What follows belongs to an exercise in optimizing a design on an open flow for small area, a short achievable clock period and few clock cycles; a production flow would make more cautious choices. At most, simulation tests tie the RTL to the original design; equivalence was not proved. Some runs may be left out. An edit can pass the tests and still lose a function that they never use. Only the layout flow was run in runs 2 to 4 and 7; the RTL was not checked for function there. Power is estimated from default activity; no workload was simulated.

$ cat design/flow/config.mk
export PLATFORM = sky130hd
export DESIGN_NAME = RV32I_Processor
export DESIGN_NICKNAME = RV32I_Processor
export VERILOG_FILES = /design/flow/design.v
export SDC_FILE = /design/flow/constraint.sdc
export NUM_CORES = 4
export LEC_CHECK = 0
export CAP_MARGIN = 20
export CORE_MARGIN = 2
export CORE_UTILIZATION = 40
export PLACE_DENSITY = 0.6
export SLEW_MARGIN = 20
$ cat design/flow/constraint.sdc
create_clock -name core_clock -period 11.0 [get_ports {clk}]
set_input_delay 2.2000 -clock core_clock [delete_from_list [all_inputs] [get_ports {clk}]]
set_output_delay 2.2000 -clock core_clock [all_outputs]
set_load 0.01 [all_outputs]
$ cat design/flow/design.v
module ALU(
    input  [31:0] A, B,
    input  [3:0]  ALUControl,
    output reg [31:0] Result,
    output Zero,
    output Less,
    output LessU
);
    assign Zero  = (Result == 32'b0);
    assign Less  = ($signed(A) < $signed(B));
    assign LessU = (A < B);
    always @(*) begin
        case (ALUControl)
            4'b0010: Result = A + B;                      
            4'b0110: Result = A - B;                      
            4'b0000: Result = A & B;                      
            4'b0001: Result = A | B;                      
            4'b0011: Result = A ^ B;                      
            4'b0100: Result = A << B[4:0];                
            4'b0101: Result = A >> B[4:0];                
            4'b0111: Result = $signed(A) >>> B[4:0];      
            4'b1000: Result = {31'b0, Less};              
            4'b1001: Result = {31'b0, LessU};             
            default: Result = 32'b0;
        endcase
    end
endmodule
module Control_Unit(
    input  [6:0] opcode,
    input  [2:0] funct3,
    input  [6:0] funct7,
    output reg RegWrite,
    output reg ALUSrc,
    output reg [1:0] ALUSrcA,
    output reg MemWrite,
    output reg MemRead,
    output reg [1:0] ResultSrc,
    output reg Branch,
    output reg Jump,
    output reg JumpReg,
    output reg [3:0] ALUControl,
    output reg [2:0] ImmSrc
);
    always @(*) begin
        RegWrite   = 1'b0;
        ALUSrc     = 1'b0;
        ALUSrcA    = 2'b00;
        MemWrite   = 1'b0;
        MemRead    = 1'b0;
        ResultSrc  = 2'b00;
        Branch     = 1'b0;
        Jump       = 1'b0;
        JumpReg    = 1'b0;
        ALUControl = 4'b0010;
        ImmSrc     = 3'b000;
        case (opcode)
            7'b0110011: begin  
                RegWrite = 1'b1;
                case ({funct7, funct3})
                    10'b0000000_000: ALUControl = 4'b0010;  
                    10'b0100000_000: ALUControl = 4'b0110;  
                    10'b0000000_111: ALUControl = 4'b0000;  
                    10'b0000000_110: ALUControl = 4'b0001;  
                    10'b0000000_100: ALUControl = 4'b0011;  
                    10'b0000000_001: ALUControl = 4'b0100;  
                    10'b0000000_101: ALUControl = 4'b0101;  
                    10'b0100000_101: ALUControl = 4'b0111;  
                    10'b0000000_010: ALUControl = 4'b1000;  
                    10'b0000000_011: ALUControl = 4'b1001;  
                    default:         ALUControl = 4'b0000;
                endcase
            end
            7'b0010011: begin  
                RegWrite = 1'b1;
                ALUSrc   = 1'b1;
                case (funct3)
                    3'b000: ALUControl = 4'b0010;  
                    3'b111: ALUControl = 4'b0000;  
                    3'b110: ALUControl = 4'b0001;  
                    3'b100: ALUControl = 4'b0011;  
                    3'b001: ALUControl = 4'b0100;  
                    3'b101: ALUControl = (funct7 == 7'b0000000) ? 4'b0101 : 4'b0111;  
                    3'b010: ALUControl = 4'b1000;  
                    3'b011: ALUControl = 4'b1001;  
                    default: ALUControl = 4'b0000;
                endcase
            end
            7'b0000011: begin  
                RegWrite  = 1'b1;
                ALUSrc    = 1'b1;
                MemRead   = 1'b1;
                ResultSrc = 2'b01;
            end
            7'b0100011: begin  
                ALUSrc   = 1'b1;
                MemWrite = 1'b1;
                ImmSrc   = 3'b001;
            end
            7'b1100011: begin  
                Branch     = 1'b1;
                ALUControl = 4'b0110;
                ImmSrc     = 3'b010;
            end
            7'b0110111: begin  
                RegWrite = 1'b1;
                ALUSrc   = 1'b1;
                ALUSrcA  = 2'b10;
                ImmSrc   = 3'b011;
            end
            7'b0010111: begin  
                RegWrite = 1'b1;
                ALUSrc   = 1'b1;
                ALUSrcA  = 2'b01;
                ImmSrc   = 3'b011;
            end
            7'b1101111: begin  
                RegWrite  = 1'b1;
                ResultSrc = 2'b10;
                Jump      = 1'b1;
                ImmSrc    = 3'b100;
            end
            7'b1100111: begin  
                RegWrite  = 1'b1;
                ALUSrc    = 1'b1;
                ResultSrc = 2'b10;
                Jump      = 1'b1;
                JumpReg   = 1'b1;
            end
            default: ;
        endcase
    end
endmodule
module Extend(In, ImmSrc, Imm_Ext);
    input  [31:0] In;
    input  [2:0]  ImmSrc;
    output reg [31:0] Imm_Ext;
    always @(*) begin
        case (ImmSrc)
            3'b000: Imm_Ext = {{20{In[31]}}, In[31:20]};                                 
            3'b001: Imm_Ext = {{20{In[31]}}, In[31:25], In[11:7]};                       
            3'b010: Imm_Ext = {{19{In[31]}}, In[31], In[7], In[30:25], In[11:8], 1'b0};  
            3'b011: Imm_Ext = {In[31:12], 12'b0};                                        
            3'b100: Imm_Ext = {{11{In[31]}}, In[31], In[19:12], In[20], In[30:21], 1'b0};  
            default: Imm_Ext = 32'h00000000;
        endcase
    end
endmodule
module Register_file(clk, WE3, WD3, A1, A2, A3, RD1, RD2);
    input clk, WE3;
    input  [4:0]  A1, A2, A3;
    input  [31:0] WD3;
    output [31:0] RD1, RD2;
    reg [31:0] Register [1:31];
    always @(posedge clk) begin
        if (WE3 & (A3 != 5'h00))
            Register[A3] <= WD3;
    end
    assign RD1 = (A1 == 5'h00) ? 32'd0 :
                 (WE3 && (A3 == A1)) ? WD3 : Register[A1];
    assign RD2 = (A2 == 5'h00) ? 32'd0 :
                 (WE3 && (A3 == A2)) ? WD3 : Register[A2];
endmodule
module Hazard_unit(
    input  [4:0] Rs1_D, Rs2_D,
    input  [4:0] Rs1_E, Rs2_E, Rd_E,
    input        MemReadE, PCSrcE,
    input        RegWriteM, RegWriteW,
    input  [4:0] Rd_M, Rd_W,
    output reg [1:0] ForwardAE,
    output reg [1:0] ForwardBE,
    output StallF, StallD, FlushD, FlushE
);
    wire lwStall = MemReadE && (Rd_E != 5'h00) && ((Rd_E == Rs1_D) || (Rd_E == Rs2_D));
    assign StallF = lwStall;
    assign StallD = lwStall;
    assign FlushD = PCSrcE;
    assign FlushE = lwStall | PCSrcE;
    always @(*) begin
        if (RegWriteM && (Rd_M != 5'h00) && (Rd_M == Rs1_E))
            ForwardAE = 2'b10;
        else if (RegWriteW && (Rd_W != 5'h00) && (Rd_W == Rs1_E))
            ForwardAE = 2'b01;
        else
            ForwardAE = 2'b00;
        if (RegWriteM && (Rd_M != 5'h00) && (Rd_M == Rs2_E))
            ForwardBE = 2'b10;
        else if (RegWriteW && (Rd_W != 5'h00) && (Rd_W == Rs2_E))
            ForwardBE = 2'b01;
        else
            ForwardBE = 2'b00;
    end
endmodule
module Branch_Jump_Control(
    input Branch, Jump,
    input Zero, Less, LessU,
    input [2:0] funct3,
    output reg PCSrc
);
    always @(*) begin
        PCSrc = 1'b0;
        if (Jump)
            PCSrc = 1'b1;
        else if (Branch) begin
            case (funct3)
                3'b000: PCSrc = Zero;     
                3'b001: PCSrc = ~Zero;    
                3'b100: PCSrc = Less;     
                3'b101: PCSrc = ~Less;    
                3'b110: PCSrc = LessU;    
                3'b111: PCSrc = ~LessU;   
                default: PCSrc = 1'b0;
            endcase
        end
    end
endmodule
module RV32I_Processor(
    input         clk,
    input         rst,
    output [31:0] imem_addr,
    input  [31:0] imem_rdata,
    output [31:0] dmem_addr,
    output [31:0] dmem_wdata,
    output        dmem_we,
    input  [31:0] dmem_rdata
);
    localparam [31:0] NOP = 32'h00000013;
    reg  [31:0] PCF;
    wire [31:0] PCPlus4F = PCF + 32'd4;
    wire [31:0] PCTargetE;
    wire PCSrcE;
    wire StallF, StallD, FlushD, FlushE;
    always @(posedge clk or posedge rst) begin
        if (rst)
            PCF <= 32'h00000000;
        else if (!StallF)
            PCF <= PCSrcE ? PCTargetE : PCPlus4F;
    end
    assign imem_addr = PCF;
    reg [31:0] InstrD, PCD, PCPlus4D;
    always @(posedge clk or posedge rst) begin
        if (rst) begin
            InstrD   <= NOP;
            PCD      <= 32'h0;
            PCPlus4D <= 32'h0;
        end else if (FlushD) begin
            InstrD   <= NOP;
            PCD      <= 32'h0;
            PCPlus4D <= 32'h0;
        end else if (!StallD) begin
            InstrD   <= imem_rdata;
            PCD      <= PCF;
            PCPlus4D <= PCPlus4F;
        end
    end
    wire RegWriteD, ALUSrcD, MemWriteD, MemReadD, BranchD, JumpD, JumpRegD;
    wire [1:0] ALUSrcAD, ResultSrcD;
    wire [3:0] ALUControlD;
    wire [2:0] ImmSrcD;
    wire [31:0] RD1D, RD2D, ImmExtD;
    wire [4:0] Rs1D = InstrD[19:15];
    wire [4:0] Rs2D = InstrD[24:20];
    wire [4:0] RdD  = InstrD[11:7];
    wire        RegWriteW;
    wire [4:0]  RdW;
    wire [31:0] ResultW;
    Control_Unit control (
        .opcode(InstrD[6:0]),
        .funct3(InstrD[14:12]),
        .funct7(InstrD[31:25]),
        .RegWrite(RegWriteD),
        .ALUSrc(ALUSrcD),
        .ALUSrcA(ALUSrcAD),
        .MemWrite(MemWriteD),
        .MemRead(MemReadD),
        .ResultSrc(ResultSrcD),
        .Branch(BranchD),
        .Jump(JumpD),
        .JumpReg(JumpRegD),
        .ALUControl(ALUControlD),
        .ImmSrc(ImmSrcD)
    );
    Register_file rf (
        .clk(clk),
        .WE3(RegWriteW),
        .WD3(ResultW),
        .A1(Rs1D),
        .A2(Rs2D),
        .A3(RdW),
        .RD1(RD1D),
        .RD2(RD2D)
    );
    Extend extension (
        .In(InstrD),
        .ImmSrc(ImmSrcD),
        .Imm_Ext(ImmExtD)
    );
    reg RegWriteE, ALUSrcE, MemWriteE, MemReadE, BranchE, JumpE, JumpRegE;
    reg [1:0] ALUSrcAE, ResultSrcE;
    reg [3:0] ALUControlE;
    reg [31:0] RD1E, RD2E, ImmExtE, PCE, PCPlus4E;
    reg [4:0] Rs1E, Rs2E, RdE;
    reg [2:0] funct3E;
    always @(posedge clk or posedge rst) begin
        if (rst) begin
            RegWriteE   <= 1'b0;
            ALUSrcE     <= 1'b0;
            MemWriteE   <= 1'b0;
            MemReadE    <= 1'b0;
            BranchE     <= 1'b0;
            JumpE       <= 1'b0;
            JumpRegE    <= 1'b0;
            ALUSrcAE    <= 2'b00;
            ResultSrcE  <= 2'b00;
            ALUControlE <= 4'b0000;
            RD1E        <= 32'h0;
            RD2E        <= 32'h0;
            ImmExtE     <= 32'h0;
            PCE         <= 32'h0;
            PCPlus4E    <= 32'h0;
            Rs1E        <= 5'h0;
            Rs2E        <= 5'h0;
            RdE         <= 5'h0;
            funct3E     <= 3'b000;
        end else if (FlushE) begin
            RegWriteE   <= 1'b0;
            ALUSrcE     <= 1'b0;
            MemWriteE   <= 1'b0;
            MemReadE    <= 1'b0;
            BranchE     <= 1'b0;
            JumpE       <= 1'b0;
            JumpRegE    <= 1'b0;
            ALUSrcAE    <= 2'b00;
            ResultSrcE  <= 2'b00;
            ALUControlE <= 4'b0000;
            RD1E        <= 32'h0;
            RD2E        <= 32'h0;
            ImmExtE     <= 32'h0;
            PCE         <= 32'h0;
            PCPlus4E    <= 32'h0;
            Rs1E        <= 5'h0;
            Rs2E        <= 5'h0;
            RdE         <= 5'h0;
            funct3E     <= 3'b000;
        end else begin
            RegWriteE   <= RegWriteD;
            ALUSrcE     <= ALUSrcD;
            MemWriteE   <= MemWriteD;
            MemReadE    <= MemReadD;
            BranchE     <= BranchD;
            JumpE       <= JumpD;
            JumpRegE    <= JumpRegD;
            ALUSrcAE    <= ALUSrcAD;
            ResultSrcE  <= ResultSrcD;
            ALUControlE <= ALUControlD;
            RD1E        <= RD1D;
            RD2E        <= RD2D;
            ImmExtE     <= ImmExtD;
            PCE         <= PCD;
            PCPlus4E    <= PCPlus4D;
            Rs1E        <= Rs1D;
            Rs2E        <= Rs2D;
            RdE         <= RdD;
            funct3E     <= InstrD[14:12];
        end
    end
    wire [1:0] ForwardAE, ForwardBE;
    reg  [31:0] ALUResultM;
    reg         RegWriteM;
    reg  [4:0]  RdM;
    wire [31:0] FwdAE = (ForwardAE == 2'b10) ? ALUResultM :
                        (ForwardAE == 2'b01) ? ResultW : RD1E;
    wire [31:0] FwdBE = (ForwardBE == 2'b10) ? ALUResultM :
                        (ForwardBE == 2'b01) ? ResultW : RD2E;
    wire [31:0] SrcAE = (ALUSrcAE == 2'b01) ? PCE :
                        (ALUSrcAE == 2'b10) ? 32'h0 : FwdAE;
    wire [31:0] SrcBE = ALUSrcE ? ImmExtE : FwdBE;
    wire [31:0] ALUResultE;
    wire ZeroE, LessE, LessUE;
    ALU alu (
        .A(SrcAE),
        .B(SrcBE),
        .ALUControl(ALUControlE),
        .Result(ALUResultE),
        .Zero(ZeroE),
        .Less(LessE),
        .LessU(LessUE)
    );
    Branch_Jump_Control branch_jump_control (
        .Branch(BranchE),
        .Jump(JumpE),
        .Zero(ZeroE),
        .Less(LessE),
        .LessU(LessUE),
        .funct3(funct3E),
        .PCSrc(PCSrcE)
    );
    assign PCTargetE = JumpRegE ? ((FwdAE + ImmExtE) & 32'hFFFFFFFE) : (PCE + ImmExtE);
    Hazard_unit hazard_unit_inst (
        .Rs1_D(Rs1D),
        .Rs2_D(Rs2D),
        .Rs1_E(Rs1E),
        .Rs2_E(Rs2E),
        .Rd_E(RdE),
        .MemReadE(MemReadE),
        .PCSrcE(PCSrcE),
        .RegWriteM(RegWriteM),
        .RegWriteW(RegWriteW),
        .Rd_M(RdM),
        .Rd_W(RdW),
        .ForwardAE(ForwardAE),
        .ForwardBE(ForwardBE),
        .StallF(StallF),
        .StallD(StallD),
        .FlushD(FlushD),
        .FlushE(FlushE)
    );
    reg        MemWriteM;
    reg [1:0]  ResultSrcM;
    reg [31:0] WriteDataM, PCPlus4M;
    always @(posedge clk or posedge rst) begin
        if (rst) begin
            RegWriteM  <= 1'b0;
            MemWriteM  <= 1'b0;
            ResultSrcM <= 2'b00;
            ALUResultM <= 32'h0;
            WriteDataM <= 32'h0;
            PCPlus4M   <= 32'h0;
            RdM        <= 5'h0;
        end else begin
            RegWriteM  <= RegWriteE;
            MemWriteM  <= MemWriteE;
            ResultSrcM <= ResultSrcE;
            ALUResultM <= ALUResultE;
            WriteDataM <= FwdBE;
            PCPlus4M   <= PCPlus4E;
            RdM        <= RdE;
        end
    end
    assign dmem_addr  = ALUResultM;
    assign dmem_wdata = WriteDataM;
    assign dmem_we    = MemWriteM;
    reg        RegWriteWr;
    reg [1:0]  ResultSrcW;
    reg [31:0] ALUResultW, ReadDataW, PCPlus4W;
    reg [4:0]  RdWr;
    always @(posedge clk or posedge rst) begin
        if (rst) begin
            RegWriteWr <= 1'b0;
            ResultSrcW <= 2'b00;
            ALUResultW <= 32'h0;
            ReadDataW  <= 32'h0;
            PCPlus4W   <= 32'h0;
            RdWr       <= 5'h0;
        end else begin
            RegWriteWr <= RegWriteM;
            ResultSrcW <= ResultSrcM;
            ALUResultW <= ALUResultM;
            ReadDataW  <= dmem_rdata;
            PCPlus4W   <= PCPlus4M;
            RdWr       <= RdM;
        end
    end
    assign RegWriteW = RegWriteWr;
    assign RdW       = RdWr;
    assign ResultW   = (ResultSrcW == 2'b01) ? ReadDataW :
                       (ResultSrcW == 2'b10) ? PCPlus4W : ALUResultW;
endmodule
$ cat design/flow/run.sh
#!/bin/bash
# synth_recipe.tcl (not shown) runs the flow's synth.tcl, then flattens the netlist and writes it again
# the make line also repeats each setting of config.mk as NAME=value (left out here)
make -C /OpenROAD-flow-scripts/flow DESIGN_CONFIG=/design/flow/config.mk WORK_HOME=/design/flow/orfs CLKGATE_MAP_FILE= SYNTH_SCRIPT=/design/flow/synth_recipe.tcl finish
==> run_1/sizes.png <==
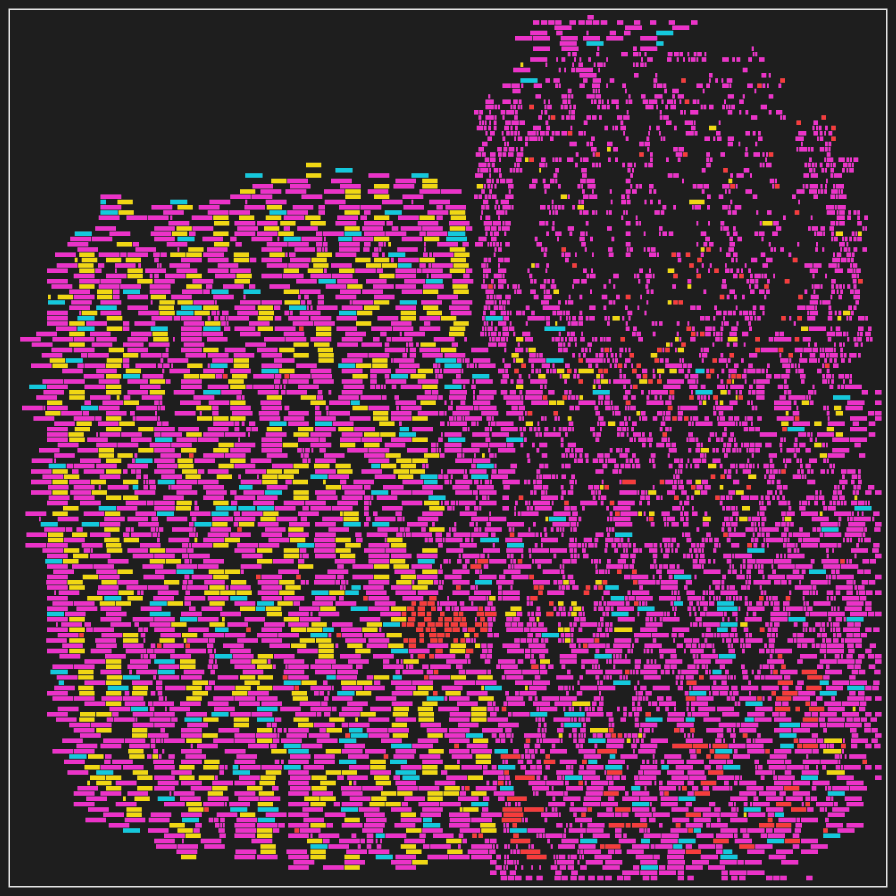
- _2 cells: yellow (cells 642; share 10%)
- _0 and _1 cells: magenta (cells 5185; share 81%)
- _6 and larger: cyan (cells 228; share 3.6%)
- _3 and _4 cells: red (cells 314; share 4.9%)

==> run_1/clock_tree.png <==
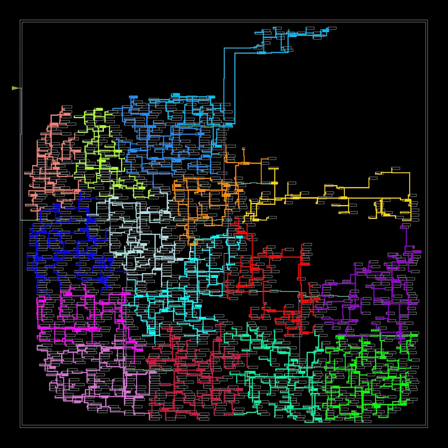
number of sequential cells: 1517
CTS Buf Count: 165
root buffer cell: clkbuf_16

==> run_1/metal_density.png <==
The bar under the picture is 100 um long. The die is cut into 23 by 23 equal tiles; black is low, pale yellow is high, scaled to the fullest tile. Values are wire area over tile area, all layers added.
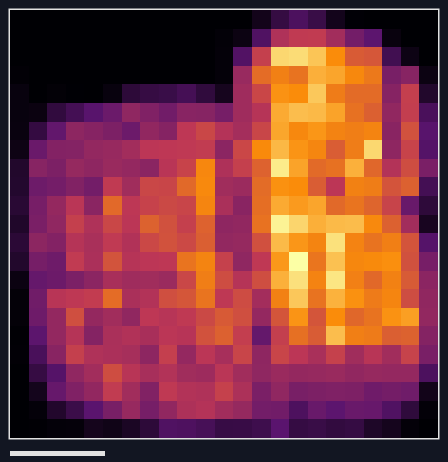
- emptiest ninth of the die: north-west
- fullest tile: 0.67
- mean over tiles: 0.27
- tiles over half the peak: 37%

==> flow_metrics.tcl, run 1 <==
set metrics [dict create \
    cts_hold_buffers 0 \
    synth_top_family_by_area "multiplexers" \
    power_leakage_nw 32.5 \
    ys_seq_elements 1517 \
    crit_slowest_cell "mux2i_1" \
    fin_nets 6465 \
    hold_viol_final 0 \
    grt_pass1_wl_mm 447 \
    dpl.hpwl_mm 213 \
    drc 0 \
    maxUsedRoutingLayer "met5" \
    start_util_pct 40.1 \
    r2r-end "PCF[7]$_DFFE_PP0N_" \
    grt_util_all_layers_pct 31.0 \
    coreArea_um2 199000 \
    row_count 164 \
    routed_wl_mm 321 \
    reg2reg_depth 25 \
    die_w_um 451 \
    slowest_delay_ns 0.72 \
    muxShareOfSynthArea_pct 19.3 \
    synth_top_area_share_pct 37.3 \
    gr-total-overflow 0 \
    grt-busiest-layer "met2" \
    cellPowerDensity_nw_per_um2 210 \
    finalCritPeriodShare_pct 95.1 \
    cts_setup_buffers 0 \
    synth_area_leader_cell "edfxtp_1" \
    endpoint_kind "register" \
    fin_cells 9050 \
    ys_types 102 \
    setup_violations 0 \
    cts_max_level 4 \
    synth-simple-area-share_pct 8.25 \
    hold_end "PCPlus4M[21]$_DFF_PP0_" \
    timing.fmax_ghz 0.0956 \
    synth_compound_area_share_pct 11.9 \
    crit_type "register to register" \
    required_ns 11.70 \
    cts_tree "yes" \
    finalWorstSetupSlack_ns 0.541 \
    dp_slack_ns 0.979 \
    yosys_warnings 7 \
    insertion_delay_ns 0.84 \
    met2_usage_pct 47.7 \
    syn_to_final_growth_pct 14.2 \
    synth_edf_count 992 \
    period_minus_slack_ns 10.46 \
    synth_cells 6132 \
    cts.repair.resized 0 \
    r2r_slack_ns 0.54 \
    critPathBufInv 2 \
    dp_cells 8721 \
    relSlewSlack_pct 12.4 \
    largest_reg_flops 992 \
    place.gp.congestion 1.02 \
    yosys.area_share.xor_xnor_pct 1.24 \
    num_vias 59000 \
    die_h_um 451 \
    min_from "PCPlus4E[21]$_DFF_PP0_" \
    hold_path_class "register to register" \
    grt_util_met3_pct 6.53 \
    seq_area_um2 43000 \
    finalSetupTns_ns 0 \
    grt_pass1_vias 57000 \
    mappedNetlistArea_um2 80000 \
    synth-adder-area-share_pct 2.63 \
    viasPerCell 6.52 \
    path_delay_family "compound AO/OA/AOI/OAI gates" \
    p_total_mw 19.1 \
    path_clk_slew_ns 0.06 \
    critical_path.max_fanout 49 \
    postRouteAntennaNets 0 \
    slew_violations 0 \
    clk_path_buf_depth 3 \
    layout_common_cells "edfxtp_1, mux4_2, dfrtp_1" \
    fin_worst_skew_ns 0.0542 \
    synth_top_cells_by_count "edfxtp_1, dfrtp_1, mux4_2" \
    grt_max_degree 151 \
    synth_area_leaders "edfxtp_1, dfrtp_1, mux4_2" \
    worstMarginPinSlew_ns 1.31 \
    whs_path_depth 0 \
    io_pins 163 \
    final_common_cell "edfxtp_1" \
    hold_ws_ns 0.340 \
    met2_length_mm 146 \
    syn_area_per_cell_um2 13.0 \
    status "no timing/DRC/antenna violations" \
    drt_iter0_markers 8694 \
    drive_above_1_share_pct 18.6 \
    synth_most_common_cell "edfxtp_1" \
    ir_drop_mv 0.179 \
    fill_cells 17600 \
]
Testbench counts for the RTL of run 1, summed over its fixed seeds: cycles 67,204.
-- run 1: cell type report --
type	instances	area share [%]
sequential	1517	47.1
clock buffer	225	5.04
inverter	153	0.633
tap	2656	3.64
antenna	25	0.0685
clock inverter	78	1.02
timing repair buffer	390	3.79
multi-input combinational	4006	38.7
-- run 1: report_power, final --
group | switching (mW) | internal (mW) | total [mW]
logic | 3.62 | 1.77 | 5.39
registers | 0.859 | 7.22 | 8.08
clock network | 2.42 | 3.25 | 5.67
-- run 1: stage by stage --
stage,utilization [%],instance area (um2)
floorplan,-,80000
global placement,43.0,85700
detailed placement,43.0,85700
CTS,45.8,91200
global route,45.8,91300
finish,45.8,91300
-- run 1: worst max path at each step --
| stage | endpoint | slack, ns | depth (start not counted) |
|---|---|---|---|
| final | PCF[7]$_DFFE_PP0N_ | 0.54 | 25 |
| after detailed placement | PCF[7]$_DFFE_PP0N_ | 0.98 | 25 |
| after global routing | PCF[7]$_DFFE_PP0N_ | 0.37 | 25 |
| after global placement | PCF[7]$_DFFE_PP0N_ | 1.18 | 25 |
| after CTS | PCF[7]$_DFFE_PP0N_ | 0.93 | 25 |
| after floorplan | ALUControlE[0]$_DFF_PP0_ | 1.67 | 1 |
--- run 2 (changed files replaced; the others as in run 1) ---
==> design/flow/design.v <==
module ALU(
    input  [31:0] A, B,
    input         Sub, Add, Xor, Or, And, ShiftL, ShiftR, Sra, Slt, Sltu,
    output [31:0] Result,
    output        Eq, Lt, Ltu
);
    wire [31:0] Bx  = Sub ? ~B : B;
    wire [32:0] Sum = {1'b0, A} + {1'b0, Bx} + {32'd0, Sub};
    assign Ltu = ~Sum[32];
    assign Lt  = (A[31] ^ B[31]) ? A[31] : Sum[31];
    assign Eq  = (A == B);
    function [31:0] rev(input [31:0] x);
        integer i;
        for (i = 0; i < 32; i = i + 1) rev[i] = x[31 - i];
    endfunction
    wire [31:0] ShIn  = ShiftL ? rev(A) : A;
    wire        Fill  = Sra & A[31] & ~ShiftL;
    wire [32:0] ShTmp = $signed({Fill, ShIn}) >>> B[4:0];
    wire [31:0] ShOut = ShiftL ? rev(ShTmp[31:0]) : ShTmp[31:0];
    assign Result = ({32{Add}} & Sum[31:0]) |
                    ({32{Xor}} & (A ^ B)) |
                    ({32{Or}}  & (A | B)) |
                    ({32{And}} & (A & B)) |
                    ({32{ShiftL | ShiftR}} & ShOut) |
                    {31'd0, (Slt & Lt) | (Sltu & Ltu)};
endmodule
module Control_Unit(
    input  [6:0] opcode,
    output isR, isI, isLoad, isStore, isBranch, isLUI, isAUIPC, isJAL, isJALR
);
    assign isR      = (opcode == 7'b0110011);
    assign isI      = (opcode == 7'b0010011);
    assign isLoad   = (opcode == 7'b0000011);
    assign isStore  = (opcode == 7'b0100011);
    assign isBranch = (opcode == 7'b1100011);
    assign isLUI    = (opcode == 7'b0110111);
    assign isAUIPC  = (opcode == 7'b0010111);
    assign isJAL    = (opcode == 7'b1101111);
    assign isJALR   = (opcode == 7'b1100111);
endmodule
module Extend(In, Imm_Ext);
    input  [31:0] In;
    output reg [31:0] Imm_Ext;
    wire [6:0] op = In[6:0];
    always @(*) begin
        case (op)
            7'b0100011: Imm_Ext = {{20{In[31]}}, In[31:25], In[11:7]};                       
            7'b1100011: Imm_Ext = {{19{In[31]}}, In[31], In[7], In[30:25], In[11:8], 1'b0};  
            7'b0110111,
            7'b0010111: Imm_Ext = {In[31:12], 12'b0};                                        
            7'b1101111: Imm_Ext = {{11{In[31]}}, In[31], In[19:12], In[20], In[30:21], 1'b0};  
            default:    Imm_Ext = {{20{In[31]}}, In[31:20]};                                 
        endcase
    end
endmodule
module Register_file(clk, WE3, WD3, A1, A2, A3, RD1, RD2);
    input clk, WE3;
    input  [4:0]  A1, A2, A3;
    input  [31:0] WD3;
    output [31:0] RD1, RD2;
    reg [31:0] Register [1:31];
    always @(posedge clk) begin
        if (WE3 & (A3 != 5'h00))
            Register[A3] <= WD3;
    end
    assign RD1 = Register[A1];
    assign RD2 = Register[A2];
endmodule
module Hazard_unit(
    input  [4:0] Rs1_D, Rs2_D,
    input  [4:0] Rs1_E, Rs2_E, Rd_E,
    input        MemReadE, PCSrcE,
    input        RegWriteM, RegWriteW,
    input  [4:0] Rd_M, Rd_W,
    output reg [1:0] ForwardAE,
    output reg [1:0] ForwardBE,
    output StallF, StallD, FlushD, FlushE
);
    wire lwStall = MemReadE && (Rd_E != 5'h00) && ((Rd_E == Rs1_D) || (Rd_E == Rs2_D));
    assign StallF = lwStall;
    assign StallD = lwStall;
    assign FlushD = PCSrcE;
    assign FlushE = lwStall | PCSrcE;
    always @(*) begin
        if (RegWriteM && (Rd_M != 5'h00) && (Rd_M == Rs1_E))
            ForwardAE = 2'b10;
        else if (RegWriteW && (Rd_W != 5'h00) && (Rd_W == Rs1_E))
            ForwardAE = 2'b01;
        else
            ForwardAE = 2'b00;
        if (RegWriteM && (Rd_M != 5'h00) && (Rd_M == Rs2_E))
            ForwardBE = 2'b10;
        else if (RegWriteW && (Rd_W != 5'h00) && (Rd_W == Rs2_E))
            ForwardBE = 2'b01;
        else
            ForwardBE = 2'b00;
    end
endmodule
module Branch_Jump_Control(
    input  [2:0] funct3,
    input        Eq, Lt, Ltu,
    output reg   Taken
);
    always @(*) begin
        case (funct3)
            3'b000:  Taken = Eq;
            3'b001:  Taken = ~Eq;
            3'b100:  Taken = Lt;
            3'b101:  Taken = ~Lt;
            3'b110:  Taken = Ltu;
            3'b111:  Taken = ~Ltu;
            default: Taken = 1'b0;
        endcase
    end
endmodule
module RV32I_Processor(
    input         clk,
    input         rst,
    output [31:0] imem_addr,
    input  [31:0] imem_rdata,
    output [31:0] dmem_addr,
    output [31:0] dmem_wdata,
    output        dmem_we,
    input  [31:0] dmem_rdata
);
    reg        RegWriteW, LoadW, MemWriteW;
    reg [4:0]  RdW;
    reg [31:0] ResultW, WriteDataW;
    wire [31:0] WBDataW = LoadW ? dmem_rdata : ResultW;
    reg  [31:2] PCF;
    wire [31:2] PCPlus4F = PCF + 30'd1;
    assign imem_addr = {PCF, 2'b00};
    reg         ValidD;
    reg  [31:0] InstrD;
    reg  [31:2] PCD;
    wire [6:0] opD = InstrD[6:0];
    wire [2:0] f3D = InstrD[14:12];
    wire [4:0] Rs1D = InstrD[19:15];
    wire [4:0] Rs2D = InstrD[24:20];
    wire [4:0] RdD  = InstrD[11:7];
    wire [14:0] dec;
    wire isRD, isID, isLoadD, isStoreD, isBranchD, isLUID, isAUIPCD, isJALD, isJALRD;
    Control_Unit control (
        .opcode(opD),
        .isR(isRD), .isI(isID), .isLoad(isLoadD), .isStore(isStoreD),
        .isBranch(isBranchD), .isLUI(isLUID), .isAUIPC(isAUIPCD),
        .isJAL(isJALD), .isJALR(isJALRD)
    );
    wire usesRs1D = isRD | isID | isLoadD | isStoreD | isBranchD | isJALRD;
    wire usesRs2D = isRD | isStoreD | isBranchD;
    wire RegWriteD = ValidD & (isRD | isID | isLoadD | isLUID | isAUIPCD | isJALD | isJALRD)
                     & (RdD != 5'd0);
    wire [31:0] ImmD;
    Extend extension (.In(InstrD), .Imm_Ext(ImmD));
    wire [31:0] RD1D, RD2D;
    Register_file rf (
        .clk(clk), .WE3(RegWriteW), .WD3(WBDataW),
        .A1(Rs1D), .A2(Rs2D), .A3(RdW),
        .RD1(RD1D), .RD2(RD2D)
    );
    reg         ValidE, RegWriteE, LoadE, StoreE, BranchE, JumpLinkE, JALRE, PredTakenE;
    reg  [4:0]  RdE;
    wire StallD = ValidE & LoadE & RegWriteE &
                  ((usesRs1D & (RdE == Rs1D)) | (usesRs2D & (RdE == Rs2D)));
    wire PredTakenD = isJALD | (isBranchD & InstrD[31]);
    wire [31:2] TargetD = PCD + ImmD[31:2];
    wire [31:2] PCPlus4D = PCD + 30'd1;
    wire RedirectD = ValidD & PredTakenD & ~StallD;
    wire RedirectE;
    wire [31:2] TargetE;
    always @(posedge clk or posedge rst) begin
        if (rst)
            PCF <= 30'd0;
        else if (RedirectE)
            PCF <= TargetE;
        else if (!StallD)
            PCF <= RedirectD ? TargetD : PCPlus4F;
    end
    always @(posedge clk or posedge rst) begin
        if (rst)
            ValidD <= 1'b0;
        else if (RedirectE | RedirectD)
            ValidD <= 1'b0;
        else if (!StallD)
            ValidD <= 1'b1;
    end
    always @(posedge clk) begin
        if (!StallD) begin
            InstrD <= imem_rdata;
            PCD    <= PCF;
        end
    end
    wire [31:0] Rs1ValD = (Rs1D == 5'd0) ? 32'd0 :
                          (RegWriteW && RdW == Rs1D) ? WBDataW : RD1D;
    wire [31:0] Rs2ValD = (Rs2D == 5'd0) ? 32'd0 :
                          (RegWriteW && RdW == Rs2D) ? WBDataW : RD2D;
    wire [31:0] OpAD = isAUIPCD ? {PCD, 2'b00} : isLUID ? 32'd0 : Rs1ValD;
    wire        BImmD = ~(isRD | isBranchD);
    wire [31:0] OpBD = BImmD ? ImmD : Rs2ValD;
    wire FwdHitE1 = ValidE & RegWriteE & (RdE == Rs1D);
    wire FwdHitE2 = ValidE & RegWriteE & (RdE == Rs2D);
    reg  [31:0] OpAE, OpBE, StoreDataE;
    reg  [31:2] AltE;
    reg         FwdAE, FwdBE, FwdSE;
    reg  [2:0]  f3E;
    reg         SubE, SraE, ShiftLE, ShiftRE, SltE, SltuE, XorE, OrE, AndE, AddE;
    always @(posedge clk or posedge rst) begin
        if (rst) begin
            ValidE    <= 1'b0;
            RegWriteE <= 1'b0;
            LoadE     <= 1'b0;
            StoreE    <= 1'b0;
            BranchE   <= 1'b0;
            JALRE     <= 1'b0;
        end else begin
            ValidE    <= ValidD & ~StallD & ~RedirectE;
            RegWriteE <= RegWriteD & ~StallD & ~RedirectE;
            LoadE     <= ValidD & isLoadD;
            StoreE    <= ValidD & isStoreD & ~StallD & ~RedirectE;
            BranchE   <= ValidD & isBranchD & ~StallD & ~RedirectE;
            JALRE     <= ValidD & isJALRD & ~StallD & ~RedirectE;
        end
    end
    wire isOpD = isRD | isID;
    always @(posedge clk) begin
        RdE        <= RdD;
        OpAE       <= OpAD;
        OpBE       <= OpBD;
        StoreDataE <= Rs2ValD;
        AltE       <= (isBranchD & ~InstrD[31]) ? TargetD : PCPlus4D;
        FwdAE      <= FwdHitE1 & usesRs1D;
        FwdBE      <= FwdHitE2 & ~BImmD;
        FwdSE      <= FwdHitE2;
        f3E        <= f3D;
        PredTakenE <= InstrD[31];
        JumpLinkE  <= isJALD | isJALRD;
        SubE    <= isBranchD | (isOpD & (f3D == 3'b010 | f3D == 3'b011)) | (isRD & f3D == 3'b000 & InstrD[30]);
        AddE    <= ~isOpD | (f3D == 3'b000);
        XorE    <= isOpD & (f3D == 3'b100);
        OrE     <= isOpD & (f3D == 3'b110);
        AndE    <= isOpD & (f3D == 3'b111);
        ShiftLE <= isOpD & (f3D == 3'b001);
        ShiftRE <= isOpD & (f3D == 3'b101);
        SraE    <= InstrD[30];
        SltE    <= isOpD & (f3D == 3'b010);
        SltuE   <= isOpD & (f3D == 3'b011);
    end
    wire [31:0] AE = FwdAE ? ResultW : OpAE;
    wire [31:0] BE = FwdBE ? ResultW : OpBE;
    wire [31:0] SE = FwdSE ? ResultW : StoreDataE;
    wire [31:0] ALUResultE;
    wire EqE, LtE, LtuE;
    ALU alu (
        .A(AE), .B(BE),
        .Sub(SubE), .Add(AddE), .Xor(XorE), .Or(OrE), .And(AndE),
        .ShiftL(ShiftLE), .ShiftR(ShiftRE), .Sra(SraE), .Slt(SltE), .Sltu(SltuE),
        .Result(ALUResultE), .Eq(EqE), .Lt(LtE), .Ltu(LtuE)
    );
    wire TakenE;
    Branch_Jump_Control bjc (
        .funct3(f3E), .Eq(EqE), .Lt(LtE), .Ltu(LtuE), .Taken(TakenE)
    );
    assign RedirectE = (BranchE & (TakenE ^ PredTakenE)) | JALRE;
    assign TargetE   = JALRE ? ALUResultE[31:2] : AltE;
    always @(posedge clk or posedge rst) begin
        if (rst) begin
            RegWriteW <= 1'b0;
            MemWriteW <= 1'b0;
        end else begin
            RegWriteW <= RegWriteE;
            MemWriteW <= StoreE;
        end
    end
    always @(posedge clk) begin
        LoadW      <= LoadE;
        RdW        <= RdE;
        ResultW    <= JumpLinkE ? {AltE, 2'b00} : ALUResultE;
        WriteDataW <= SE;
    end
    assign dmem_addr  = ResultW;
    assign dmem_wdata = WriteDataW;
    assign dmem_we    = MemWriteW;
endmodule
==> run_2/clock_tree.png <==
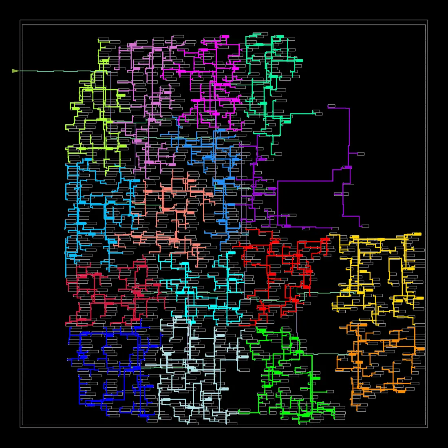
number of sequential cells: 1322
H-tree depth: 4
CTS Buf Count: 142
Clock Sinks: 1322

==> run_2/metal_density.png <==
The bar under the picture is 100 um long. The die is cut into 21 by 21 equal tiles; black is low, pale yellow is high, scaled to the fullest tile. Values are wire area over tile area, all layers added.
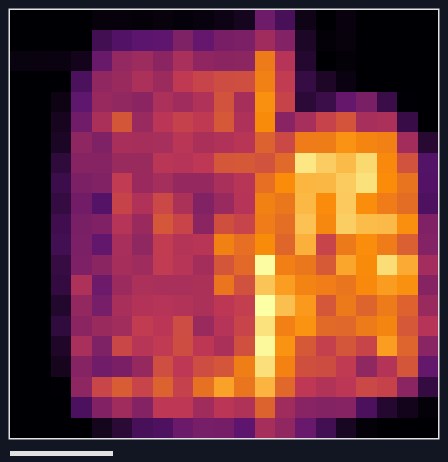
- nearly empty tiles: 18%
- densest ninth of the die: east
- mean over tiles: 0.24
- tiles over half the peak: 35%
- fullest tile: 0.61

==> flow_metrics.tcl, run 2 <==
set metrics [dict create \
    synth_cells 4607 \
    row_count 150 \
    r2r-end "PCF[31]$_DFFE_PP0P_" \
    grt_max_degree 91 \
    finalWorstSetupSlack_ns 4.68 \
    dpl.hpwl_mm 155 \
    critical_path.max_fanout 40 \
    whs_path_depth 0 \
    crit_cells 16 \
    slowest_delay_ns 0.90 \
    cts_hold_buffers 0 \
    setup_violations 0 \
    critical_path.endpoint "PCF[31]$_DFFE_PP0P_" \
    drc 0 \
    status "no timing/DRC/antenna violations" \
    layout_common_cells "edfxtp_1, mux4_2, nand2_1" \
    finalSetupTns_ns 0 \
    hold_ws_ns 0.364 \
    grt_util_all_layers_pct 27.7 \
    path_clk_slew_ns 0.06 \
    largest_reg_flops 992 \
    syn_to_final_growth_pct 13.4 \
    design_area_um2 76700 \
    clk_path_buf_depth 3 \
    path_delay_family "compound AO/OA/AOI/OAI gates" \
    synth-simple-area-share_pct 5.32 \
    num_vias 44900 \
    endpoint_kind "register" \
    drt_iter0_markers 6092 \
    grt_pass1_wl_mm 338 \
    power_leakage_nw 25.9 \
    dp_slack_ns 4.78 \
    coreArea_um2 168000 \
    synth_area_leader_cell "edfxtp_1" \
    insertion_delay_ns 0.80 \
    cts_setup_buffers 0 \
    cts.repair.resized 0 \
    die_h_um 415 \
    viasPerCell 6.38 \
    synth_top_cells_by_count "edfxtp_1, mux4_2, nand2_1" \
    utilization_pct 45.8 \
    finalCritPeriodShare_pct 57.4 \
    muxShareOfSynthArea_pct 25.4 \
    synth_compound_area_share_pct 7.60 \
    period_minus_slack_ns 6.32 \
    mappedNetlistArea_um2 67700 \
    gr-total-overflow 0 \
    synth_top_family_by_area "multiplexers" \
    ir_drop_mv 0.166 \
    synth_edf_count 1054 \
    r2r_slack_ns 4.68 \
    die_w_um 415 \
    io_pins 163 \
    rsz0062_at_grt "false" \
    reg2reg_depth 16 \
    final_common_cell "edfxtp_1" \
    ys_types 91 \
    timing.fmax_ghz 0.158 \
    required_ns 11.68 \
    worstMarginPinSlew_ns 1.30 \
    grt_pass1_vias 43400 \
    hold_viol_final 0 \
    slew_violations 0 \
    hold_end "LoadW$_DFF_P_" \
    critPathBufInv 3 \
    hold_path_class "register to register" \
    routed_wl_mm 243 \
    min_from "LoadE$_DFF_PP0_" \
    fin_cells 7033 \
    yosys_warnings 5 \
    p_total_mw 14.8 \
    synth_top_area_share_pct 46.8 \
    relSlewSlack_pct 12.7 \
    synth_most_common_cell "edfxtp_1" \
    synth_area_leaders "edfxtp_1, mux4_2, dfxtp_1" \
    syn_area_per_cell_um2 14.7 \
    fin_worst_skew_ns 0.0270 \
    yosys.area_share.xor_xnor_pct 1.76 \
    start_util_pct 40.4 \
    placed_cell_area_um2 72100 \
]
[run 2: changes by cell type in the layout (fill, tap and decap cells not counted), moves of 58 or more]
cell and delta:
edfxtp_1 +62, and2_1 -76, nand2_1 -118, nand3_1 -58, a22oi_1 -62, mux2_2 +97, o21ai_0 -61, dfxtp_1 +212
a21oi_1 -112, a211oi_1 -118, buf_4 -98, nor2_1 -203, dfrtp_1 -468, mux4_2 +65
[run 2: layout make-up]
type	count	area, um2
repair buffers	283	2560
clock inverters	71	767
fillers	14500	90900
multi-input cells	2841	29100
diodes	2	5.00
well taps	2204	2760
clock buffers	188	3870
flip-flops and latches	1322	37300
inverters	122	460
[run 2: power by group]
part           internal, mW  switching [mW]  leakage (nW)
Clock                  2.79            2.05          2.25
Combinational          1.17            2.04          11.6
Sequential             6.15           0.629          12.0
Total                  10.1            4.72          25.9
[run 2: metal layers]
layer | GRT usage, % | part of all wire (%)
met3 | 4.61 | 7.9
met2 | 44.1 | 47
met1 | 35.4 | 38
met4 | 17.5 | 7.3
met5 | 0 | 0
==> run 2 -> run 3 <==
--- a/design/flow/design.v
+++ b/design/flow/design.v
@@ -130,7 +130,10 @@
     reg  [31:2] PCF;
     wire [31:2] PCPlus4F = PCF + 30'd1;
     assign imem_addr = {PCF, 2'b00};
-    reg         ValidD;
+    reg         BtbValid;
+    reg  [11:2] BtbTag, BtbTarget;
+    wire        BtbHitF = BtbValid & (PCF[31:12] == 20'd0) & (PCF[11:2] == BtbTag);
+    reg         ValidD, BtbHitD;
     reg  [31:0] InstrD;
     reg  [31:2] PCD;
     wire [6:0] opD = InstrD[6:0];
@@ -165,7 +168,9 @@
     wire PredTakenD = isJALD | (isBranchD & InstrD[31]);
     wire [31:2] TargetD = PCD + ImmD[31:2];
     wire [31:2] PCPlus4D = PCD + 30'd1;
-    wire RedirectD = ValidD & PredTakenD & ~StallD;
+    wire RedirectD = ValidD & PredTakenD & ~BtbHitD & ~StallD;
+    wire BtbAlloc  = ValidD & isBranchD & InstrD[31] & ~BtbHitD &
+                     (PCD[31:12] == 20'd0) & (TargetD[31:12] == 20'd0);
     wire RedirectE;
     wire [31:2] TargetE;
     always @(posedge clk or posedge rst) begin
@@ -174,7 +179,19 @@
         else if (RedirectE)
             PCF <= TargetE;
         else if (!StallD)
-            PCF <= RedirectD ? TargetD : PCPlus4F;
+            PCF <= RedirectD ? TargetD : BtbHitF ? {20'd0, BtbTarget} : PCPlus4F;
+    end
+    always @(posedge clk or posedge rst) begin
+        if (rst)
+            BtbValid <= 1'b0;
+        else if (BtbAlloc)
+            BtbValid <= 1'b1;
+    end
+    always @(posedge clk) begin
+        if (BtbAlloc) begin
+            BtbTag    <= PCD[11:2];
+            BtbTarget <= TargetD[11:2];
+        end
     end
     always @(posedge clk or posedge rst) begin
         if (rst)
@@ -186,8 +203,9 @@
     end
     always @(posedge clk) begin
         if (!StallD) begin
-            InstrD <= imem_rdata;
-            PCD    <= PCF;
+            InstrD  <= imem_rdata;
+            PCD     <= PCF;
+            BtbHitD <= BtbHitF;
         end
     end
     wire [31:0] Rs1ValD = (Rs1D == 5'd0) ? 32'd0 :
--- a/design/flow/config.mk
+++ b/design/flow/config.mk
@@ -5,8 +5,10 @@
 export SDC_FILE = /design/flow/constraint.sdc
 export NUM_CORES = 4
 export LEC_CHECK = 0
+export ABC_CLOCK_PERIOD_IN_PS = 3000
 export CAP_MARGIN = 20
 export CORE_MARGIN = 2
 export CORE_UTILIZATION = 40
 export PLACE_DENSITY = 0.6
+export SETUP_SLACK_MARGIN = 5
 export SLEW_MARGIN = 20
==> run_3/placement_by_type.png <==
Fill, decap, tap and diode cells in gray.
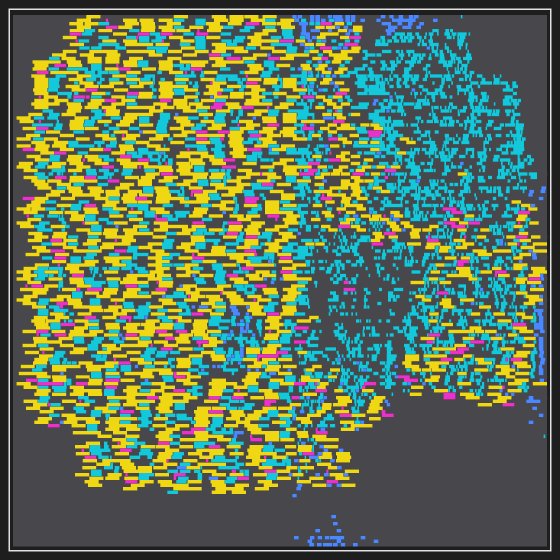
- flops: yellow (cells 1344; share of their area 50%)
- clock drivers and dummy loads: magenta (cells 267; share of their area 6.4%)
- combinational and other logic: cyan (cells 3071; share of their area 40%)
- other buffers and delay cells: blue (cells 279; share of their area 3.4%)

==> run_3/clock_tree.png <==
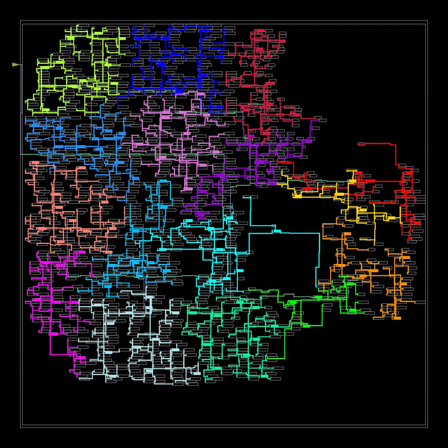
CTS Buf Count: 145
Clock Sinks: 1344
number of sequential cells: 1344

==> flow_metrics.tcl, run 3 <==
set metrics [dict create \
    internal-power_mw 10.4 \
    p_seq_share_pct 45.1 \
    timing.fmax_ghz 0.170 \
    firstDrtPassIters 5 \
    synth_top_family_by_area "multiplexers" \
    coreArea_um2 172000 \
    muxShareOfSynthArea_pct 25.1 \
    ys.flop_type "edfxtp_1" \
    cpMostUsedCell "or4b_1" \
    finalSetupTns_ns 0 \
    hold_ws_ns 0.331 \
    period_minus_slack_ns 5.87 \
    synth-simple-area-share_pct 5.82 \
    async_reset_ff_share_pct 2.98 \
    grt_max_degree 121 \
    cts_hold_buffers 0 \
    comb_power_share_pct 22.9 \
    finalWorstSetupSlack_ns 5.13 \
    cellPowerDensity_nw_per_um2 199 \
    synth_most_common_cell "edfxtp_1" \
    critical_path.max_fanout 13 \
    synth_area_leader_cell "edfxtp_1" \
    drive_above_1_share_pct 23.4 \
    crit_start "InstrD[2]$_DFFE_PN_" \
    finalCritPeriodShare_pct 53.4 \
    cts.repair.resized 2 \
    largest_reg_flops 992 \
    worst_ep_arrival_time_ns 6.32 \
    setup_violations 0 \
    slowest_delay_ns 0.56 \
    wl_met1_mm 95.8 \
    p_sw_mw 5.20 \
    die_w_um 420 \
    drt_iter0_markers 5994 \
    routed_wl_mm 252 \
    grt_pass1_vias 45400 \
    dieArea_um2 176000 \
    clockRootBuffer "clkbuf_16" \
    path_delay_family "simple AND/OR/NAND/NOR gates" \
    grt_util_met3_pct 6.24 \
    crit_slowest_cell "or4b_1" \
    maxPowerGroup "sequential cells" \
    path_clk_slew_ns 0.06 \
    final_common_cell "edfxtp_1" \
    met2_usage_pct 44.0 \
    crit_type "register to register" \
    cts_tree "yes" \
    yosys_warnings 5 \
    synth_edf_count 1075 \
    rr_startpoint "InstrD[2]$_DFFE_PN_" \
    clk_path_buf_depth 3 \
    cp_cell_sequence "nand4bb_2, nor3b_1, buf_4, o21ai_0, ha_1, fa_1, a211oi_1, o21ai_1, and3_1, or3_1, a21oi_1, or4b_1, or4b_1, nor4b_4, and4b_4" \
    wl_per_cell_um 34.6 \
    slew_violations 0 \
    hold_path_class "register to register" \
    clkPwrFrac_pct 32.0 \
    synth_top_area_share_pct 46.6 \
    antenna_found_initial 20 \
    synth_area_leaders "edfxtp_1, mux4_2, dfxtp_1" \
    p_seq_mw 7.04 \
    synth_top_cells_by_count "edfxtp_1, mux4_2, nand2_1" \
    ys_seq_area_share_pct 54.7 \
    cap_violations 0 \
    drc 0 \
    hold_viol_final 0 \
    fin_nets 5035 \
    dpl.hpwl_mm 165 \
    powerComb_mw 3.57 \
    ys_types 91 \
    mappedNetlistArea_um2 69200 \
    ir_drop_mv 0.157 \
    num_vias 46500 \
    synth_cells 4752 \
    syn_to_final_growth_pct 13.6 \
    required_ns 11.45 \
    dp_slack_ns 4.65 \
    cts_setup_buffers 0 \
    start_util_pct 40.3 \
    rsz0062_at_grt "false" \
    synth-adder-area-share_pct 2.34 \
    power_leakage_nw 26.3 \
    die_h_um 420 \
    grt_util_all_layers_pct 28.4 \
    row_count 152 \
    critPathBufInv 1 \
    insertion_delay_ns 0.82 \
    endpoint_kind "register" \
    ys_seq_elements 1344 \
    grt-busiest-layer "met2" \
    synth_compound_area_share_pct 7.55 \
    met1_usage_pct 36.5 \
    postRouteAntennaNets 0 \
    pg_clk_mw 5.00 \
    layout_common_cells "edfxtp_1, mux4_2, nand2_1" \
    maxUsedRoutingLayer "met5" \
    io_pins 163 \
    worstMarginPinSlew_ns 1.26 \
    startpoint_type "register" \
    place.gp.congestion 1.02 \
    switching_share_pct 33.3 \
    fin_worst_skew_ns 0.0723 \
    min_from "LoadE$_DFF_PP0_" \
    portBuffers 160 \
    syn_area_per_cell_um2 14.6 \
    met2_length_mm 116 \
    grt_pass1_wl_mm 350 \
    regMostFlops "rf.Register" \
    yosys.area_share.xor_xnor_pct 1.90 \
    relSlewSlack_pct 15.5 \
    status "no timing/DRC/antenna violations" \
    viasPerCell 6.38 \
    wl_met3_mm 22.6 \
    gr-total-overflow 0 \
    cts_max_level 4 \
]
run 3: through the flow:
| step | power (mW) | cell area, um2 | std cells | util [%] |
|---|---|---|---|---|
| 2_1_floorplan | 8.72 | 69200 | 4753 | - |
| 6_report | 15.6 | 78600 | 7285 | 45.8 |
| 5_1_grt | 16.1 | 78600 | 7275 | 45.8 |
| 3_5_place_dp | 10.6 | 73700 | 7001 | 42.9 |
| 4_1_cts | 15.6 | 78500 | 7268 | 45.7 |
| 3_3_place_gp | 10.6 | 73700 | 7001 | 42.9 |
run 3: worst paths after layout:
kind | to | slack [ns] | depth (start not counted)
setup / recovery | BtbTarget[6]$_DFFE_PP_ | 5.13 | 15
hold / removal | LoadW$_DFF_P_ | 0.33 | 0
setup reg to reg | BtbTarget[6]$_DFFE_PP_ | 5.13 | 15
hold reg to reg | LoadW$_DFF_P_ | 0.33 | 0
max in group asynchronous | JALRE$_DFF_PP0_ | 8.33 | 2
min in group asynchronous | PCF[25]$_DFFE_PP0P_ | 1.97 | 2
run 3: final cells by class:
class,instances,area (um2)
antenna,14,35.0
sequential,1344,37900
multi-input combinational,2945,29900
tap,2310,2890
inverter,126,480
fill,15000,93100
clock buffer,186,3860
timing repair buffer,279,2550
clock inverter,81,972
==> run 3 -> run 4 <==
==> design/flow/flow/run.sh (new file) <==
#!/bin/bash
# Standard layout, with timing repair aiming for a larger setup slack.
set -euo pipefail
bash standard.sh SETUP_SLACK_MARGIN=7.8 finish > standard_flow.log 2>&1
==> design/flow/standard.sh (new file) <==
#!/bin/bash
# synth_recipe.tcl (not shown) runs the flow's synth.tcl, then flattens the netlist and writes it again
# the make line also repeats each setting of config.mk as NAME=value (left out here)
make -C /OpenROAD-flow-scripts/flow DESIGN_CONFIG=/design/flow/config.mk WORK_HOME=/design/flow/orfs CLKGATE_MAP_FILE= SYNTH_SCRIPT=/design/flow/synth_recipe.tcl "${@:-finish}"
--- a/design/flow/config.mk
+++ b/design/flow/config.mk
@@ -10,5 +10,4 @@
 export CORE_MARGIN = 2
 export CORE_UTILIZATION = 40
 export PLACE_DENSITY = 0.6
-export SETUP_SLACK_MARGIN = 5
 export SLEW_MARGIN = 20
removed: design/flow/run.sh
==> run_4/metal_density.png <==
The bar under the picture is 100 um long. The die is cut into 21 by 21 equal tiles; black is low, pale yellow is high, scaled to the fullest tile. Values are wire area over tile area, all layers added.
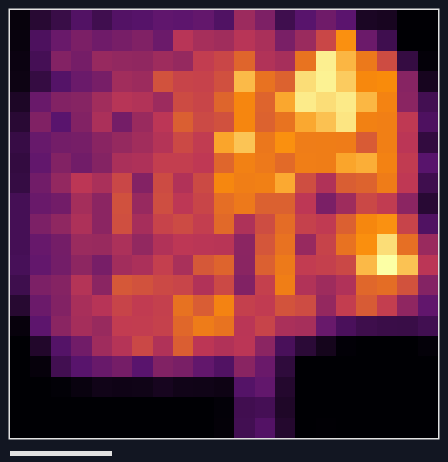
- mean over tiles: 0.28
- nearly empty tiles: 15%
- emptiest ninth of the die: south-east
- fullest tile: 0.73
- tiles over half the peak: 35%

==> run_4/flops_by_reg.png <==
Other sequential cells in the stronger gray, the rest of the logic in the fainter gray.
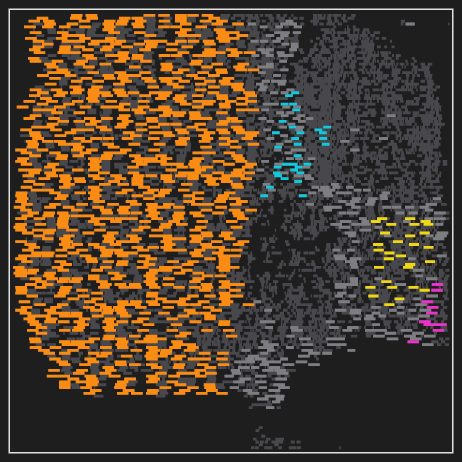
- OpBE: cyan (flops 32)
- rf.Register: orange (flops 992)
- BtbTag: magenta (flops 10)
- PCF: yellow (flops 30; where east)

==> flow_metrics.tcl, run 4 <==
set metrics [dict create \
    clockRootBuffer "clkbuf_16" \
    ys_seq_area_share_pct 54.7 \
    hold_path_class "register to register" \
    path_delay_family "simple AND/OR/NAND/NOR gates" \
    fin_worst_skew_ns 0.0499 \
    p_total_mw 17.5 \
    timing.fmax_ghz 0.200 \
    finalCritPeriodShare_pct 45.4 \
    setup_violations 0 \
    hold_ws_ns 0.363 \
    fin_nets 5439 \
    p_seq_mw 6.83 \
    pg_clk_mw 4.98 \
    slew_violations 0 \
    crit_type "register to register" \
    crit_slowest_cell "or4b_4" \
    wl_met1_mm 102 \
    synth_top_cells_by_count "edfxtp_1, mux4_2, nand2_1" \
    period_minus_slack_ns 4.99 \
    grt-busiest-layer "met2" \
    insertion_delay_ns 0.81 \
    num_vias 50000 \
    ys_types 91 \
    antenna_found_initial 22 \
    design_area_um2 87500 \
    die_h_um 420 \
    worst_ep_arrival_time_ns 5.45 \
    fill_cells 14200 \
    wl_met3_mm 28.5 \
    io_pins 163 \
    placed_cell_area_um2 74300 \
    rsz0062_at_grt "true" \
    synth_top_area_share_pct 46.6 \
    cts_hold_buffers 0 \
    finalWorstSetupSlack_ns 6.01 \
    wl_per_cell_um 36.6 \
    maxUsedRoutingLayer "met5" \
    critPathBufInv 2 \
    cpMostUsedCell "or4b_4" \
    cts.repair.resized 1232 \
    layout_common_cells "edfxtp_1, mux4_2, buf_4" \
    cts_tree "yes" \
    startpoint_type "register" \
    ys_seq_elements 1344 \
    synth_edf_count 1075 \
    switching_share_pct 34.7 \
    grt_pass1_vias 48100 \
    ys.flop_type "edfxtp_1" \
    cts_setup_buffers 269 \
    endpoint_kind "register" \
    path_clk_slew_ns 0.06 \
    required_ns 11.46 \
    final_common_cell "edfxtp_1" \
    drt_iter0_markers 6948 \
    finalSetupTns_ns 0 \
    synth_cells 4752 \
    dp_slack_ns 4.88 \
    p_sw_mw 6.08 \
    comb_power_share_pct 32.7 \
    grt_max_degree 68 \
    row_count 152 \
    grt_util_all_layers_pct 31.2 \
    start_util_pct 40.3 \
    met1_usage_pct 39.3 \
    ir_drop_mv 0.153 \
    muxShareOfSynthArea_pct 25.1 \
    dp_cells 6989 \
    cp_cell_sequence "nand4bb_4, nor3b_4, buf_4, mux2i_1, nand2_1, nand2_2, ha_4, a21oi_4, o21ai_4, a221o_1, or3_4, a21oi_2, or4b_4, or4b_4, nor4b_4, buf_6, and4b_4" \
    routed_wl_mm 281 \
    numCtsBuffers 143 \
    status "no timing/DRC/antenna violations" \
    power_leakage_nw 30.0 \
    cap_violations 0 \
    synth_area_leaders "edfxtp_1, mux4_2, dfxtp_1" \
    yosys.area_share.xor_xnor_pct 1.90 \
    cts_max_level 4 \
    hold_viol_final 0 \
    cellPowerDensity_nw_per_um2 200 \
    slowest_delay_ns 0.51 \
    synth_top_family_by_area "multiplexers" \
    synth-simple-area-share_pct 5.82 \
    largest_reg_flops 992 \
    regMostFlops "rf.Register" \
    critical_path.max_fanout 6 \
    firstDrtPassIters 8 \
    die_w_um 420 \
    portBuffers 160 \
    yosys_warnings 5 \
    utilization_pct 50.9 \
    cts_sinks 1344 \
    maxPowerGroup "sequential cells" \
    dieArea_um2 176000 \
    syn_to_final_growth_pct 26.4 \
    drive_above_1_share_pct 41.0 \
    drc 0 \
    mappedNetlistArea_um2 69200 \
    synth-adder-area-share_pct 2.34 \
    postRouteAntennaNets 0 \
    grt_util_met3_pct 7.16 \
    viasPerCell 6.51 \
    coreArea_um2 172000 \
    internal-power_mw 11.5 \
    place.gp.congestion 1.00 \
    async_reset_ff_share_pct 2.98 \
    worstMarginPinSlew_ns 1.39 \
    synth_most_common_cell "edfxtp_1" \
    met2_length_mm 129 \
    synth_compound_area_share_pct 7.55 \
    dpl.hpwl_mm 163 \
    met2_usage_pct 48.4 \
    powerComb_mw 5.73 \
    grt_pass1_wl_mm 381 \
]
run 4: cell counts after synthesis:
No cell type changed its count.
run 4: worst paths after layout:
check                           depth (start not counted)             endpoint                start  slack, ns
worst max-delay path                                   17  BtbTag[3]$_DFFE_PP_  InstrD[3]$_DFFE_PN_       6.01
worst min-delay path                                    0  MemWriteW$_DFF_PP0_     StoreE$_DFF_PP0_       0.36
worst max register to register                         17  BtbTag[3]$_DFFE_PP_  InstrD[3]$_DFFE_PN_       6.01
worst min register to register                          0  MemWriteW$_DFF_PP0_     StoreE$_DFF_PP0_       0.36
max in group asynchronous                               2      JALRE$_DFF_PP0_                  rst       8.32
min in group asynchronous                               2   PCF[5]$_DFFE_PP0P_                  rst       1.98
run 4: final cells by class:
class / count / area [um2] / area share [%]
repair buffers: 657 / 7180 / 8.21
repair inverters: 2 / 23.8 / 0.0272
diodes: 13 / 32.5 / 0.0372
inverters: 126 / 493 / 0.564
well taps: 2310 / 2890 / 3.30
multi-input cells: 2971 / 34000 / 38.8
flip-flops and latches: 1344 / 38100 / 43.6
clock inverters: 72 / 918 / 1.05
clock buffers: 188 / 3870 / 4.42
--- run 5 (changed files replaced; the others as in run 4) ---
==> design/flow/design.v <==
module ALU(
    input  [31:0] A, B,
    input         Sub, Add, Xor, Or, And, ShiftL, ShiftR, Sra, Slt, Sltu,
    output [31:0] Result, Sum,
    output        Eq, Lt, Ltu
);
    assign Sum = A + B + {31'd0, Sub};
    assign Ltu = A < B;
    assign Lt  = $signed(A) < $signed(B);
    assign Eq  = (A == B);
    function [31:0] rev(input [31:0] x);
        integer i;
        for (i = 0; i < 32; i = i + 1) rev[i] = x[31 - i];
    endfunction
    wire [31:0] ShIn  = ShiftL ? rev(A) : A;
    wire        Fill  = Sra & A[31] & ~ShiftL;
    wire [32:0] ShTmp = $signed({Fill, ShIn}) >>> B[4:0];
    wire [31:0] ShOut = ShiftL ? rev(ShTmp[31:0]) : ShTmp[31:0];
    assign Result = ({32{Add}} & Sum) |
                    ({32{Xor}} & (A ^ B)) |
                    ({32{Or}}  & (A | B)) |
                    ({32{And}} & (A & B)) |
                    ({32{ShiftL | ShiftR}} & ShOut) |
                    {31'd0, (Slt & Lt) | (Sltu & Ltu)};
endmodule
module Control_Unit(
    input  [6:0] opcode,
    output isR, isI, isLoad, isStore, isLUI, isAUIPC, isJALR
);
    assign isR      = (opcode == 7'b0110011);
    assign isI      = (opcode == 7'b0010011);
    assign isLoad   = (opcode == 7'b0000011);
    assign isStore  = (opcode == 7'b0100011);
    assign isLUI    = (opcode == 7'b0110111);
    assign isAUIPC  = (opcode == 7'b0010111);
    assign isJALR   = (opcode == 7'b1100111);
endmodule
module Extend(In, Imm_Ext);
    input  [31:0] In;
    output [31:0] Imm_Ext;
    wire isS = (In[6:0] == 7'b0100011);
    wire isU = (In[4:0] == 5'b10111);    
    assign Imm_Ext = isU ? {In[31:12], 12'b0} :
                     isS ? {{20{In[31]}}, In[31:25], In[11:7]} :
                           {{20{In[31]}}, In[31:20]};
endmodule
module Register_file(clk, WE3, WD3, A1, A2, A3, RD1, RD2);
    input clk, WE3;
    input  [4:0]  A1, A2, A3;
    input  [31:0] WD3;
    output [31:0] RD1, RD2;
    reg [31:0] Register [1:31];
    always @(posedge clk) begin
        if (WE3 & (A3 != 5'h00))
            Register[A3] <= WD3;
    end
    assign RD1 = Register[A1];
    assign RD2 = Register[A2];
endmodule
module Hazard_unit(
    input        ValidD,
    input  [4:0] Rs1D, Rs2D,
    input        UsesRs1D, UsesRs2D, OpAIsRs1D, OpBIsRs2D,
    input        RegWriteE, LoadE,
    input  [4:0] RdE,
    output       StallD, FwdA, FwdB, FwdS
);
    wire hit1 = RegWriteE & (RdE == Rs1D);
    wire hit2 = RegWriteE & (RdE == Rs2D);
    assign StallD = ValidD & LoadE & ((UsesRs1D & hit1) | (UsesRs2D & hit2));
    assign FwdA   = hit1 & OpAIsRs1D;
    assign FwdB   = hit2 & OpBIsRs2D;
    assign FwdS   = hit2;
endmodule
module Branch_Jump_Control(
    input  rEq, rNe, rLt, rGe, rLtu, rGeu,
    input  Eq, Lt, Ltu,
    output Redirect
);
    assign Redirect = (rEq & Eq) | (rNe & ~Eq) | (rLt & Lt) | (rGe & ~Lt) |
                      (rLtu & Ltu) | (rGeu & ~Ltu);
endmodule
module RV32I_Processor(
    input         clk,
    input         rst,
    output [31:0] imem_addr,
    input  [31:0] imem_rdata,
    output [31:0] dmem_addr,
    output [31:0] dmem_wdata,
    output        dmem_we,
    input  [31:0] dmem_rdata
);
    reg        RegWriteW, LoadW, MemWriteW;
    reg [4:0]  RdW;
    reg [31:0] ResultW, WriteDataW;
    wire [31:0] WBDataW = LoadW ? dmem_rdata : ResultW;
    reg FlushR;
    reg  [31:2] PCF;
    wire [31:2] PCPlus4F = PCF + 30'd1;
    assign imem_addr = {PCF, 2'b00};
    reg         BtbValid;
    reg  [11:2] BtbTag, BtbTarget;
    wire        BtbHitF = BtbValid & (PCF[31:12] == 20'd0) & (PCF[11:2] == BtbTag);
    wire        pdJAL = (imem_rdata[6:0] == 7'b1101111);
    wire        pdBr  = (imem_rdata[6:0] == 7'b1100011);
    wire [31:0] pdImmJ = {{12{imem_rdata[31]}}, imem_rdata[19:12], imem_rdata[20], imem_rdata[30:21], 1'b0};
    wire [31:0] pdImmB = {{20{imem_rdata[31]}}, imem_rdata[7], imem_rdata[30:25], imem_rdata[11:8], 1'b0};
    wire [31:2] pdImmBJ = pdJAL ? pdImmJ[31:2] : pdImmB[31:2];
    reg         ValidDr, BtbHitD, isJALD, isBrD;
    reg  [31:0] InstrD;
    reg  [31:2] PCD, ImmBJD;
    wire        ValidD = ValidDr & ~FlushR;
    wire [2:0] f3D  = InstrD[14:12];
    wire [4:0] Rs1D = InstrD[19:15];
    wire [4:0] Rs2D = InstrD[24:20];
    wire [4:0] RdD  = InstrD[11:7];
    wire       PredTakenD = isJALD | (isBrD & InstrD[31]);
    wire isRD, isID, isLoadD, isStoreD, isLUID, isAUIPCD, isJALRD;
    Control_Unit control (
        .opcode(InstrD[6:0]),
        .isR(isRD), .isI(isID), .isLoad(isLoadD), .isStore(isStoreD),
        .isLUI(isLUID), .isAUIPC(isAUIPCD), .isJALR(isJALRD)
    );
    wire usesRs1D = isRD | isID | isLoadD | isStoreD | isBrD | isJALRD;
    wire usesRs2D = isRD | isStoreD | isBrD;
    wire WritesD  = (isRD | isID | isLoadD | isLUID | isAUIPCD | isJALD | isJALRD) & (RdD != 5'd0);
    wire [31:0] ImmD;
    Extend extension (.In(InstrD), .Imm_Ext(ImmD));
    wire [31:0] RD1D, RD2D;
    Register_file rf (
        .clk(clk), .WE3(RegWriteW), .WD3(WBDataW),
        .A1(Rs1D), .A2(Rs2D), .A3(RdW),
        .RD1(RD1D), .RD2(RD2D)
    );
    reg         RegWriteEr, LoadEr, StoreEr, JALREr;
    reg         rEq, rNe, rLt, rGe, rLtu, rGeu;
    reg  [4:0]  RdE;
    wire        RegWriteE = RegWriteEr;
    wire        LoadE     = LoadEr;
    wire StallD, FwdAD, FwdBD, FwdSD;
    Hazard_unit hazard (
        .ValidD(ValidD), .Rs1D(Rs1D), .Rs2D(Rs2D),
        .UsesRs1D(usesRs1D), .UsesRs2D(usesRs2D),
        .OpAIsRs1D(~(isLUID | isAUIPCD)), .OpBIsRs2D(isRD | isBrD),
        .RegWriteE(RegWriteE), .LoadE(LoadE), .RdE(RdE),
        .StallD(StallD), .FwdA(FwdAD), .FwdB(FwdBD), .FwdS(FwdSD)
    );
    wire [31:2] TargetD  = PCD + ImmBJD;
    wire [31:2] PCPlus4D = PCD + 30'd1;
    wire        RedirectD = ValidD & PredTakenD & ~BtbHitD & ~StallD;
    wire [12:2] BtbSumD = {1'b0, PCD[11:2]} + {ImmBJD[12], ImmBJD[11:2]};
    wire        BtbAlloc = ValidD & isBrD & InstrD[31] & ~BtbHitD &
                           (PCD[31:12] == 20'd0) & ~BtbSumD[12];
    wire        RedirectE;
    wire [31:2] TargetE;
    always @(posedge clk or posedge rst) begin
        if (rst)
            PCF <= 30'd0;
        else if (RedirectE)
            PCF <= TargetE;
        else if (!StallD)
            PCF <= RedirectD ? TargetD : BtbHitF ? {20'd0, BtbTarget} : PCPlus4F;
    end
    always @(posedge clk or posedge rst) begin
        if (rst) begin
            ValidDr  <= 1'b0;
            FlushR   <= 1'b0;
            BtbValid <= 1'b0;
        end else begin
            ValidDr <= ~RedirectD;
            FlushR  <= RedirectE;
            if (BtbAlloc)
                BtbValid <= 1'b1;
        end
    end
    always @(posedge clk) begin
        if (BtbAlloc) begin
            BtbTag    <= PCD[11:2];
            BtbTarget <= BtbSumD[11:2];
        end
    end
    always @(posedge clk) begin
        if (!StallD) begin
            InstrD  <= imem_rdata;
            PCD     <= PCF;
            BtbHitD <= BtbHitF;
            isJALD  <= pdJAL;
            isBrD   <= pdBr;
            ImmBJD  <= pdImmBJ;
        end
    end
    wire [31:0] Rs1ValD = (RegWriteW && RdW == Rs1D) ? WBDataW : RD1D;
    wire [31:0] Rs2ValD = (Rs2D == 5'd0) ? 32'd0 :
                          (RegWriteW && RdW == Rs2D) ? WBDataW : RD2D;
    wire [31:0] OpAD = isAUIPCD ? {PCD, 2'b00} :
                       (isLUID | (Rs1D == 5'd0)) ? 32'd0 : Rs1ValD;
    wire        SubD = isRD & (f3D == 3'b000) & InstrD[30];
    wire [31:0] OpBD = (isRD | isBrD) ? (Rs2ValD ^ {32{SubD}}) : ImmD;
    wire        IssueD = ValidD & ~StallD;
    wire        PredD  = InstrD[31];
    wire        isOpD  = isRD | isID;
    reg  [31:0] OpAE, OpBE, StoreDataE;
    reg  [31:2] AltE;
    reg         FwdAE, FwdBE, FwdSE, JumpLinkE;
    reg         SubE, SraE, ShiftLE, ShiftRE, SltE, SltuE, XorE, OrE, AndE, AddE;
    wire        IssueE = IssueD & ~RedirectE;
    always @(posedge clk or posedge rst) begin
        if (rst) begin
            RegWriteEr <= 1'b0;
            LoadEr     <= 1'b0;
            StoreEr    <= 1'b0;
            JALREr     <= 1'b0;
            rEq        <= 1'b0;
            rNe        <= 1'b0;
            rLt        <= 1'b0;
            rGe        <= 1'b0;
            rLtu       <= 1'b0;
            rGeu       <= 1'b0;
        end else begin
            RegWriteEr <= IssueE & WritesD;
            LoadEr     <= IssueE & WritesD & isLoadD;
            StoreEr    <= IssueE & isStoreD;
            JALREr     <= IssueE & isJALRD;
            rEq  <= IssueE & isBrD & ((f3D == 3'b000 & ~PredD) | (f3D == 3'b001 & PredD));
            rNe  <= IssueE & isBrD & ((f3D == 3'b001 & ~PredD) | (f3D == 3'b000 & PredD));
            rLt  <= IssueE & isBrD & ((f3D == 3'b100 & ~PredD) | (f3D == 3'b101 & PredD));
            rGe  <= IssueE & isBrD & ((f3D == 3'b101 & ~PredD) | (f3D == 3'b100 & PredD));
            rLtu <= IssueE & isBrD & ((f3D == 3'b110 & ~PredD) | (f3D == 3'b111 & PredD));
            rGeu <= IssueE & isBrD & ((f3D == 3'b111 & ~PredD) | (f3D == 3'b110 & PredD));
        end
    end
    always @(posedge clk) begin
        RdE        <= RdD;
        OpAE       <= OpAD;
        OpBE       <= OpBD;
        StoreDataE <= Rs2ValD;
        AltE       <= (isBrD & ~PredD) ? TargetD : PCPlus4D;
        FwdAE      <= FwdAD;
        FwdBE      <= FwdBD;
        FwdSE      <= FwdSD;
        JumpLinkE  <= isJALD | isJALRD;
        AddE    <= ~(isOpD | isJALD | isJALRD) | (isOpD & f3D == 3'b000);
        SubE    <= SubD;
        XorE    <= isOpD & (f3D == 3'b100);
        OrE     <= isOpD & (f3D == 3'b110);
        AndE    <= isOpD & (f3D == 3'b111);
        ShiftLE <= isOpD & (f3D == 3'b001);
        ShiftRE <= isOpD & (f3D == 3'b101);
        SraE    <= InstrD[30];
        SltE    <= isOpD & (f3D == 3'b010);
        SltuE   <= isOpD & (f3D == 3'b011);
    end
    wire [31:0] AE = FwdAE ? ResultW : OpAE;
    wire [31:0] BE = FwdBE ? (ResultW ^ {32{SubE}}) : OpBE;
    wire [31:0] SE = FwdSE ? ResultW : StoreDataE;
    wire [31:0] ALUResultE, SumE;
    wire EqE, LtE, LtuE;
    ALU alu (
        .A(AE), .B(BE),
        .Sub(SubE), .Add(AddE), .Xor(XorE), .Or(OrE), .And(AndE),
        .ShiftL(ShiftLE), .ShiftR(ShiftRE), .Sra(SraE), .Slt(SltE), .Sltu(SltuE),
        .Result(ALUResultE), .Sum(SumE), .Eq(EqE), .Lt(LtE), .Ltu(LtuE)
    );
    wire BranchRedirectE;
    Branch_Jump_Control bjc (
        .rEq(rEq), .rNe(rNe), .rLt(rLt), .rGe(rGe), .rLtu(rLtu), .rGeu(rGeu),
        .Eq(EqE), .Lt(LtE), .Ltu(LtuE), .Redirect(BranchRedirectE)
    );
    assign RedirectE = BranchRedirectE | JALREr;
    assign TargetE   = JALREr ? SumE[31:2] : AltE;
    always @(posedge clk or posedge rst) begin
        if (rst) begin
            RegWriteW <= 1'b0;
            MemWriteW <= 1'b0;
        end else begin
            RegWriteW <= RegWriteE;
            MemWriteW <= StoreEr;
        end
    end
    always @(posedge clk) begin
        LoadW      <= LoadEr;
        RdW        <= RdE;
        ResultW    <= ALUResultE | ({32{JumpLinkE}} & {AltE, 2'b00});
        WriteDataW <= SE;
    end
    assign dmem_addr  = ResultW;
    assign dmem_wdata = WriteDataW;
    assign dmem_we    = MemWriteW;
endmodule
==> design/flow/config.mk <==
export PLATFORM = sky130hd
export DESIGN_NAME = RV32I_Processor
export DESIGN_NICKNAME = RV32I_Processor
export VERILOG_FILES = /design/flow/design.v
export SDC_FILE = /design/flow/constraint.sdc
export NUM_CORES = 4
export LEC_CHECK = 0
export CAP_MARGIN = 20
export CORE_MARGIN = 2
export CORE_UTILIZATION = 40
export PLACE_DENSITY = 0.6
export SLEW_MARGIN = 20
==> run_5/metal_density.png <==
The bar under the picture is 100 um long. The die is cut into 21 by 21 equal tiles; black is low, pale yellow is high, scaled to the fullest tile. Values are wire area over tile area, all layers added.
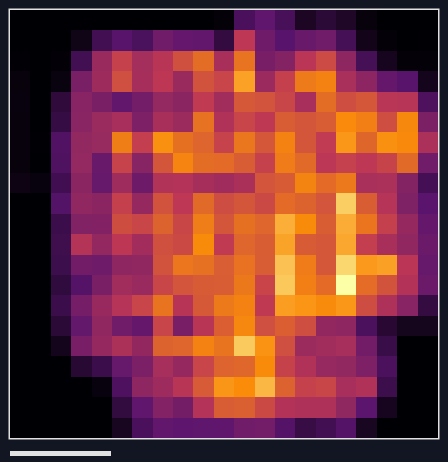
- fullest tile: 0.70
- emptiest ninth of the die: south-west
- densest ninth of the die: center
- mean over tiles: 0.27
- tiles over half the peak: 37%
- nearly empty tiles: 17%

==> run_5/sizes.png <==
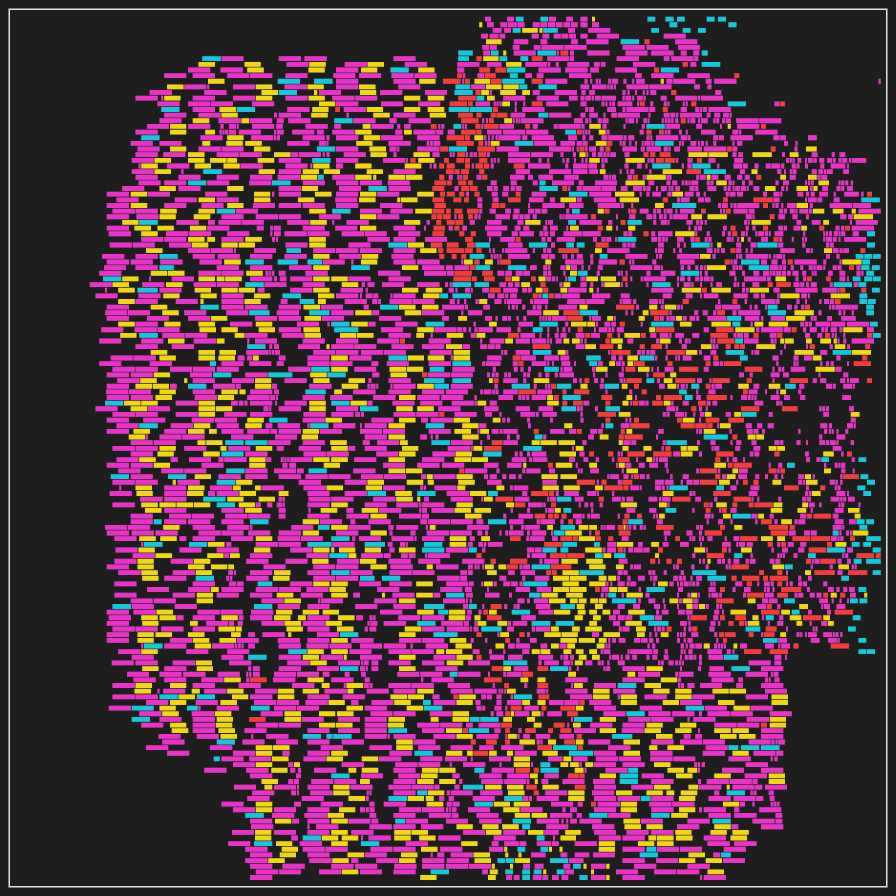
- _6 and larger: cyan (cells 380; share 7.2%)
- _3 and _4 cells: red (cells 473; share 8.9%)
- _0 and _1 cells: magenta (cells 3452; share 65%)
- _2 cells: yellow (cells 999; share 19%)

==> flow_metrics.tcl, run 5 <==
set metrics [dict create \
    status "no timing/DRC/antenna violations" \
    drt_iter0_markers 7328 \
    switching_share_pct 32.4 \
    critPathBufInv 3 \
    rr_startpoint "FwdBE$_DFF_P_" \
    required_ns 11.71 \
    die_h_um 422 \
    path_delay_family "simple AND/OR/NAND/NOR gates" \
    viasPerCell 6.50 \
    whs_path_depth 0 \
    fin_nets 5383 \
    finalWorstSetupSlack_ns 6.86 \
    synth_area_leaders "edfxtp_1, mux4_2, dfxtp_1" \
    largest_reg_flops 992 \
    layout_common_cells "edfxtp_1, mux4_2, nor2_1" \
    wl_per_cell_um 35.9 \
    numCtsBuffers 147 \
    cpMostUsedCell "mux2_4" \
    grt_pass1_wl_mm 370 \
    antenna_found_initial 24 \
    crit_start "FwdBE$_DFF_P_" \
    ys.flop_type "edfxtp_1" \
    synth-adder-area-share_pct 2.38 \
    routed_wl_mm 274 \
    crit_cells 14 \
    synth_top_cells_by_count "edfxtp_1, mux4_2, nor2_1" \
    seq_area_um2 38600 \
    cts_hold_buffers 0 \
    power_leakage_nw 29.3 \
    cts_max_level 4 \
    r2r-end "PCF[7]$_DFFE_PP0P_" \
    syn_to_final_growth_pct 21.3 \
    slowest_delay_ns 0.54 \
    cts_tree "yes" \
    worst_ep_arrival_time_ns 4.85 \
    fill_cells 14800 \
    io_pins 163 \
    coreArea_um2 174000 \
    hold_path_class "register to register" \
    crit_slowest_cell "or4b_4" \
    yosys.area_share.xor_xnor_pct 1.96 \
    critical_path.endpoint "PCF[7]$_DFFE_PP0P_" \
    die_w_um 422 \
    postRouteAntennaNets 0 \
    p_seq_share_pct 41.6 \
    path_clk_slew_ns 0.06 \
    p_sw_mw 5.28 \
    min_from "RdE[4]$_DFF_P_" \
    async_reset_ff_share_pct 3.31 \
    synth_edf_count 1089 \
    ys_types 94 \
    cts_sinks 1359 \
    worstMarginPinSlew_ns 1.24 \
    period_minus_slack_ns 4.14 \
    p_total_mw 16.3 \
    powerComb_mw 4.48 \
    rsz0062_at_grt "true" \
    synth_cells 4840 \
    regMostFlops "rf.Register" \
    design_area_um2 84800 \
    clkPwrFrac_pct 30.9 \
    muxShareOfSynthArea_pct 23.9 \
    dp_slack_ns 5.71 \
    synth_most_common_cell "edfxtp_1" \
    clockRootBuffer "clkbuf_16" \
]
Testbench counts for the RTL of run 5, summed over its fixed seeds: cycles 61,321.
run 5: cell types whose count changed in the layout (fill, tap and decap cells not counted), sizes merged, moves of 17 or more:
| cell | change |
|---|---|
| a21oi | +42 |
| nor2b | +20 |
| nand2 | -71 |
| buf | -133 |
| nand3 | -20 |
| nor2 | +108 |
| inv | -20 |
| clkbuf | +19 |
| a221o | +17 |
| mux2i | -35 |
| o21ai | -25 |
run 5: area by class of cell:
type,instances,share of cell area [%]
inverter,105,0.500
sequential,1359,45.5
antenna,12,0.0354
timing repair buffer,526,6.75
tap,2325,3.43
clock inverter,64,0.756
multi-input combinational,3047,38.1
clock buffer,203,4.95
run 5: routing by layer:
metal | global-route usage, % | part of all wire, %
met5 | 0 | 0.050
met4 | 17.7 | 6.7
met3 | 6.13 | 10
met2 | 47.0 | 47
met1 | 37.2 | 37
run 5: what timing repair did:
action / CTS / global route
setup buffers: 166 / 71
resized for setup: 838 / 188
endpoints found under the setup margin: 280 / 278
pin swaps: 54 / 66
gates cloned: 34 / 19
run 5: per-stage QoR:
step,instances,util (%)
CTS,7539,47.8
finish,7641,48.8
detailed placement,7072,43.0
global route,7632,48.8
global placement,7072,43.0
floorplan,4841,-
==> run 5 -> run 6 <==
==> design/flow/flow/run.sh (replaced) <==
#!/bin/bash
# Standard layout, with timing repair aiming for a larger setup slack.
set -euo pipefail
bash standard.sh SETUP_SLACK_MARGIN=7.0 finish > standard_flow.log 2>&1
==> run_6/clock_tree.png <==
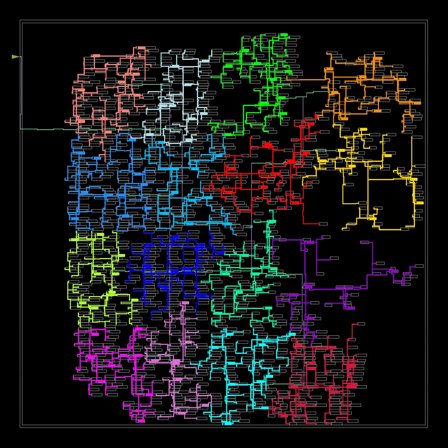
number of sequential cells: 1359
Clock Sinks: 1359
CTS Buf Count: 147

==> run_6/sizes.png <==
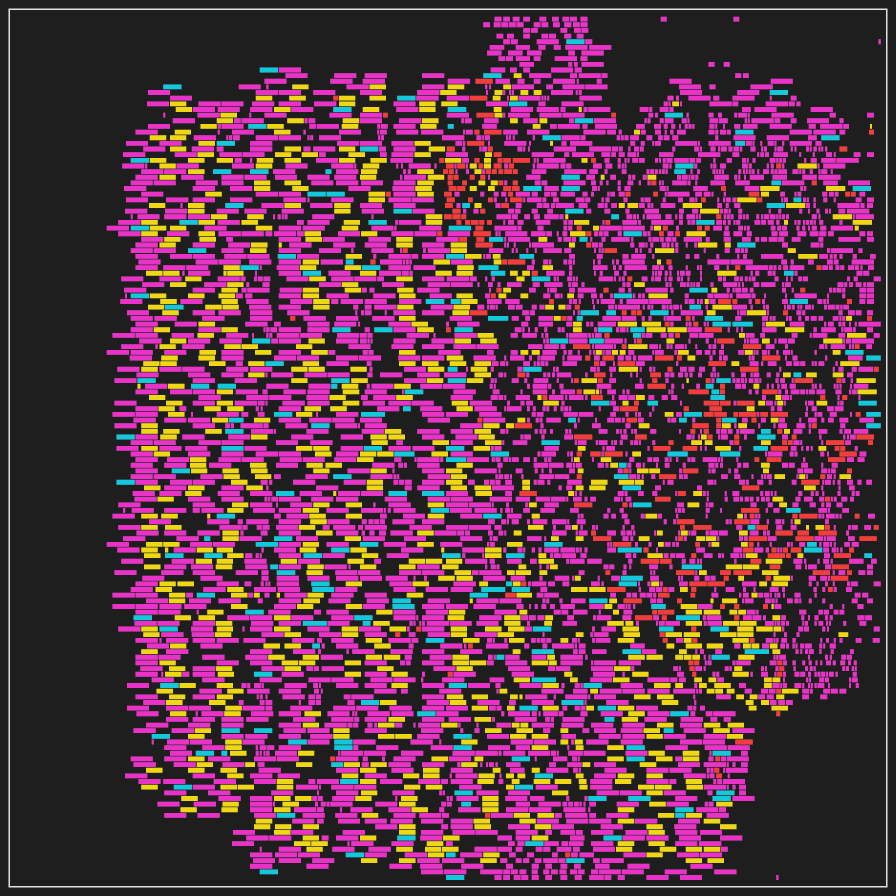
- _0 and _1 cells: magenta (cells 3719; share 72%)
- _3 and _4 cells: red (cells 317; share 6.2%)
- _2 cells: yellow (cells 871; share 17%)
- _6 and larger: cyan (cells 242; share 4.7%)

==> flow_metrics.tcl, run 6 <==
set metrics [dict create \
    cp_cell_sequence "buf_16, mux2_2, ha_4, inv_1, a21oi_1, a21oi_2, o31ai_2, a21boi_2, or4b_4, a22oi_4, buf_12, mux2_4, mux2_2" \
    num_vias 48200 \
    drt_iter0_markers 6132 \
    muxShareOfSynthArea_pct 23.9 \
    hold_path_class "register to register" \
    design_area_um2 81500 \
    grt_pass1_wl_mm 359 \
    seq_share_pct 47.3 \
    wl_per_cell_um 34.6 \
    critPathBufInv 3 \
    status "no timing/DRC/antenna violations" \
    largest_reg_flops 992 \
    viasPerCell 6.44 \
    synth_compound_area_share_pct 8.34 \
    firstDrtPassIters 6 \
    synth_top_cells_by_count "edfxtp_1, mux4_2, nor2_1" \
    endpoint_kind "register" \
    placed_cell_area_um2 74200 \
    synth-adder-area-share_pct 2.38 \
    maxPowerGroup "sequential cells" \
    clkPwrFrac_pct 32.1 \
    die_w_um 422 \
    worst_ep_arrival_time_ns 4.75 \
    inverters 106 \
    async_reset_ff_share_pct 3.31 \
    grt_max_degree 104 \
    synth_edf_count 1089 \
    finalCritPeriodShare_pct 37.1 \
    dpl.hpwl_mm 160 \
    place.gp.congestion 1.00 \
    area_share_clock_buf_inv_pct 5.84 \
    finalSetupTns_ns 0 \
    yosys_warnings 3 \
    seq_area_um2 38500 \
    dp_cells 7067 \
    synth_area_leader_cell "edfxtp_1" \
    dp_slack_ns 5.12 \
    crit_type "register to register" \
    gr-total-overflow 0 \
    n_antenna_cell 7 \
    grt_util_all_layers_pct 28.4 \
    multi_input_area_share_pct 37.8 \
    die_h_um 422 \
    synth_top_area_share_pct 46.8 \
    clockRootBuffer "clkbuf_16" \
    largest_class "registers" \
    critical_path.max_fanout 11 \
    ys.flop_type "edfxtp_1" \
    insertion_delay_ns 0.80 \
    timing.fmax_ghz 0.245 \
    wl_met3_mm 23.3 \
    drc 0 \
    met1_usage_pct 36.4 \
    startpoint_type "register" \
    buffers_excl_clock 397 \
    drive_above_1_share_pct 27.8 \
    cpMostUsedCell "mux2_2" \
    io_pins 163 \
    p_seq_share_pct 44.4 \
    maxUsedRoutingLayer "met5" \
    mappedNetlistArea_um2 69900 \
    portBuffers 160 \
    grt_pass1_vias 46800 \
    cts_max_level 4 \
    num_tap_cells 2325 \
    p_sw_mw 4.89 \
    antenna_found_initial 7 \
    syn_to_final_growth_pct 16.7 \
    regMostFlops "rf.Register" \
    synth-simple-area-share_pct 5.90 \
]
## run 6: cell counts after synthesis
No cell type changed its count.
## run 6: worst paths after layout
check / startpoint / to / slack [ns] / depth (start not counted)
max reg2reg: FwdAE$_DFF_P_ / PCF[7]$_DFFE_PP0P_ / 6.92 / 13
max: FwdAE$_DFF_P_ / PCF[7]$_DFFE_PP0P_ / 6.92 / 13
max in group asynchronous: rst / PCF[16]$_DFFE_PP0P_ / 8.51 / 3
min: RdE[1]$_DFF_P_ / RdW[1]$_DFF_P_ / 0.39 / 0
min reg2reg: RdE[1]$_DFF_P_ / RdW[1]$_DFF_P_ / 0.39 / 0
min in group asynchronous: rst / PCF[21]$_DFFE_PP0P_ / 1.94 / 3
## run 6: what timing repair did
| item | 4_1_cts | 5_1_grt |
|---|---|---|
| gates resized for setup | 267 | 92 |
| setup buffers | 85 | 36 |
| setup endpoints to repair | 184 | 58 |
| cloned | 11 | 5 |
| pin swaps | 15 | 31 |
==> run 6 -> run 7 <==
--- a/design/flow/design.v
+++ b/design/flow/design.v
@@ -1,13 +1,11 @@
 module ALU(
     input  [31:0] A, B,
     input         Sub, Add, Xor, Or, And, ShiftL, ShiftR, Sra, Slt, Sltu,
-    output [31:0] Result, Sum,
-    output        Eq, Lt, Ltu
-);
-    assign Sum = A + B + {31'd0, Sub};
-    assign Ltu = A < B;
-    assign Lt  = $signed(A) < $signed(B);
-    assign Eq  = (A == B);
+    input         Lt, Ltu,
+    output [31:0] Result, Sum
+);
+    wire [32:0] SumC = {A, 1'b1} + {B, Sub};
+    assign Sum = SumC[32:1];
     function [31:0] rev(input [31:0] x);
         integer i;
         for (i = 0; i < 32; i = i + 1) rev[i] = x[31 - i];
@@ -189,13 +187,28 @@
             ImmBJD  <= pdImmBJ;
         end
     end
-    wire [31:0] Rs1ValD = (RegWriteW && RdW == Rs1D) ? WBDataW : RD1D;
-    wire [31:0] Rs2ValD = (Rs2D == 5'd0) ? 32'd0 :
-                          (RegWriteW && RdW == Rs2D) ? WBDataW : RD2D;
-    wire [31:0] OpAD = isAUIPCD ? {PCD, 2'b00} :
-                       (isLUID | (Rs1D == 5'd0)) ? 32'd0 : Rs1ValD;
-    wire        SubD = isRD & (f3D == 3'b000) & InstrD[30];
-    wire [31:0] OpBD = (isRD | isBrD) ? (Rs2ValD ^ {32{SubD}}) : ImmD;
+    wire        WbHit1 = RegWriteW & (RdW == Rs1D);
+    wire        WbHit2 = RegWriteW & (RdW == Rs2D);
+    wire        Rs1Live = ~(isLUID | isAUIPCD) & (Rs1D != 5'd0);
+    wire        Rs2Live = (Rs2D != 5'd0);
+    wire        SubD    = isRD & (f3D == 3'b000) & InstrD[30];
+    wire        BRs2D   = isRD | isBrD;
+    wire a_rf = Rs1Live & ~WbHit1;
+    wire a_ld = Rs1Live & WbHit1 & LoadW;
+    wire a_rw = Rs1Live & WbHit1 & ~LoadW;
+    wire s_rf = Rs2Live & ~WbHit2;
+    wire s_ld = Rs2Live & WbHit2 & LoadW;
+    wire s_rw = Rs2Live & WbHit2 & ~LoadW;
+    wire [31:0] SubMask = {32{SubD}};
+    wire [31:0] OpAD = ({32{a_rf}} & RD1D) | ({32{a_ld}} & dmem_rdata) |
+                       ({32{a_rw}} & ResultW) | ({32{isAUIPCD}} & {PCD, 2'b00});
+    wire [31:0] Rs2ValD = ({32{s_rf}} & RD2D) | ({32{s_ld}} & dmem_rdata) |
+                          ({32{s_rw}} & ResultW);
+    wire [31:0] OpBD = ({32{s_rf & BRs2D}} & (RD2D ^ SubMask)) |
+                       ({32{s_ld & BRs2D}} & (dmem_rdata ^ SubMask)) |
+                       ({32{s_rw & BRs2D}} & (ResultW ^ SubMask)) |
+                       ({32{~Rs2Live & SubD}}) |
+                       ({32{~BRs2D}} & ImmD);
     wire        IssueD = ValidD & ~StallD;
     wire        PredD  = InstrD[31];
     wire        isOpD  = isRD | isID;
@@ -253,13 +266,20 @@
     wire [31:0] AE = FwdAE ? ResultW : OpAE;
     wire [31:0] BE = FwdBE ? (ResultW ^ {32{SubE}}) : OpBE;
     wire [31:0] SE = FwdSE ? ResultW : StoreDataE;
+    wire eqAB = (OpAE == OpBE),    ltuAB = (OpAE < OpBE);
+    wire eqRB = (ResultW == OpBE), ltuRB = (ResultW < OpBE);
+    wire eqAR = (OpAE == ResultW), ltuAR = (OpAE < ResultW);
+    wire EqE  = FwdAE ? (FwdBE | eqRB) : (FwdBE ? eqAR : eqAB);
+    wire LtuE = FwdAE ? (~FwdBE & ltuRB) : (FwdBE ? ltuAR : ltuAB);
+    wire A31  = FwdAE ? ResultW[31] : OpAE[31];
+    wire B31  = FwdBE ? ResultW[31] : OpBE[31];
+    wire LtE  = (A31 ^ B31) ? A31 : LtuE;
     wire [31:0] ALUResultE, SumE;
-    wire EqE, LtE, LtuE;
     ALU alu (
-        .A(AE), .B(BE),
+        .A(AE), .B(BE), .Lt(LtE), .Ltu(LtuE),
         .Sub(SubE), .Add(AddE), .Xor(XorE), .Or(OrE), .And(AndE),
         .ShiftL(ShiftLE), .ShiftR(ShiftRE), .Sra(SraE), .Slt(SltE), .Sltu(SltuE),
-        .Result(ALUResultE), .Sum(SumE), .Eq(EqE), .Lt(LtE), .Ltu(LtuE)
+        .Result(ALUResultE), .Sum(SumE)
     );
     wire BranchRedirectE;
     Branch_Jump_Control bjc (
==> design/flow/flow/run.sh (replaced) <==
#!/bin/bash
# Standard layout, with timing repair aiming for a larger setup slack.
set -euo pipefail
bash standard.sh SETUP_SLACK_MARGIN=7.5 finish > standard_flow.log 2>&1
==> run_7/placement_by_type.png <==
Fill, decap, tap and diode cells in gray.
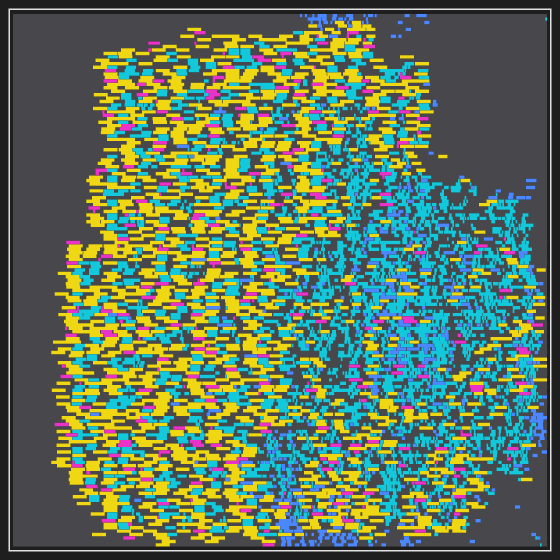
- clock drivers and dummy loads: magenta (cells 284; share of their area 6.4%)
- combinational and other logic: cyan (cells 3339; share of their area 41%)
- other buffers and delay cells: blue (cells 536; share of their area 6.7%)
- flops: yellow (cells 1359; share of their area 46%)

==> run_7/flops_by_reg.png <==
Other sequential cells in the stronger gray, the rest of the logic in the fainter gray.
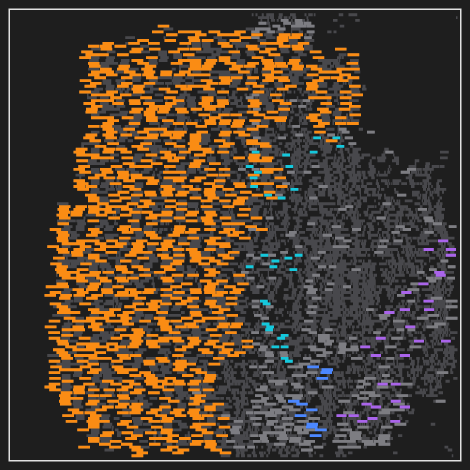
- ImmBJD: blue (flops 12)
- PCF: purple (flops 30)
- OpBE: cyan (flops 32)
- rf.Register: orange (flops 992)
- not colored: 293

==> flow_metrics.tcl, run 7 <==
set metrics [dict create \
    status "no timing/DRC/antenna violations" \
    fin_nets 5646 \
    worstMarginPinSlew_ns 1.05 \
    synth_most_common_cell "edfxtp_1" \
    final_common_cell "edfxtp_1" \
    clkPwrFrac_pct 31.9 \
    firstDrtPassIters 8 \
    largest_reg_flops 992 \
    fin_worst_skew_ns 0.0484 \
    clk_path_buf_depth 3 \
    numCtsBuffers 151 \
    mappedNetlistArea_um2 71700 \
    portBuffers 160 \
    clkbuf_count 192 \
    n_antenna_cell 1 \
    setup_violations 0 \
    final-nonclk-buf-share_pct 6.51 \
    row_count 155 \
    finalCritPeriodShare_pct 33.7 \
    crit_type "register to register" \
    internal-power_mw 11.6 \
    start_util_pct 40.2 \
    startpoint_type "register" \
    io_pins 163 \
    ir_drop_mv 0.213 \
    power_leakage_nw 30.3 \
    synth_edf_count 1089 \
    die_w_um 427 \
    ys_seq_area_share_pct 53.5 \
    synth_area_leader_cell "edfxtp_1" \
    maxUsedRoutingLayer "met5" \
    dieArea_um2 183000 \
    cpMostUsedCell "buf_12" \
    hold_viol_final 0 \
    hold_ws_ns 0.373 \
    yosys_warnings 3 \
    p_total_mw 17.2 \
    maxPowerGroup "sequential cells" \
    met2_length_mm 126 \
    critPathBufInv 6 \
    hold_path_class "register to register" \
    p_sw_mw 5.64 \
    numSequentialCells 1359 \
    ys.flop_type "edfxtp_1" \
    layout_common_cells "edfxtp_1, mux4_2, nand2_1" \
    grt_util_met3_pct 6.24 \
    critical_path.endpoint "PCF[14]$_DFFE_PP0P_" \
    viasPerCell 6.44 \
    inverters 181 \
    grt_pass1_wl_mm 375 \
    whs_path_depth 0 \
    powerComb_mw 4.88 \
    multi_input_area_um2 33300 \
    grt_max_degree 80 \
    timing.fmax_ghz 0.270 \
    coreArea_um2 178000 \
    fill_cells 15100 \
    cts_hold_buffers 0 \
    wl_met3_mm 25.7 \
    grt_util_all_layers_pct 29.2 \
    ys_seq_elements 1359 \
    place.gp.congestion 1.01 \
    crit_cells 16 \
    largest_class "registers" \
    wl_per_cell_um 34.4 \
    num-multi-input-gates 3158 \
    drt_iter0_markers 6851 \
    relSlewSlack_pct 30.3 \
    drive_above_1_share_pct 32.5 \
    period_minus_slack_ns 3.71 \
    dpl.hpwl_mm 162 \
    cap_violations 0 \
    cellPowerDensity_nw_per_um2 199 \
    fin_cells 7874 \
    dp_cells 7339 \
    antenna_found_initial 8 \
    postRouteAntennaNets 0 \
    cp_cell_sequence "buf_12, clkinvlp_4, ha_4, nand4_1, nor4_4, buf_6, nand2_8, a211oi_4, o22a_1, mux2_4, o221ai_4, nor2_4, buf_12, clkinv_16, buf_12, mux2i_1" \
    syn_to_final_growth_pct 20.6 \
    ys_types 102 \
    synth_cells 5038 \
    routed_wl_mm 271 \
    wl_met1_mm 97.8 \
    p_seq_share_pct 39.7 \
    switching_share_pct 32.8 \
    reg2reg_depth 16 \
    slowest_delay_ns 0.37 \
    cts_sinks 1359 \
    finalSetupTns_ns 0 \
    met2_usage_pct 46.2 \
    r2r-end "PCF[14]$_DFFE_PP0P_" \
    crit_start "ResultW[30]$_DFF_P_" \
    buffers_excl_clock 536 \
    p_seq_mw 6.84 \
    synth_top_cells_by_count "edfxtp_1, mux4_2, nand2_1" \
    seq_area_um2 38500 \
    num_vias 50700 \
    grt-busiest-layer "met2" \
    syn_area_per_cell_um2 14.2 \
    crit_slowest_cell "dfxtp_4" \
    rr_startpoint "ResultW[30]$_DFF_P_" \
    comb_power_share_pct 28.4 \
    insertion_delay_ns 0.83 \
    met1_usage_pct 36.2 \
    async_reset_ff_share_pct 3.31 \
    rsz0062_at_grt "true" \
    synth_area_leaders "edfxtp_1, mux4_2, dfxtp_1" \
    path_delay_family "buffers and inverters" \
    slew_violations 0 \
    endpoint_kind "register" \
    r2r_slack_ns 7.29 \
    hold_end "LoadW$_DFF_P_" \
    regMostFlops "rf.Register" \
    path_clk_slew_ns 0.06 \
    area_share_clock_buf_inv_pct 6.23 \
    grt_pass1_vias 49000 \
]
[run 7: changes by cell type after synthesis, sizes merged, moves of 63 or more]
cell / before / now
ha: 128 / 191
nor2: 375 / 256
inv: 103 / 178
a211oi: 138 / 32
nand2: 239 / 371
o21ai: 192 / 289
[run 7: cells by family (layout without fill, tap and decap cells)]
family | count (synthesis) | in the layout | share of synthesized area, %
flip-flops | 1359 | 1359 | 53.5
AND/OR/NAND/NOR | 959 | 960 | 6.13
multiplexers | 941 | 941 | 23.9
AO/OA/AOI/OAI | 888 | 889 | 7.98
buffers and inverters | 524 | 1001 | 3.01
adder cells (fa/ha/maj) | 194 | 194 | 3.40
XOR/XNOR | 172 | 172 | 2.11
other | 1 | 3 | 0.00523
[run 7: timing repair]
item / 4_1_cts / 5_1_grt
gates resized for setup: 764 / 236
endpoints found under the setup margin: 322 / 210
setup buffers: 162 / 71
cloned: 11 / 6
pin swaps: 27 / 71
[run 7: stage by stage]
step	util, %	instance area (um2)	setup slack [ns]
2_1_floorplan	-	71900	7.35
5_1_grt	48.5	86500	7.30
3_3_place_gp	42.8	76300	5.24
4_1_cts	47.5	84600	7.30
6_report	48.5	86500	7.29
3_5_place_dp	42.9	76400	5.25
## Run 8: large edit since run 7, in outline
design/flow/design.v: 309 -> 337 lines; modules unchanged: 3
  Control_Unit: edited, 12 -> 13 lines
  Extend: edited, 9 -> 9 lines
  Branch_Jump_Control: edited, 8 -> 17 lines
  RV32I_Processor: edited, 229 -> 247 lines
==> module Extend as of run 8 <==
module Extend(In, Imm_Ext);
    input  [31:0] In;
    output [31:0] Imm_Ext;
    wire isS = ~In[6] & In[5] & ~In[4];    
    wire isU = ~In[6] & In[4] & In[2];     
    assign Imm_Ext = isU ? {In[31:12], 12'b0} :
                     isS ? {{20{In[31]}}, In[31:25], In[11:7]} :
                           {{20{In[31]}}, In[31:20]};
endmodule
==> module Branch_Jump_Control as of run 8 <==
module Branch_Jump_Control(
    input  [17:0] rCond,
    input         rRR,
    input  [2:0]  Eq, Lt, Ltu,
    output        Redirect
);
    wire [2:0] hit;
    genvar k;
    generate
        for (k = 0; k < 3; k = k + 1) begin : cases
            wire [5:0] r = rCond[6*k +: 6];
            assign hit[k] = (r[0] & Eq[k]) | (r[1] & ~Eq[k]) | (r[2] & Lt[k]) |
                            (r[3] & ~Lt[k]) | (r[4] & Ltu[k]) | (r[5] & ~Ltu[k]);
        end
    endgenerate
    assign Redirect = rRR | (|hit);
endmodule
==> module Control_Unit as of run 8 <==
module Control_Unit(
    input  [6:0] opcode,
    output isR, isI, isLoad, isStore, isLUI, isAUIPC, isJALR
);
    wire [6:0] o = opcode;
    assign isR      = ~o[6] &  o[5] &  o[4] & ~o[2];    
    assign isI      = ~o[6] & ~o[5] &  o[4] & ~o[2];    
    assign isLoad   = ~o[6] & ~o[5] & ~o[4];            
    assign isStore  = ~o[6] &  o[5] & ~o[4];            
    assign isLUI    = ~o[6] &  o[5] &  o[4] &  o[2];    
    assign isAUIPC  = ~o[6] & ~o[5] &  o[4] &  o[2];    
    assign isJALR   =  o[6] & ~o[3] &  o[2];            
endmodule
==> design/flow/flow/run.sh (replaced) <==
#!/bin/bash
# Standard layout, with timing repair aiming for a larger setup slack.
set -euo pipefail
bash standard.sh SETUP_SLACK_MARGIN=7.6 finish > standard_flow.log 2>&1
--- a/design/flow/config.mk
+++ b/design/flow/config.mk
@@ -8,5 +8,7 @@
 export CAP_MARGIN = 20
 export CORE_MARGIN = 2
-export CORE_UTILIZATION = 40
-export PLACE_DENSITY = 0.6
+export CORE_UTILIZATION = 50
+export CTS_CLUSTER_DIAMETER = 100
+export CTS_CLUSTER_SIZE = 25
+export PLACE_DENSITY = 0.7
 export SLEW_MARGIN = 20
==> run_8/clock_tree.png <==
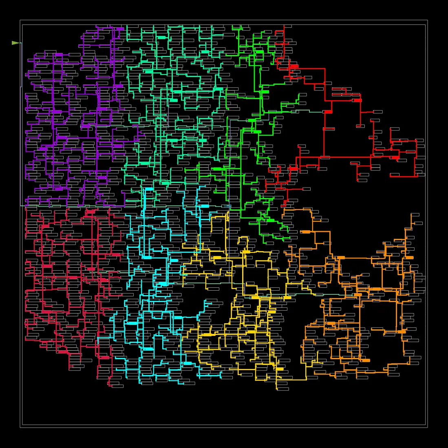
H-tree depth: 3
number of sequential cells: 1408
Clock Sinks: 1408
CTS Buf Count: 68

==> run_8/sizes.png <==
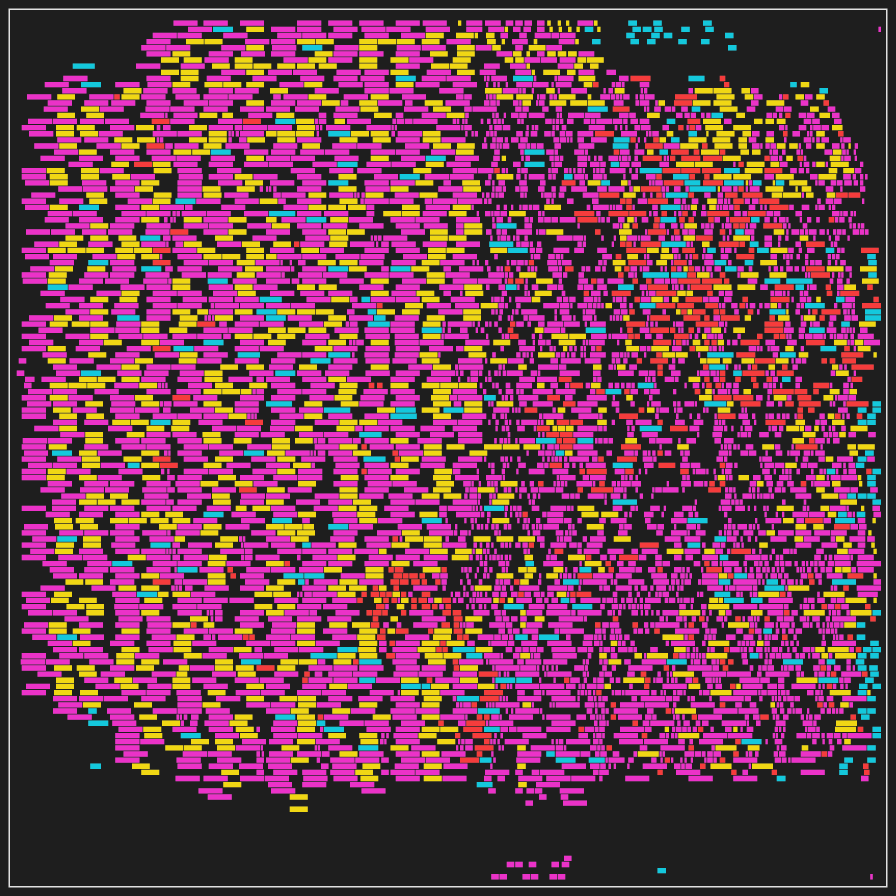
- _3 and _4 cells: red (cells 462; share 8.3%)
- _6 and larger: cyan (cells 264; share 4.7%)
- _0 and _1 cells: magenta (cells 3857; share 69%)
- _2 cells: yellow (cells 989; share 18%)

==> flow_metrics.tcl, run 8 <==
set metrics [dict create \
    status "no timing/DRC/antenna violations" \
    hold_path_class "register to register" \
    p_total_mw 16.7 \
    rr_startpoint "SubE$_DFF_P_" \
    setup_violations 0 \
    timing.fmax_ghz 0.277 \
    path_clk_slew_ns 0.10 \
    worst_ep_arrival_time_ns 4.26 \
    drive_above_1_share_pct 30.8 \
    cellPowerDensity_nw_per_um2 196 \
    min_from "LoadEr$_DFF_PP0_" \
    grt_pass1_wl_mm 362 \
    critical_path.max_fanout 7 \
    insertion_delay_ns 0.73 \
    relSlewSlack_pct 21.1 \
    ys_seq_elements 1408 \
    synth_area_leaders "edfxtp_1, mux4_2, dfxtp_1" \
    maxPowerGroup "sequential cells" \
    clockRootBuffer "clkbuf_16" \
    mappedNetlistArea_um2 73700 \
    grt_pass1_vias 49300 \
    slew_violations 0 \
    num_vias 52500 \
    layout_common_cells "edfxtp_1, mux4_2, nor2_1" \
    fin_worst_skew_ns 0.0447 \
    cpMostUsedCell "a31oi_4" \
    hold_ws_ns 0.398 \
    period_minus_slack_ns 3.61 \
    ys.flop_type "edfxtp_1" \
    place.gp.congestion 1.04 \
    cp_cell_sequence "buf_12, clkbuf_4, buf_4, xnor2_1, a21oi_2, ha_2, a21oi_1, o21ai_2, nor2_2, a31oi_4, a31oi_4, a2111oi_4, a32oi_2, a32o_2, a31oi_1" \
    portBuffers 158 \
    hold_viol_final 0 \
    cap_violations 0 \
    crit_cells 15 \
    die_h_um 388 \
    p_seq_share_pct 47.4 \
    ys_seq_area_share_pct 53.4 \
    syn_to_final_growth_pct 15.4 \
    r2r_slack_ns 7.39 \
    slowest_delay_ns 0.39 \
    dpl.hpwl_mm 161 \
    finalWorstSetupSlack_ns 7.39 \
    routed_wl_mm 263 \
    internal-power_mw 10.4 \
    crit_slowest_cell "ha_2" \
    required_ns 11.65 \
    worstMarginPinSlew_ns 1.18 \
    io_pins 163 \
    switching_share_pct 37.5 \
    clkPwrFrac_pct 18.0 \
    reg2reg_depth 15 \
    crit_type "register to register" \
    grt_util_all_layers_pct 33.8 \
    synth_most_common_cell "edfxtp_1" \
    hold_end "LoadW$_DFF_P_" \
    dp_cells 7117 \
    path_delay_family "compound AO/OA/AOI/OAI gates" \
    yosys_warnings 3 \
    critical_path.endpoint "PCF[31]$_DFFE_PP0P_" \
    row_count 140 \
    p_seq_mw 7.91 \
    drc 0 \
    yosys.area_share.xor_xnor_pct 2.14 \
    coreArea_um2 146000 \
    fin_nets 5806 \
    ir_drop_mv 0.128 \
    synth_cells 5302 \
    startpoint_type "register" \
    finalSetupTns_ns 0 \
    rsz0062_at_grt "true" \
    dieArea_um2 151000 \
    antenna_found_initial 3 \
    endpoint_kind "register" \
    firstDrtPassIters 6 \
    cts.repair.resized 821 \
    design_area_um2 85100 \
    viasPerCell 7.01 \
    clk_path_buf_depth 3 \
    whs_path_depth 0 \
    syn_area_per_cell_um2 13.9 \
    dp_slack_ns 5.84 \
    wl_per_cell_um 35.1 \
    power_leakage_nw 29.8 \
    p_sw_mw 6.25 \
    utilization_pct 58.2 \
    critPathBufInv 3 \
    drt_iter0_markers 7667 \
    ys_types 92 \
    postRouteAntennaNets 0 \
    cts_hold_buffers 0 \
    largest_reg_flops 992 \
    seq_area_um2 39600 \
    synth_edf_count 1087 \
    final_common_cell "edfxtp_1" \
    fill_cells 11300 \
    muxShareOfSynthArea_pct 23.4 \
    r2r-end "PCF[31]$_DFFE_PP0P_" \
    cts_setup_buffers 161 \
    pg_clk_mw 3.01 \
    start_util_pct 50.5 \
    multi_input_area_um2 34600 \
    synth-simple-area-share_pct 6.45 \
    fin_cells 7490 \
    synth_top_cells_by_count "edfxtp_1, mux4_2, nor2_1" \
    grt_max_degree 83 \
    crit_start "SubE$_DFF_P_" \
    powerComb_mw 5.76 \
    synth_area_leader_cell "edfxtp_1" \
    die_w_um 388 \
    cts_tree "yes" \
    comb_power_share_pct 34.6 \
    synth-adder-area-share_pct 3.30 \
    synth_compound_area_share_pct 8.36 \
    synth_top_area_share_pct 44.3 \
    finalCritPeriodShare_pct 32.8 \
    regMostFlops "rf.Register" \
    async_reset_ff_share_pct 4.19 \
    gr-total-overflow 0 \
    placed_cell_area_um2 77400 \
    synth_top_family_by_area "multiplexers" \
]
Testbench counts for the RTL of run 8, summed over its fixed seeds: cycles 61,321.
[run 8: layout make-up]
| type | count | share of cell area, % |
|---|---|---|
| repair buffers | 537 | 6.62 |
| inverters | 178 | 0.862 |
| diodes | 1 | 0.00294 |
| clock inverters | 11 | 0.229 |
| clock buffers | 84 | 2.16 |
| flip-flops and latches | 1408 | 46.6 |
| multi-input cells | 3351 | 40.7 |
| well taps | 1917 | 2.82 |
| repair inverters | 3 | 0.0338 |
[run 8: kinds of logic (layout without fill, tap and decap cells)]
| logic type | Yosys count | after routing |
|---|---|---|
| mux | 952 | 952 |
| compound gates | 974 | 974 |
| fa+ha+maj | 193 | 193 |
| xor+xnor | 179 | 179 |
| simple gates | 1050 | 1051 |
| flops | 1408 | 1408 |
| other cells | 1 | 3 |
| buf+inv | 545 | 813 |
[run 8: layer usage]
layer  global-route usage, %  vias up  wire, um  share of wire [%]
met4                    20.0        2     20700                7.9
met5                       0        -        13             0.0049
met1                    44.0    26600     93900                 36
li1                        -    21200         -                  -
met3                    6.65      818     28500                 11
met2                    52.8     3810    120000                 46
==> run 8 -> run 9 <==
==> design/flow/flow/run.sh (replaced) <==
#!/bin/bash
# Standard layout, with timing repair aiming for a larger setup slack.
set -euo pipefail
bash standard.sh SETUP_SLACK_MARGIN=7.5 finish > standard_flow.log 2>&1
--- a/design/flow/config.mk
+++ b/design/flow/config.mk
@@ -7,7 +7,7 @@
 export LEC_CHECK = 0
 export CAP_MARGIN = 20
 export CORE_MARGIN = 2
-export CORE_UTILIZATION = 50
+export CORE_UTILIZATION = 55
 export CTS_CLUSTER_DIAMETER = 100
 export CTS_CLUSTER_SIZE = 25
 export PLACE_DENSITY = 0.7
==> run_9/sizes.png <==
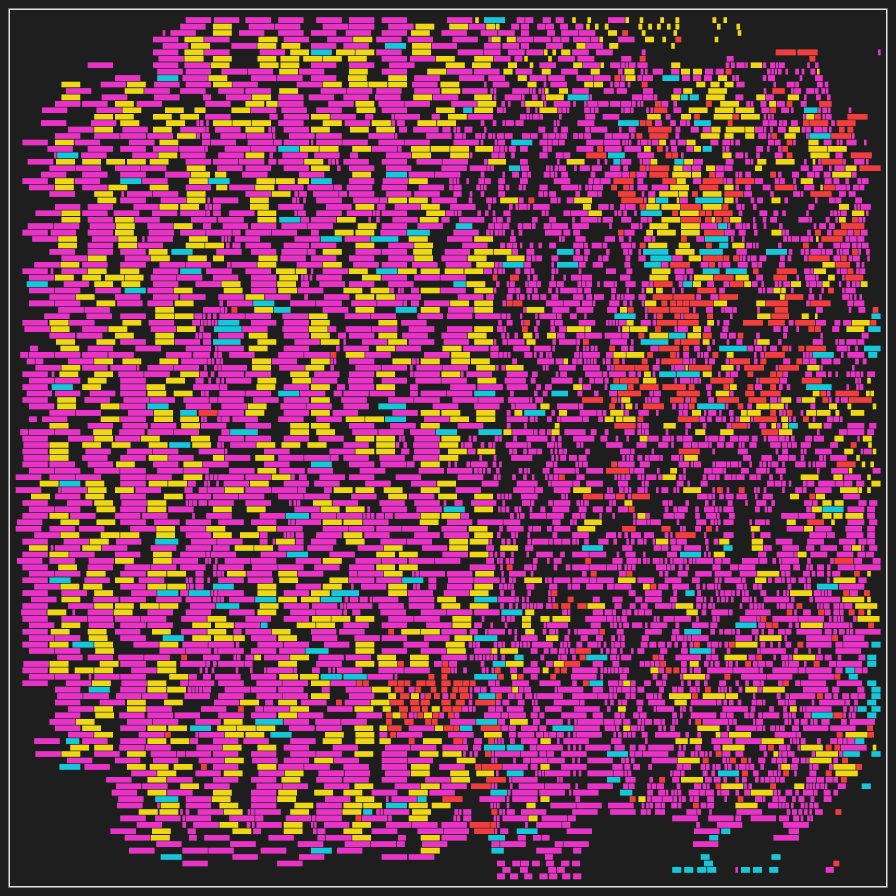
- _3 and _4 cells: red (cells 383; share 7.0%)
- _0 and _1 cells: magenta (cells 3965; share 72%)
- _6 and larger: cyan (cells 181; share 3.3%)
- _2 cells: yellow (cells 972; share 18%)

==> run_9/clock_tree.png <==
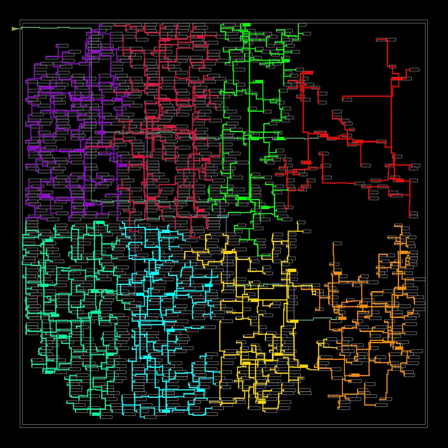
CTS Buf Count: 70

==> flow_metrics.tcl, run 9 <==
set metrics [dict create \
    synth_top_cells_by_count "edfxtp_1, mux4_2, nor2_1" \
    placed_cell_area_um2 77300 \
    die_w_um 370 \
    portBuffers 158 \
    status "no timing/DRC/antenna violations" \
    cts_hold_buffers 0 \
    cts_tree "yes" \
    critical_path.max_fanout 18 \
    n_antenna_cell 1 \
    rsz0062_at_grt "true" \
    routed_wl_mm 255 \
    drc 0 \
    utilization_pct 62.4 \
    ys.flop_type "edfxtp_1" \
    met1_usage_pct 46.5 \
    yosys.area_share.xor_xnor_pct 2.14 \
    finalWorstSetupSlack_ns 7.38 \
    relSlewSlack_pct 23.4 \
    num_vias 51200 \
    timing.fmax_ghz 0.276 \
    largest_class "registers" \
    seq_area_um2 39600 \
    maxPowerGroup "sequential cells" \
    dp_slack_ns 5.97 \
    synth-adder-area-share_pct 3.30 \
    dpl.hpwl_mm 158 \
    start_util_pct 55.3 \
    final-nonclk-buf-share_pct 5.42 \
    p_seq_mw 7.90 \
    grt_max_degree 84 \
    regMostFlops "rf.Register" \
    cts_sinks 1408 \
    layout_common_cells "edfxtp_1, mux4_2, nor2_1" \
    grt-busiest-layer "met2" \
    grt_util_all_layers_pct 36.9 \
    synth_top_family_by_area "multiplexers" \
    fin_nets 5721 \
    clk_path_buf_depth 3 \
    synth_most_common_cell "edfxtp_1" \
    cts_max_level 3 \
    io_pins 163 \
    internal-power_mw 10.2 \
    multi_input_area_um2 34000 \
    hold_viol_final 0 \
    grt_pass1_wl_mm 358 \
    p_seq_share_pct 48.5 \
    final_common_cell "edfxtp_1" \
    fin_worst_skew_ns 0.0334 \
    muxShareOfSynthArea_pct 23.4 \
    buffers_excl_clock 453 \
    ys_seq_elements 1408 \
    finalCritPeriodShare_pct 32.9 \
    syn_area_per_cell_um2 13.9 \
    powerComb_mw 5.34 \
    power_leakage_nw 29.1 \
    synth_cells 5302 \
    syn_to_final_growth_pct 12.8 \
    antenna_found_initial 6 \
    clkbuf_count 97 \
    coreArea_um2 133000 \
    area_share_clock_buf_inv_pct 2.55 \
    async_reset_ff_share_pct 4.19 \
    num_tap_cells 1768 \
    fill_cells 9960 \
    finalSetupTns_ns 0 \
    num-multi-input-gates 3350 \
    comb_power_share_pct 32.7 \
    wl_met3_mm 25.2 \
    p_sw_mw 6.12 \
    yosys_warnings 3 \
    dieArea_um2 137000 \
    wl_per_cell_um 35.1 \
    numSequentialCells 1408 \
    synth_edf_count 1087 \
    slowest_delay_ns 0.43 \
    worstMarginPinSlew_ns 1.14 \
    wl_met1_mm 89.7 \
    ys_seq_area_share_pct 53.4 \
    synth_area_leader_cell "edfxtp_1" \
    hold_path_class "register to register" \
    met2_length_mm 120 \
    maxUsedRoutingLayer "met5" \
    met2_usage_pct 58.8 \
    inverters 179 \
    slew_violations 0 \
    firstDrtPassIters 7 \
    required_ns 11.58 \
    place.gp.congestion 1.03 \
    row_count 134 \
    viasPerCell 7.04 \
    grt_pass1_vias 49700 \
    synth_top_area_share_pct 44.3 \
    cp_cell_sequence "bufbuf_16, xnor2_1, a21oi_1, ha_2, a21oi_1, o21ai_2, o31ai_4, a31oi_4, buf_4, buf_4, a21o_1, a21oi_4, xnor2_4, a221o_1" \
    die_h_um 370 \
    grt_util_met3_pct 7.02 \
    fin_cells 7270 \
    path_delay_family "compound AO/OA/AOI/OAI gates" \
    switching_share_pct 37.6 \
    gr-total-overflow 0 \
    synth-simple-area-share_pct 6.45 \
    mappedNetlistArea_um2 73700 \
    synth_area_leaders "edfxtp_1, mux4_2, dfxtp_1" \
    crit_slowest_cell "dfxtp_4" \
    clockRootBuffer "clkbuf_16" \
    postRouteAntennaNets 0 \
    critPathBufInv 3 \
    crit_type "register to register" \
    cellPowerDensity_nw_per_um2 196 \
    worst_ep_arrival_time_ns 4.20 \
    design_area_um2 83200 \
    insertion_delay_ns 0.72 \
    startpoint_type "register" \
    dp_cells 6969 \
    drt_iter0_markers 7290 \
    cap_violations 0 \
    drive_above_1_share_pct 27.9 \
    hold_ws_ns 0.386 \
    setup_violations 0 \
    synth_compound_area_share_pct 8.36 \
    multi_input_area_share_pct 40.9 \
    period_minus_slack_ns 3.62 \
    ys_types 92 \
    p_total_mw 16.3 \
    path_clk_slew_ns 0.11 \
    ir_drop_mv 0.153 \
    pg_clk_mw 3.06 \
    clkPwrFrac_pct 18.8 \
    seq_share_pct 47.6 \
    endpoint_kind "register" \
    largest_reg_flops 992 \
]
## run 9: cell families (layout without fill, tap and decap cells)
family,Yosys count,after routing
AO/OA/AOI/OAI,974,974
other,1,3
flip-flops,1408,1408
multiplexers,952,952
adder cells (fa/ha/maj),193,193
XOR/XNOR,179,179
AND/OR/NAND/NOR,1050,1050
buffers and inverters,545,743
## run 9: path summary, 6_finish.rpt
| check | from | to | slack [ns] | cells after the start |
|---|---|---|---|---|
| hold reg to reg | LoadEr$_DFF_PP0_ | LoadW$_DFF_P_ | 0.39 | 0 |
| min in group asynchronous | rst | PCF[30]$_DFFE_PP0P_ | 2.11 | 3 |
| setup reg to reg | SubE$_DFF_P_ | ResultW[19]$_DFF_P_ | 7.38 | 14 |
| setup / recovery | SubE$_DFF_P_ | ResultW[19]$_DFF_P_ | 7.38 | 14 |
| max in group asynchronous | rst | PCF[18]$_DFFE_PP0P_ | 8.22 | 3 |
| hold / removal | LoadEr$_DFF_PP0_ | LoadW$_DFF_P_ | 0.39 | 0 |
## run 9: timing repair
action | in CTS | in global routing
cloned | 16 | 4
resized for setup | 654 | 196
setup endpoints to repair | 277 | 171
pin swaps | 29 | 50
buffers inserted | 134 | 35

==> gallery <==
Where the registers sit.
Other sequential cells in the stronger gray, the rest of the logic in the fainter gray.
picture 1
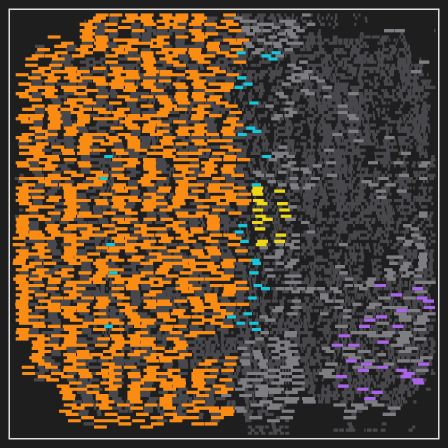
picture 2
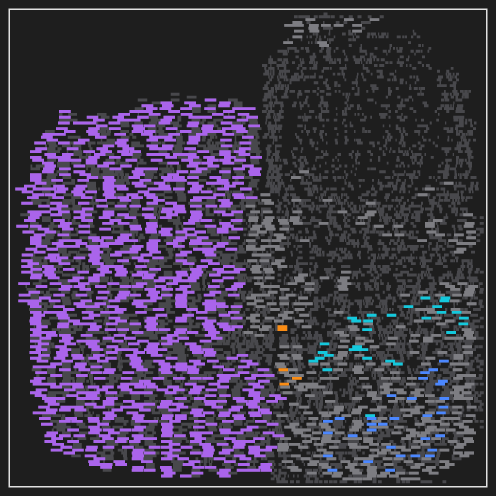
picture 3
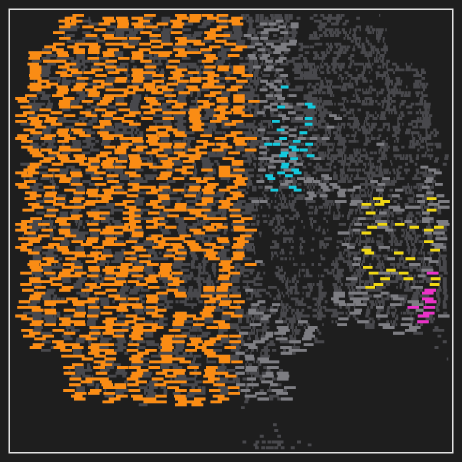
picture 4
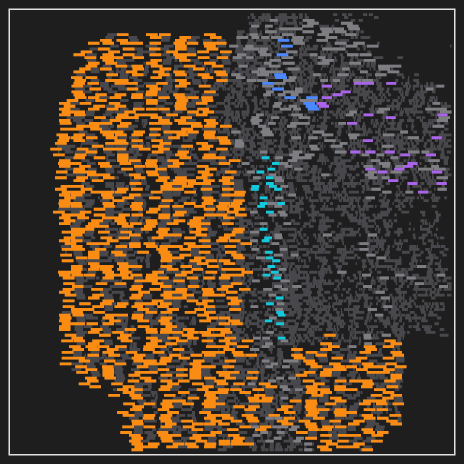
picture 5
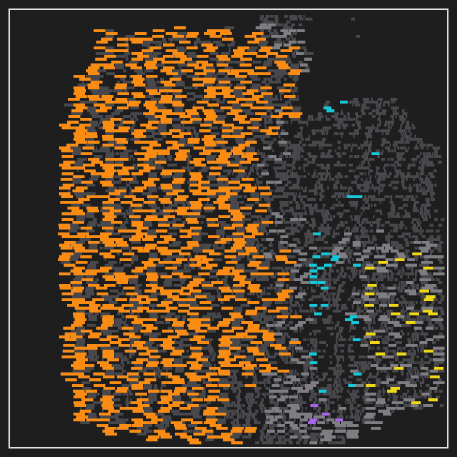
- most cells: picture 2
picture 5 -> run 2
picture 2 -> run 1
picture 1 -> run 9
picture 4 -> run 5
picture 3 -> run 3

-- what the ideal ports hide --
The results above use ideal ports. As a check the final layouts listed here were re-extracted and re-timed, cells and wires unchanged.
Step 1, drivers: a clkbuf_16 drives clk and a buf_2 each remaining input, both assumed.
Step 2 moves the port delays by t, midway between the first and last clock arrival at a register: inputs arrive t later, outputs are due t later. That takes back most of the time a late clock gives input paths.
Slacks: no drivers / after step 1 / after step 2; pairs: no drivers / after step 1.
run | t (ns) | setup slack, ns | pins driven straight from the clock port
run 1 | 0.885 | 0.541 / 0.541 / 0.541 | 1
run 2 | 0.874 | 4.682 / 4.682 / 4.682 | 1
run 3 | 0.862 | 5.130 / 5.130 / 5.130 | 1
run 4 | 0.865 | 6.007 / 6.007 / 6.007 | 1
run 5 | 0.888 | 6.862 / 6.862 / 6.862 | 1
run 6 | 0.875 | 6.923 / 6.923 / 6.360 | 1
run 7 | 0.904 | 7.292 / 7.225 / 6.649 | 1
run 8 | 0.783 | 7.392 / 7.359 / 6.875 | 1
run 9 | 0.791 | 7.381 / 7.381 / 6.763 | 1
After both steps setup and hold are still met in every run listed. The setup slack of run 7, which loses most, moves by -0.067 ns with the drivers and by -0.643 ns with both steps.
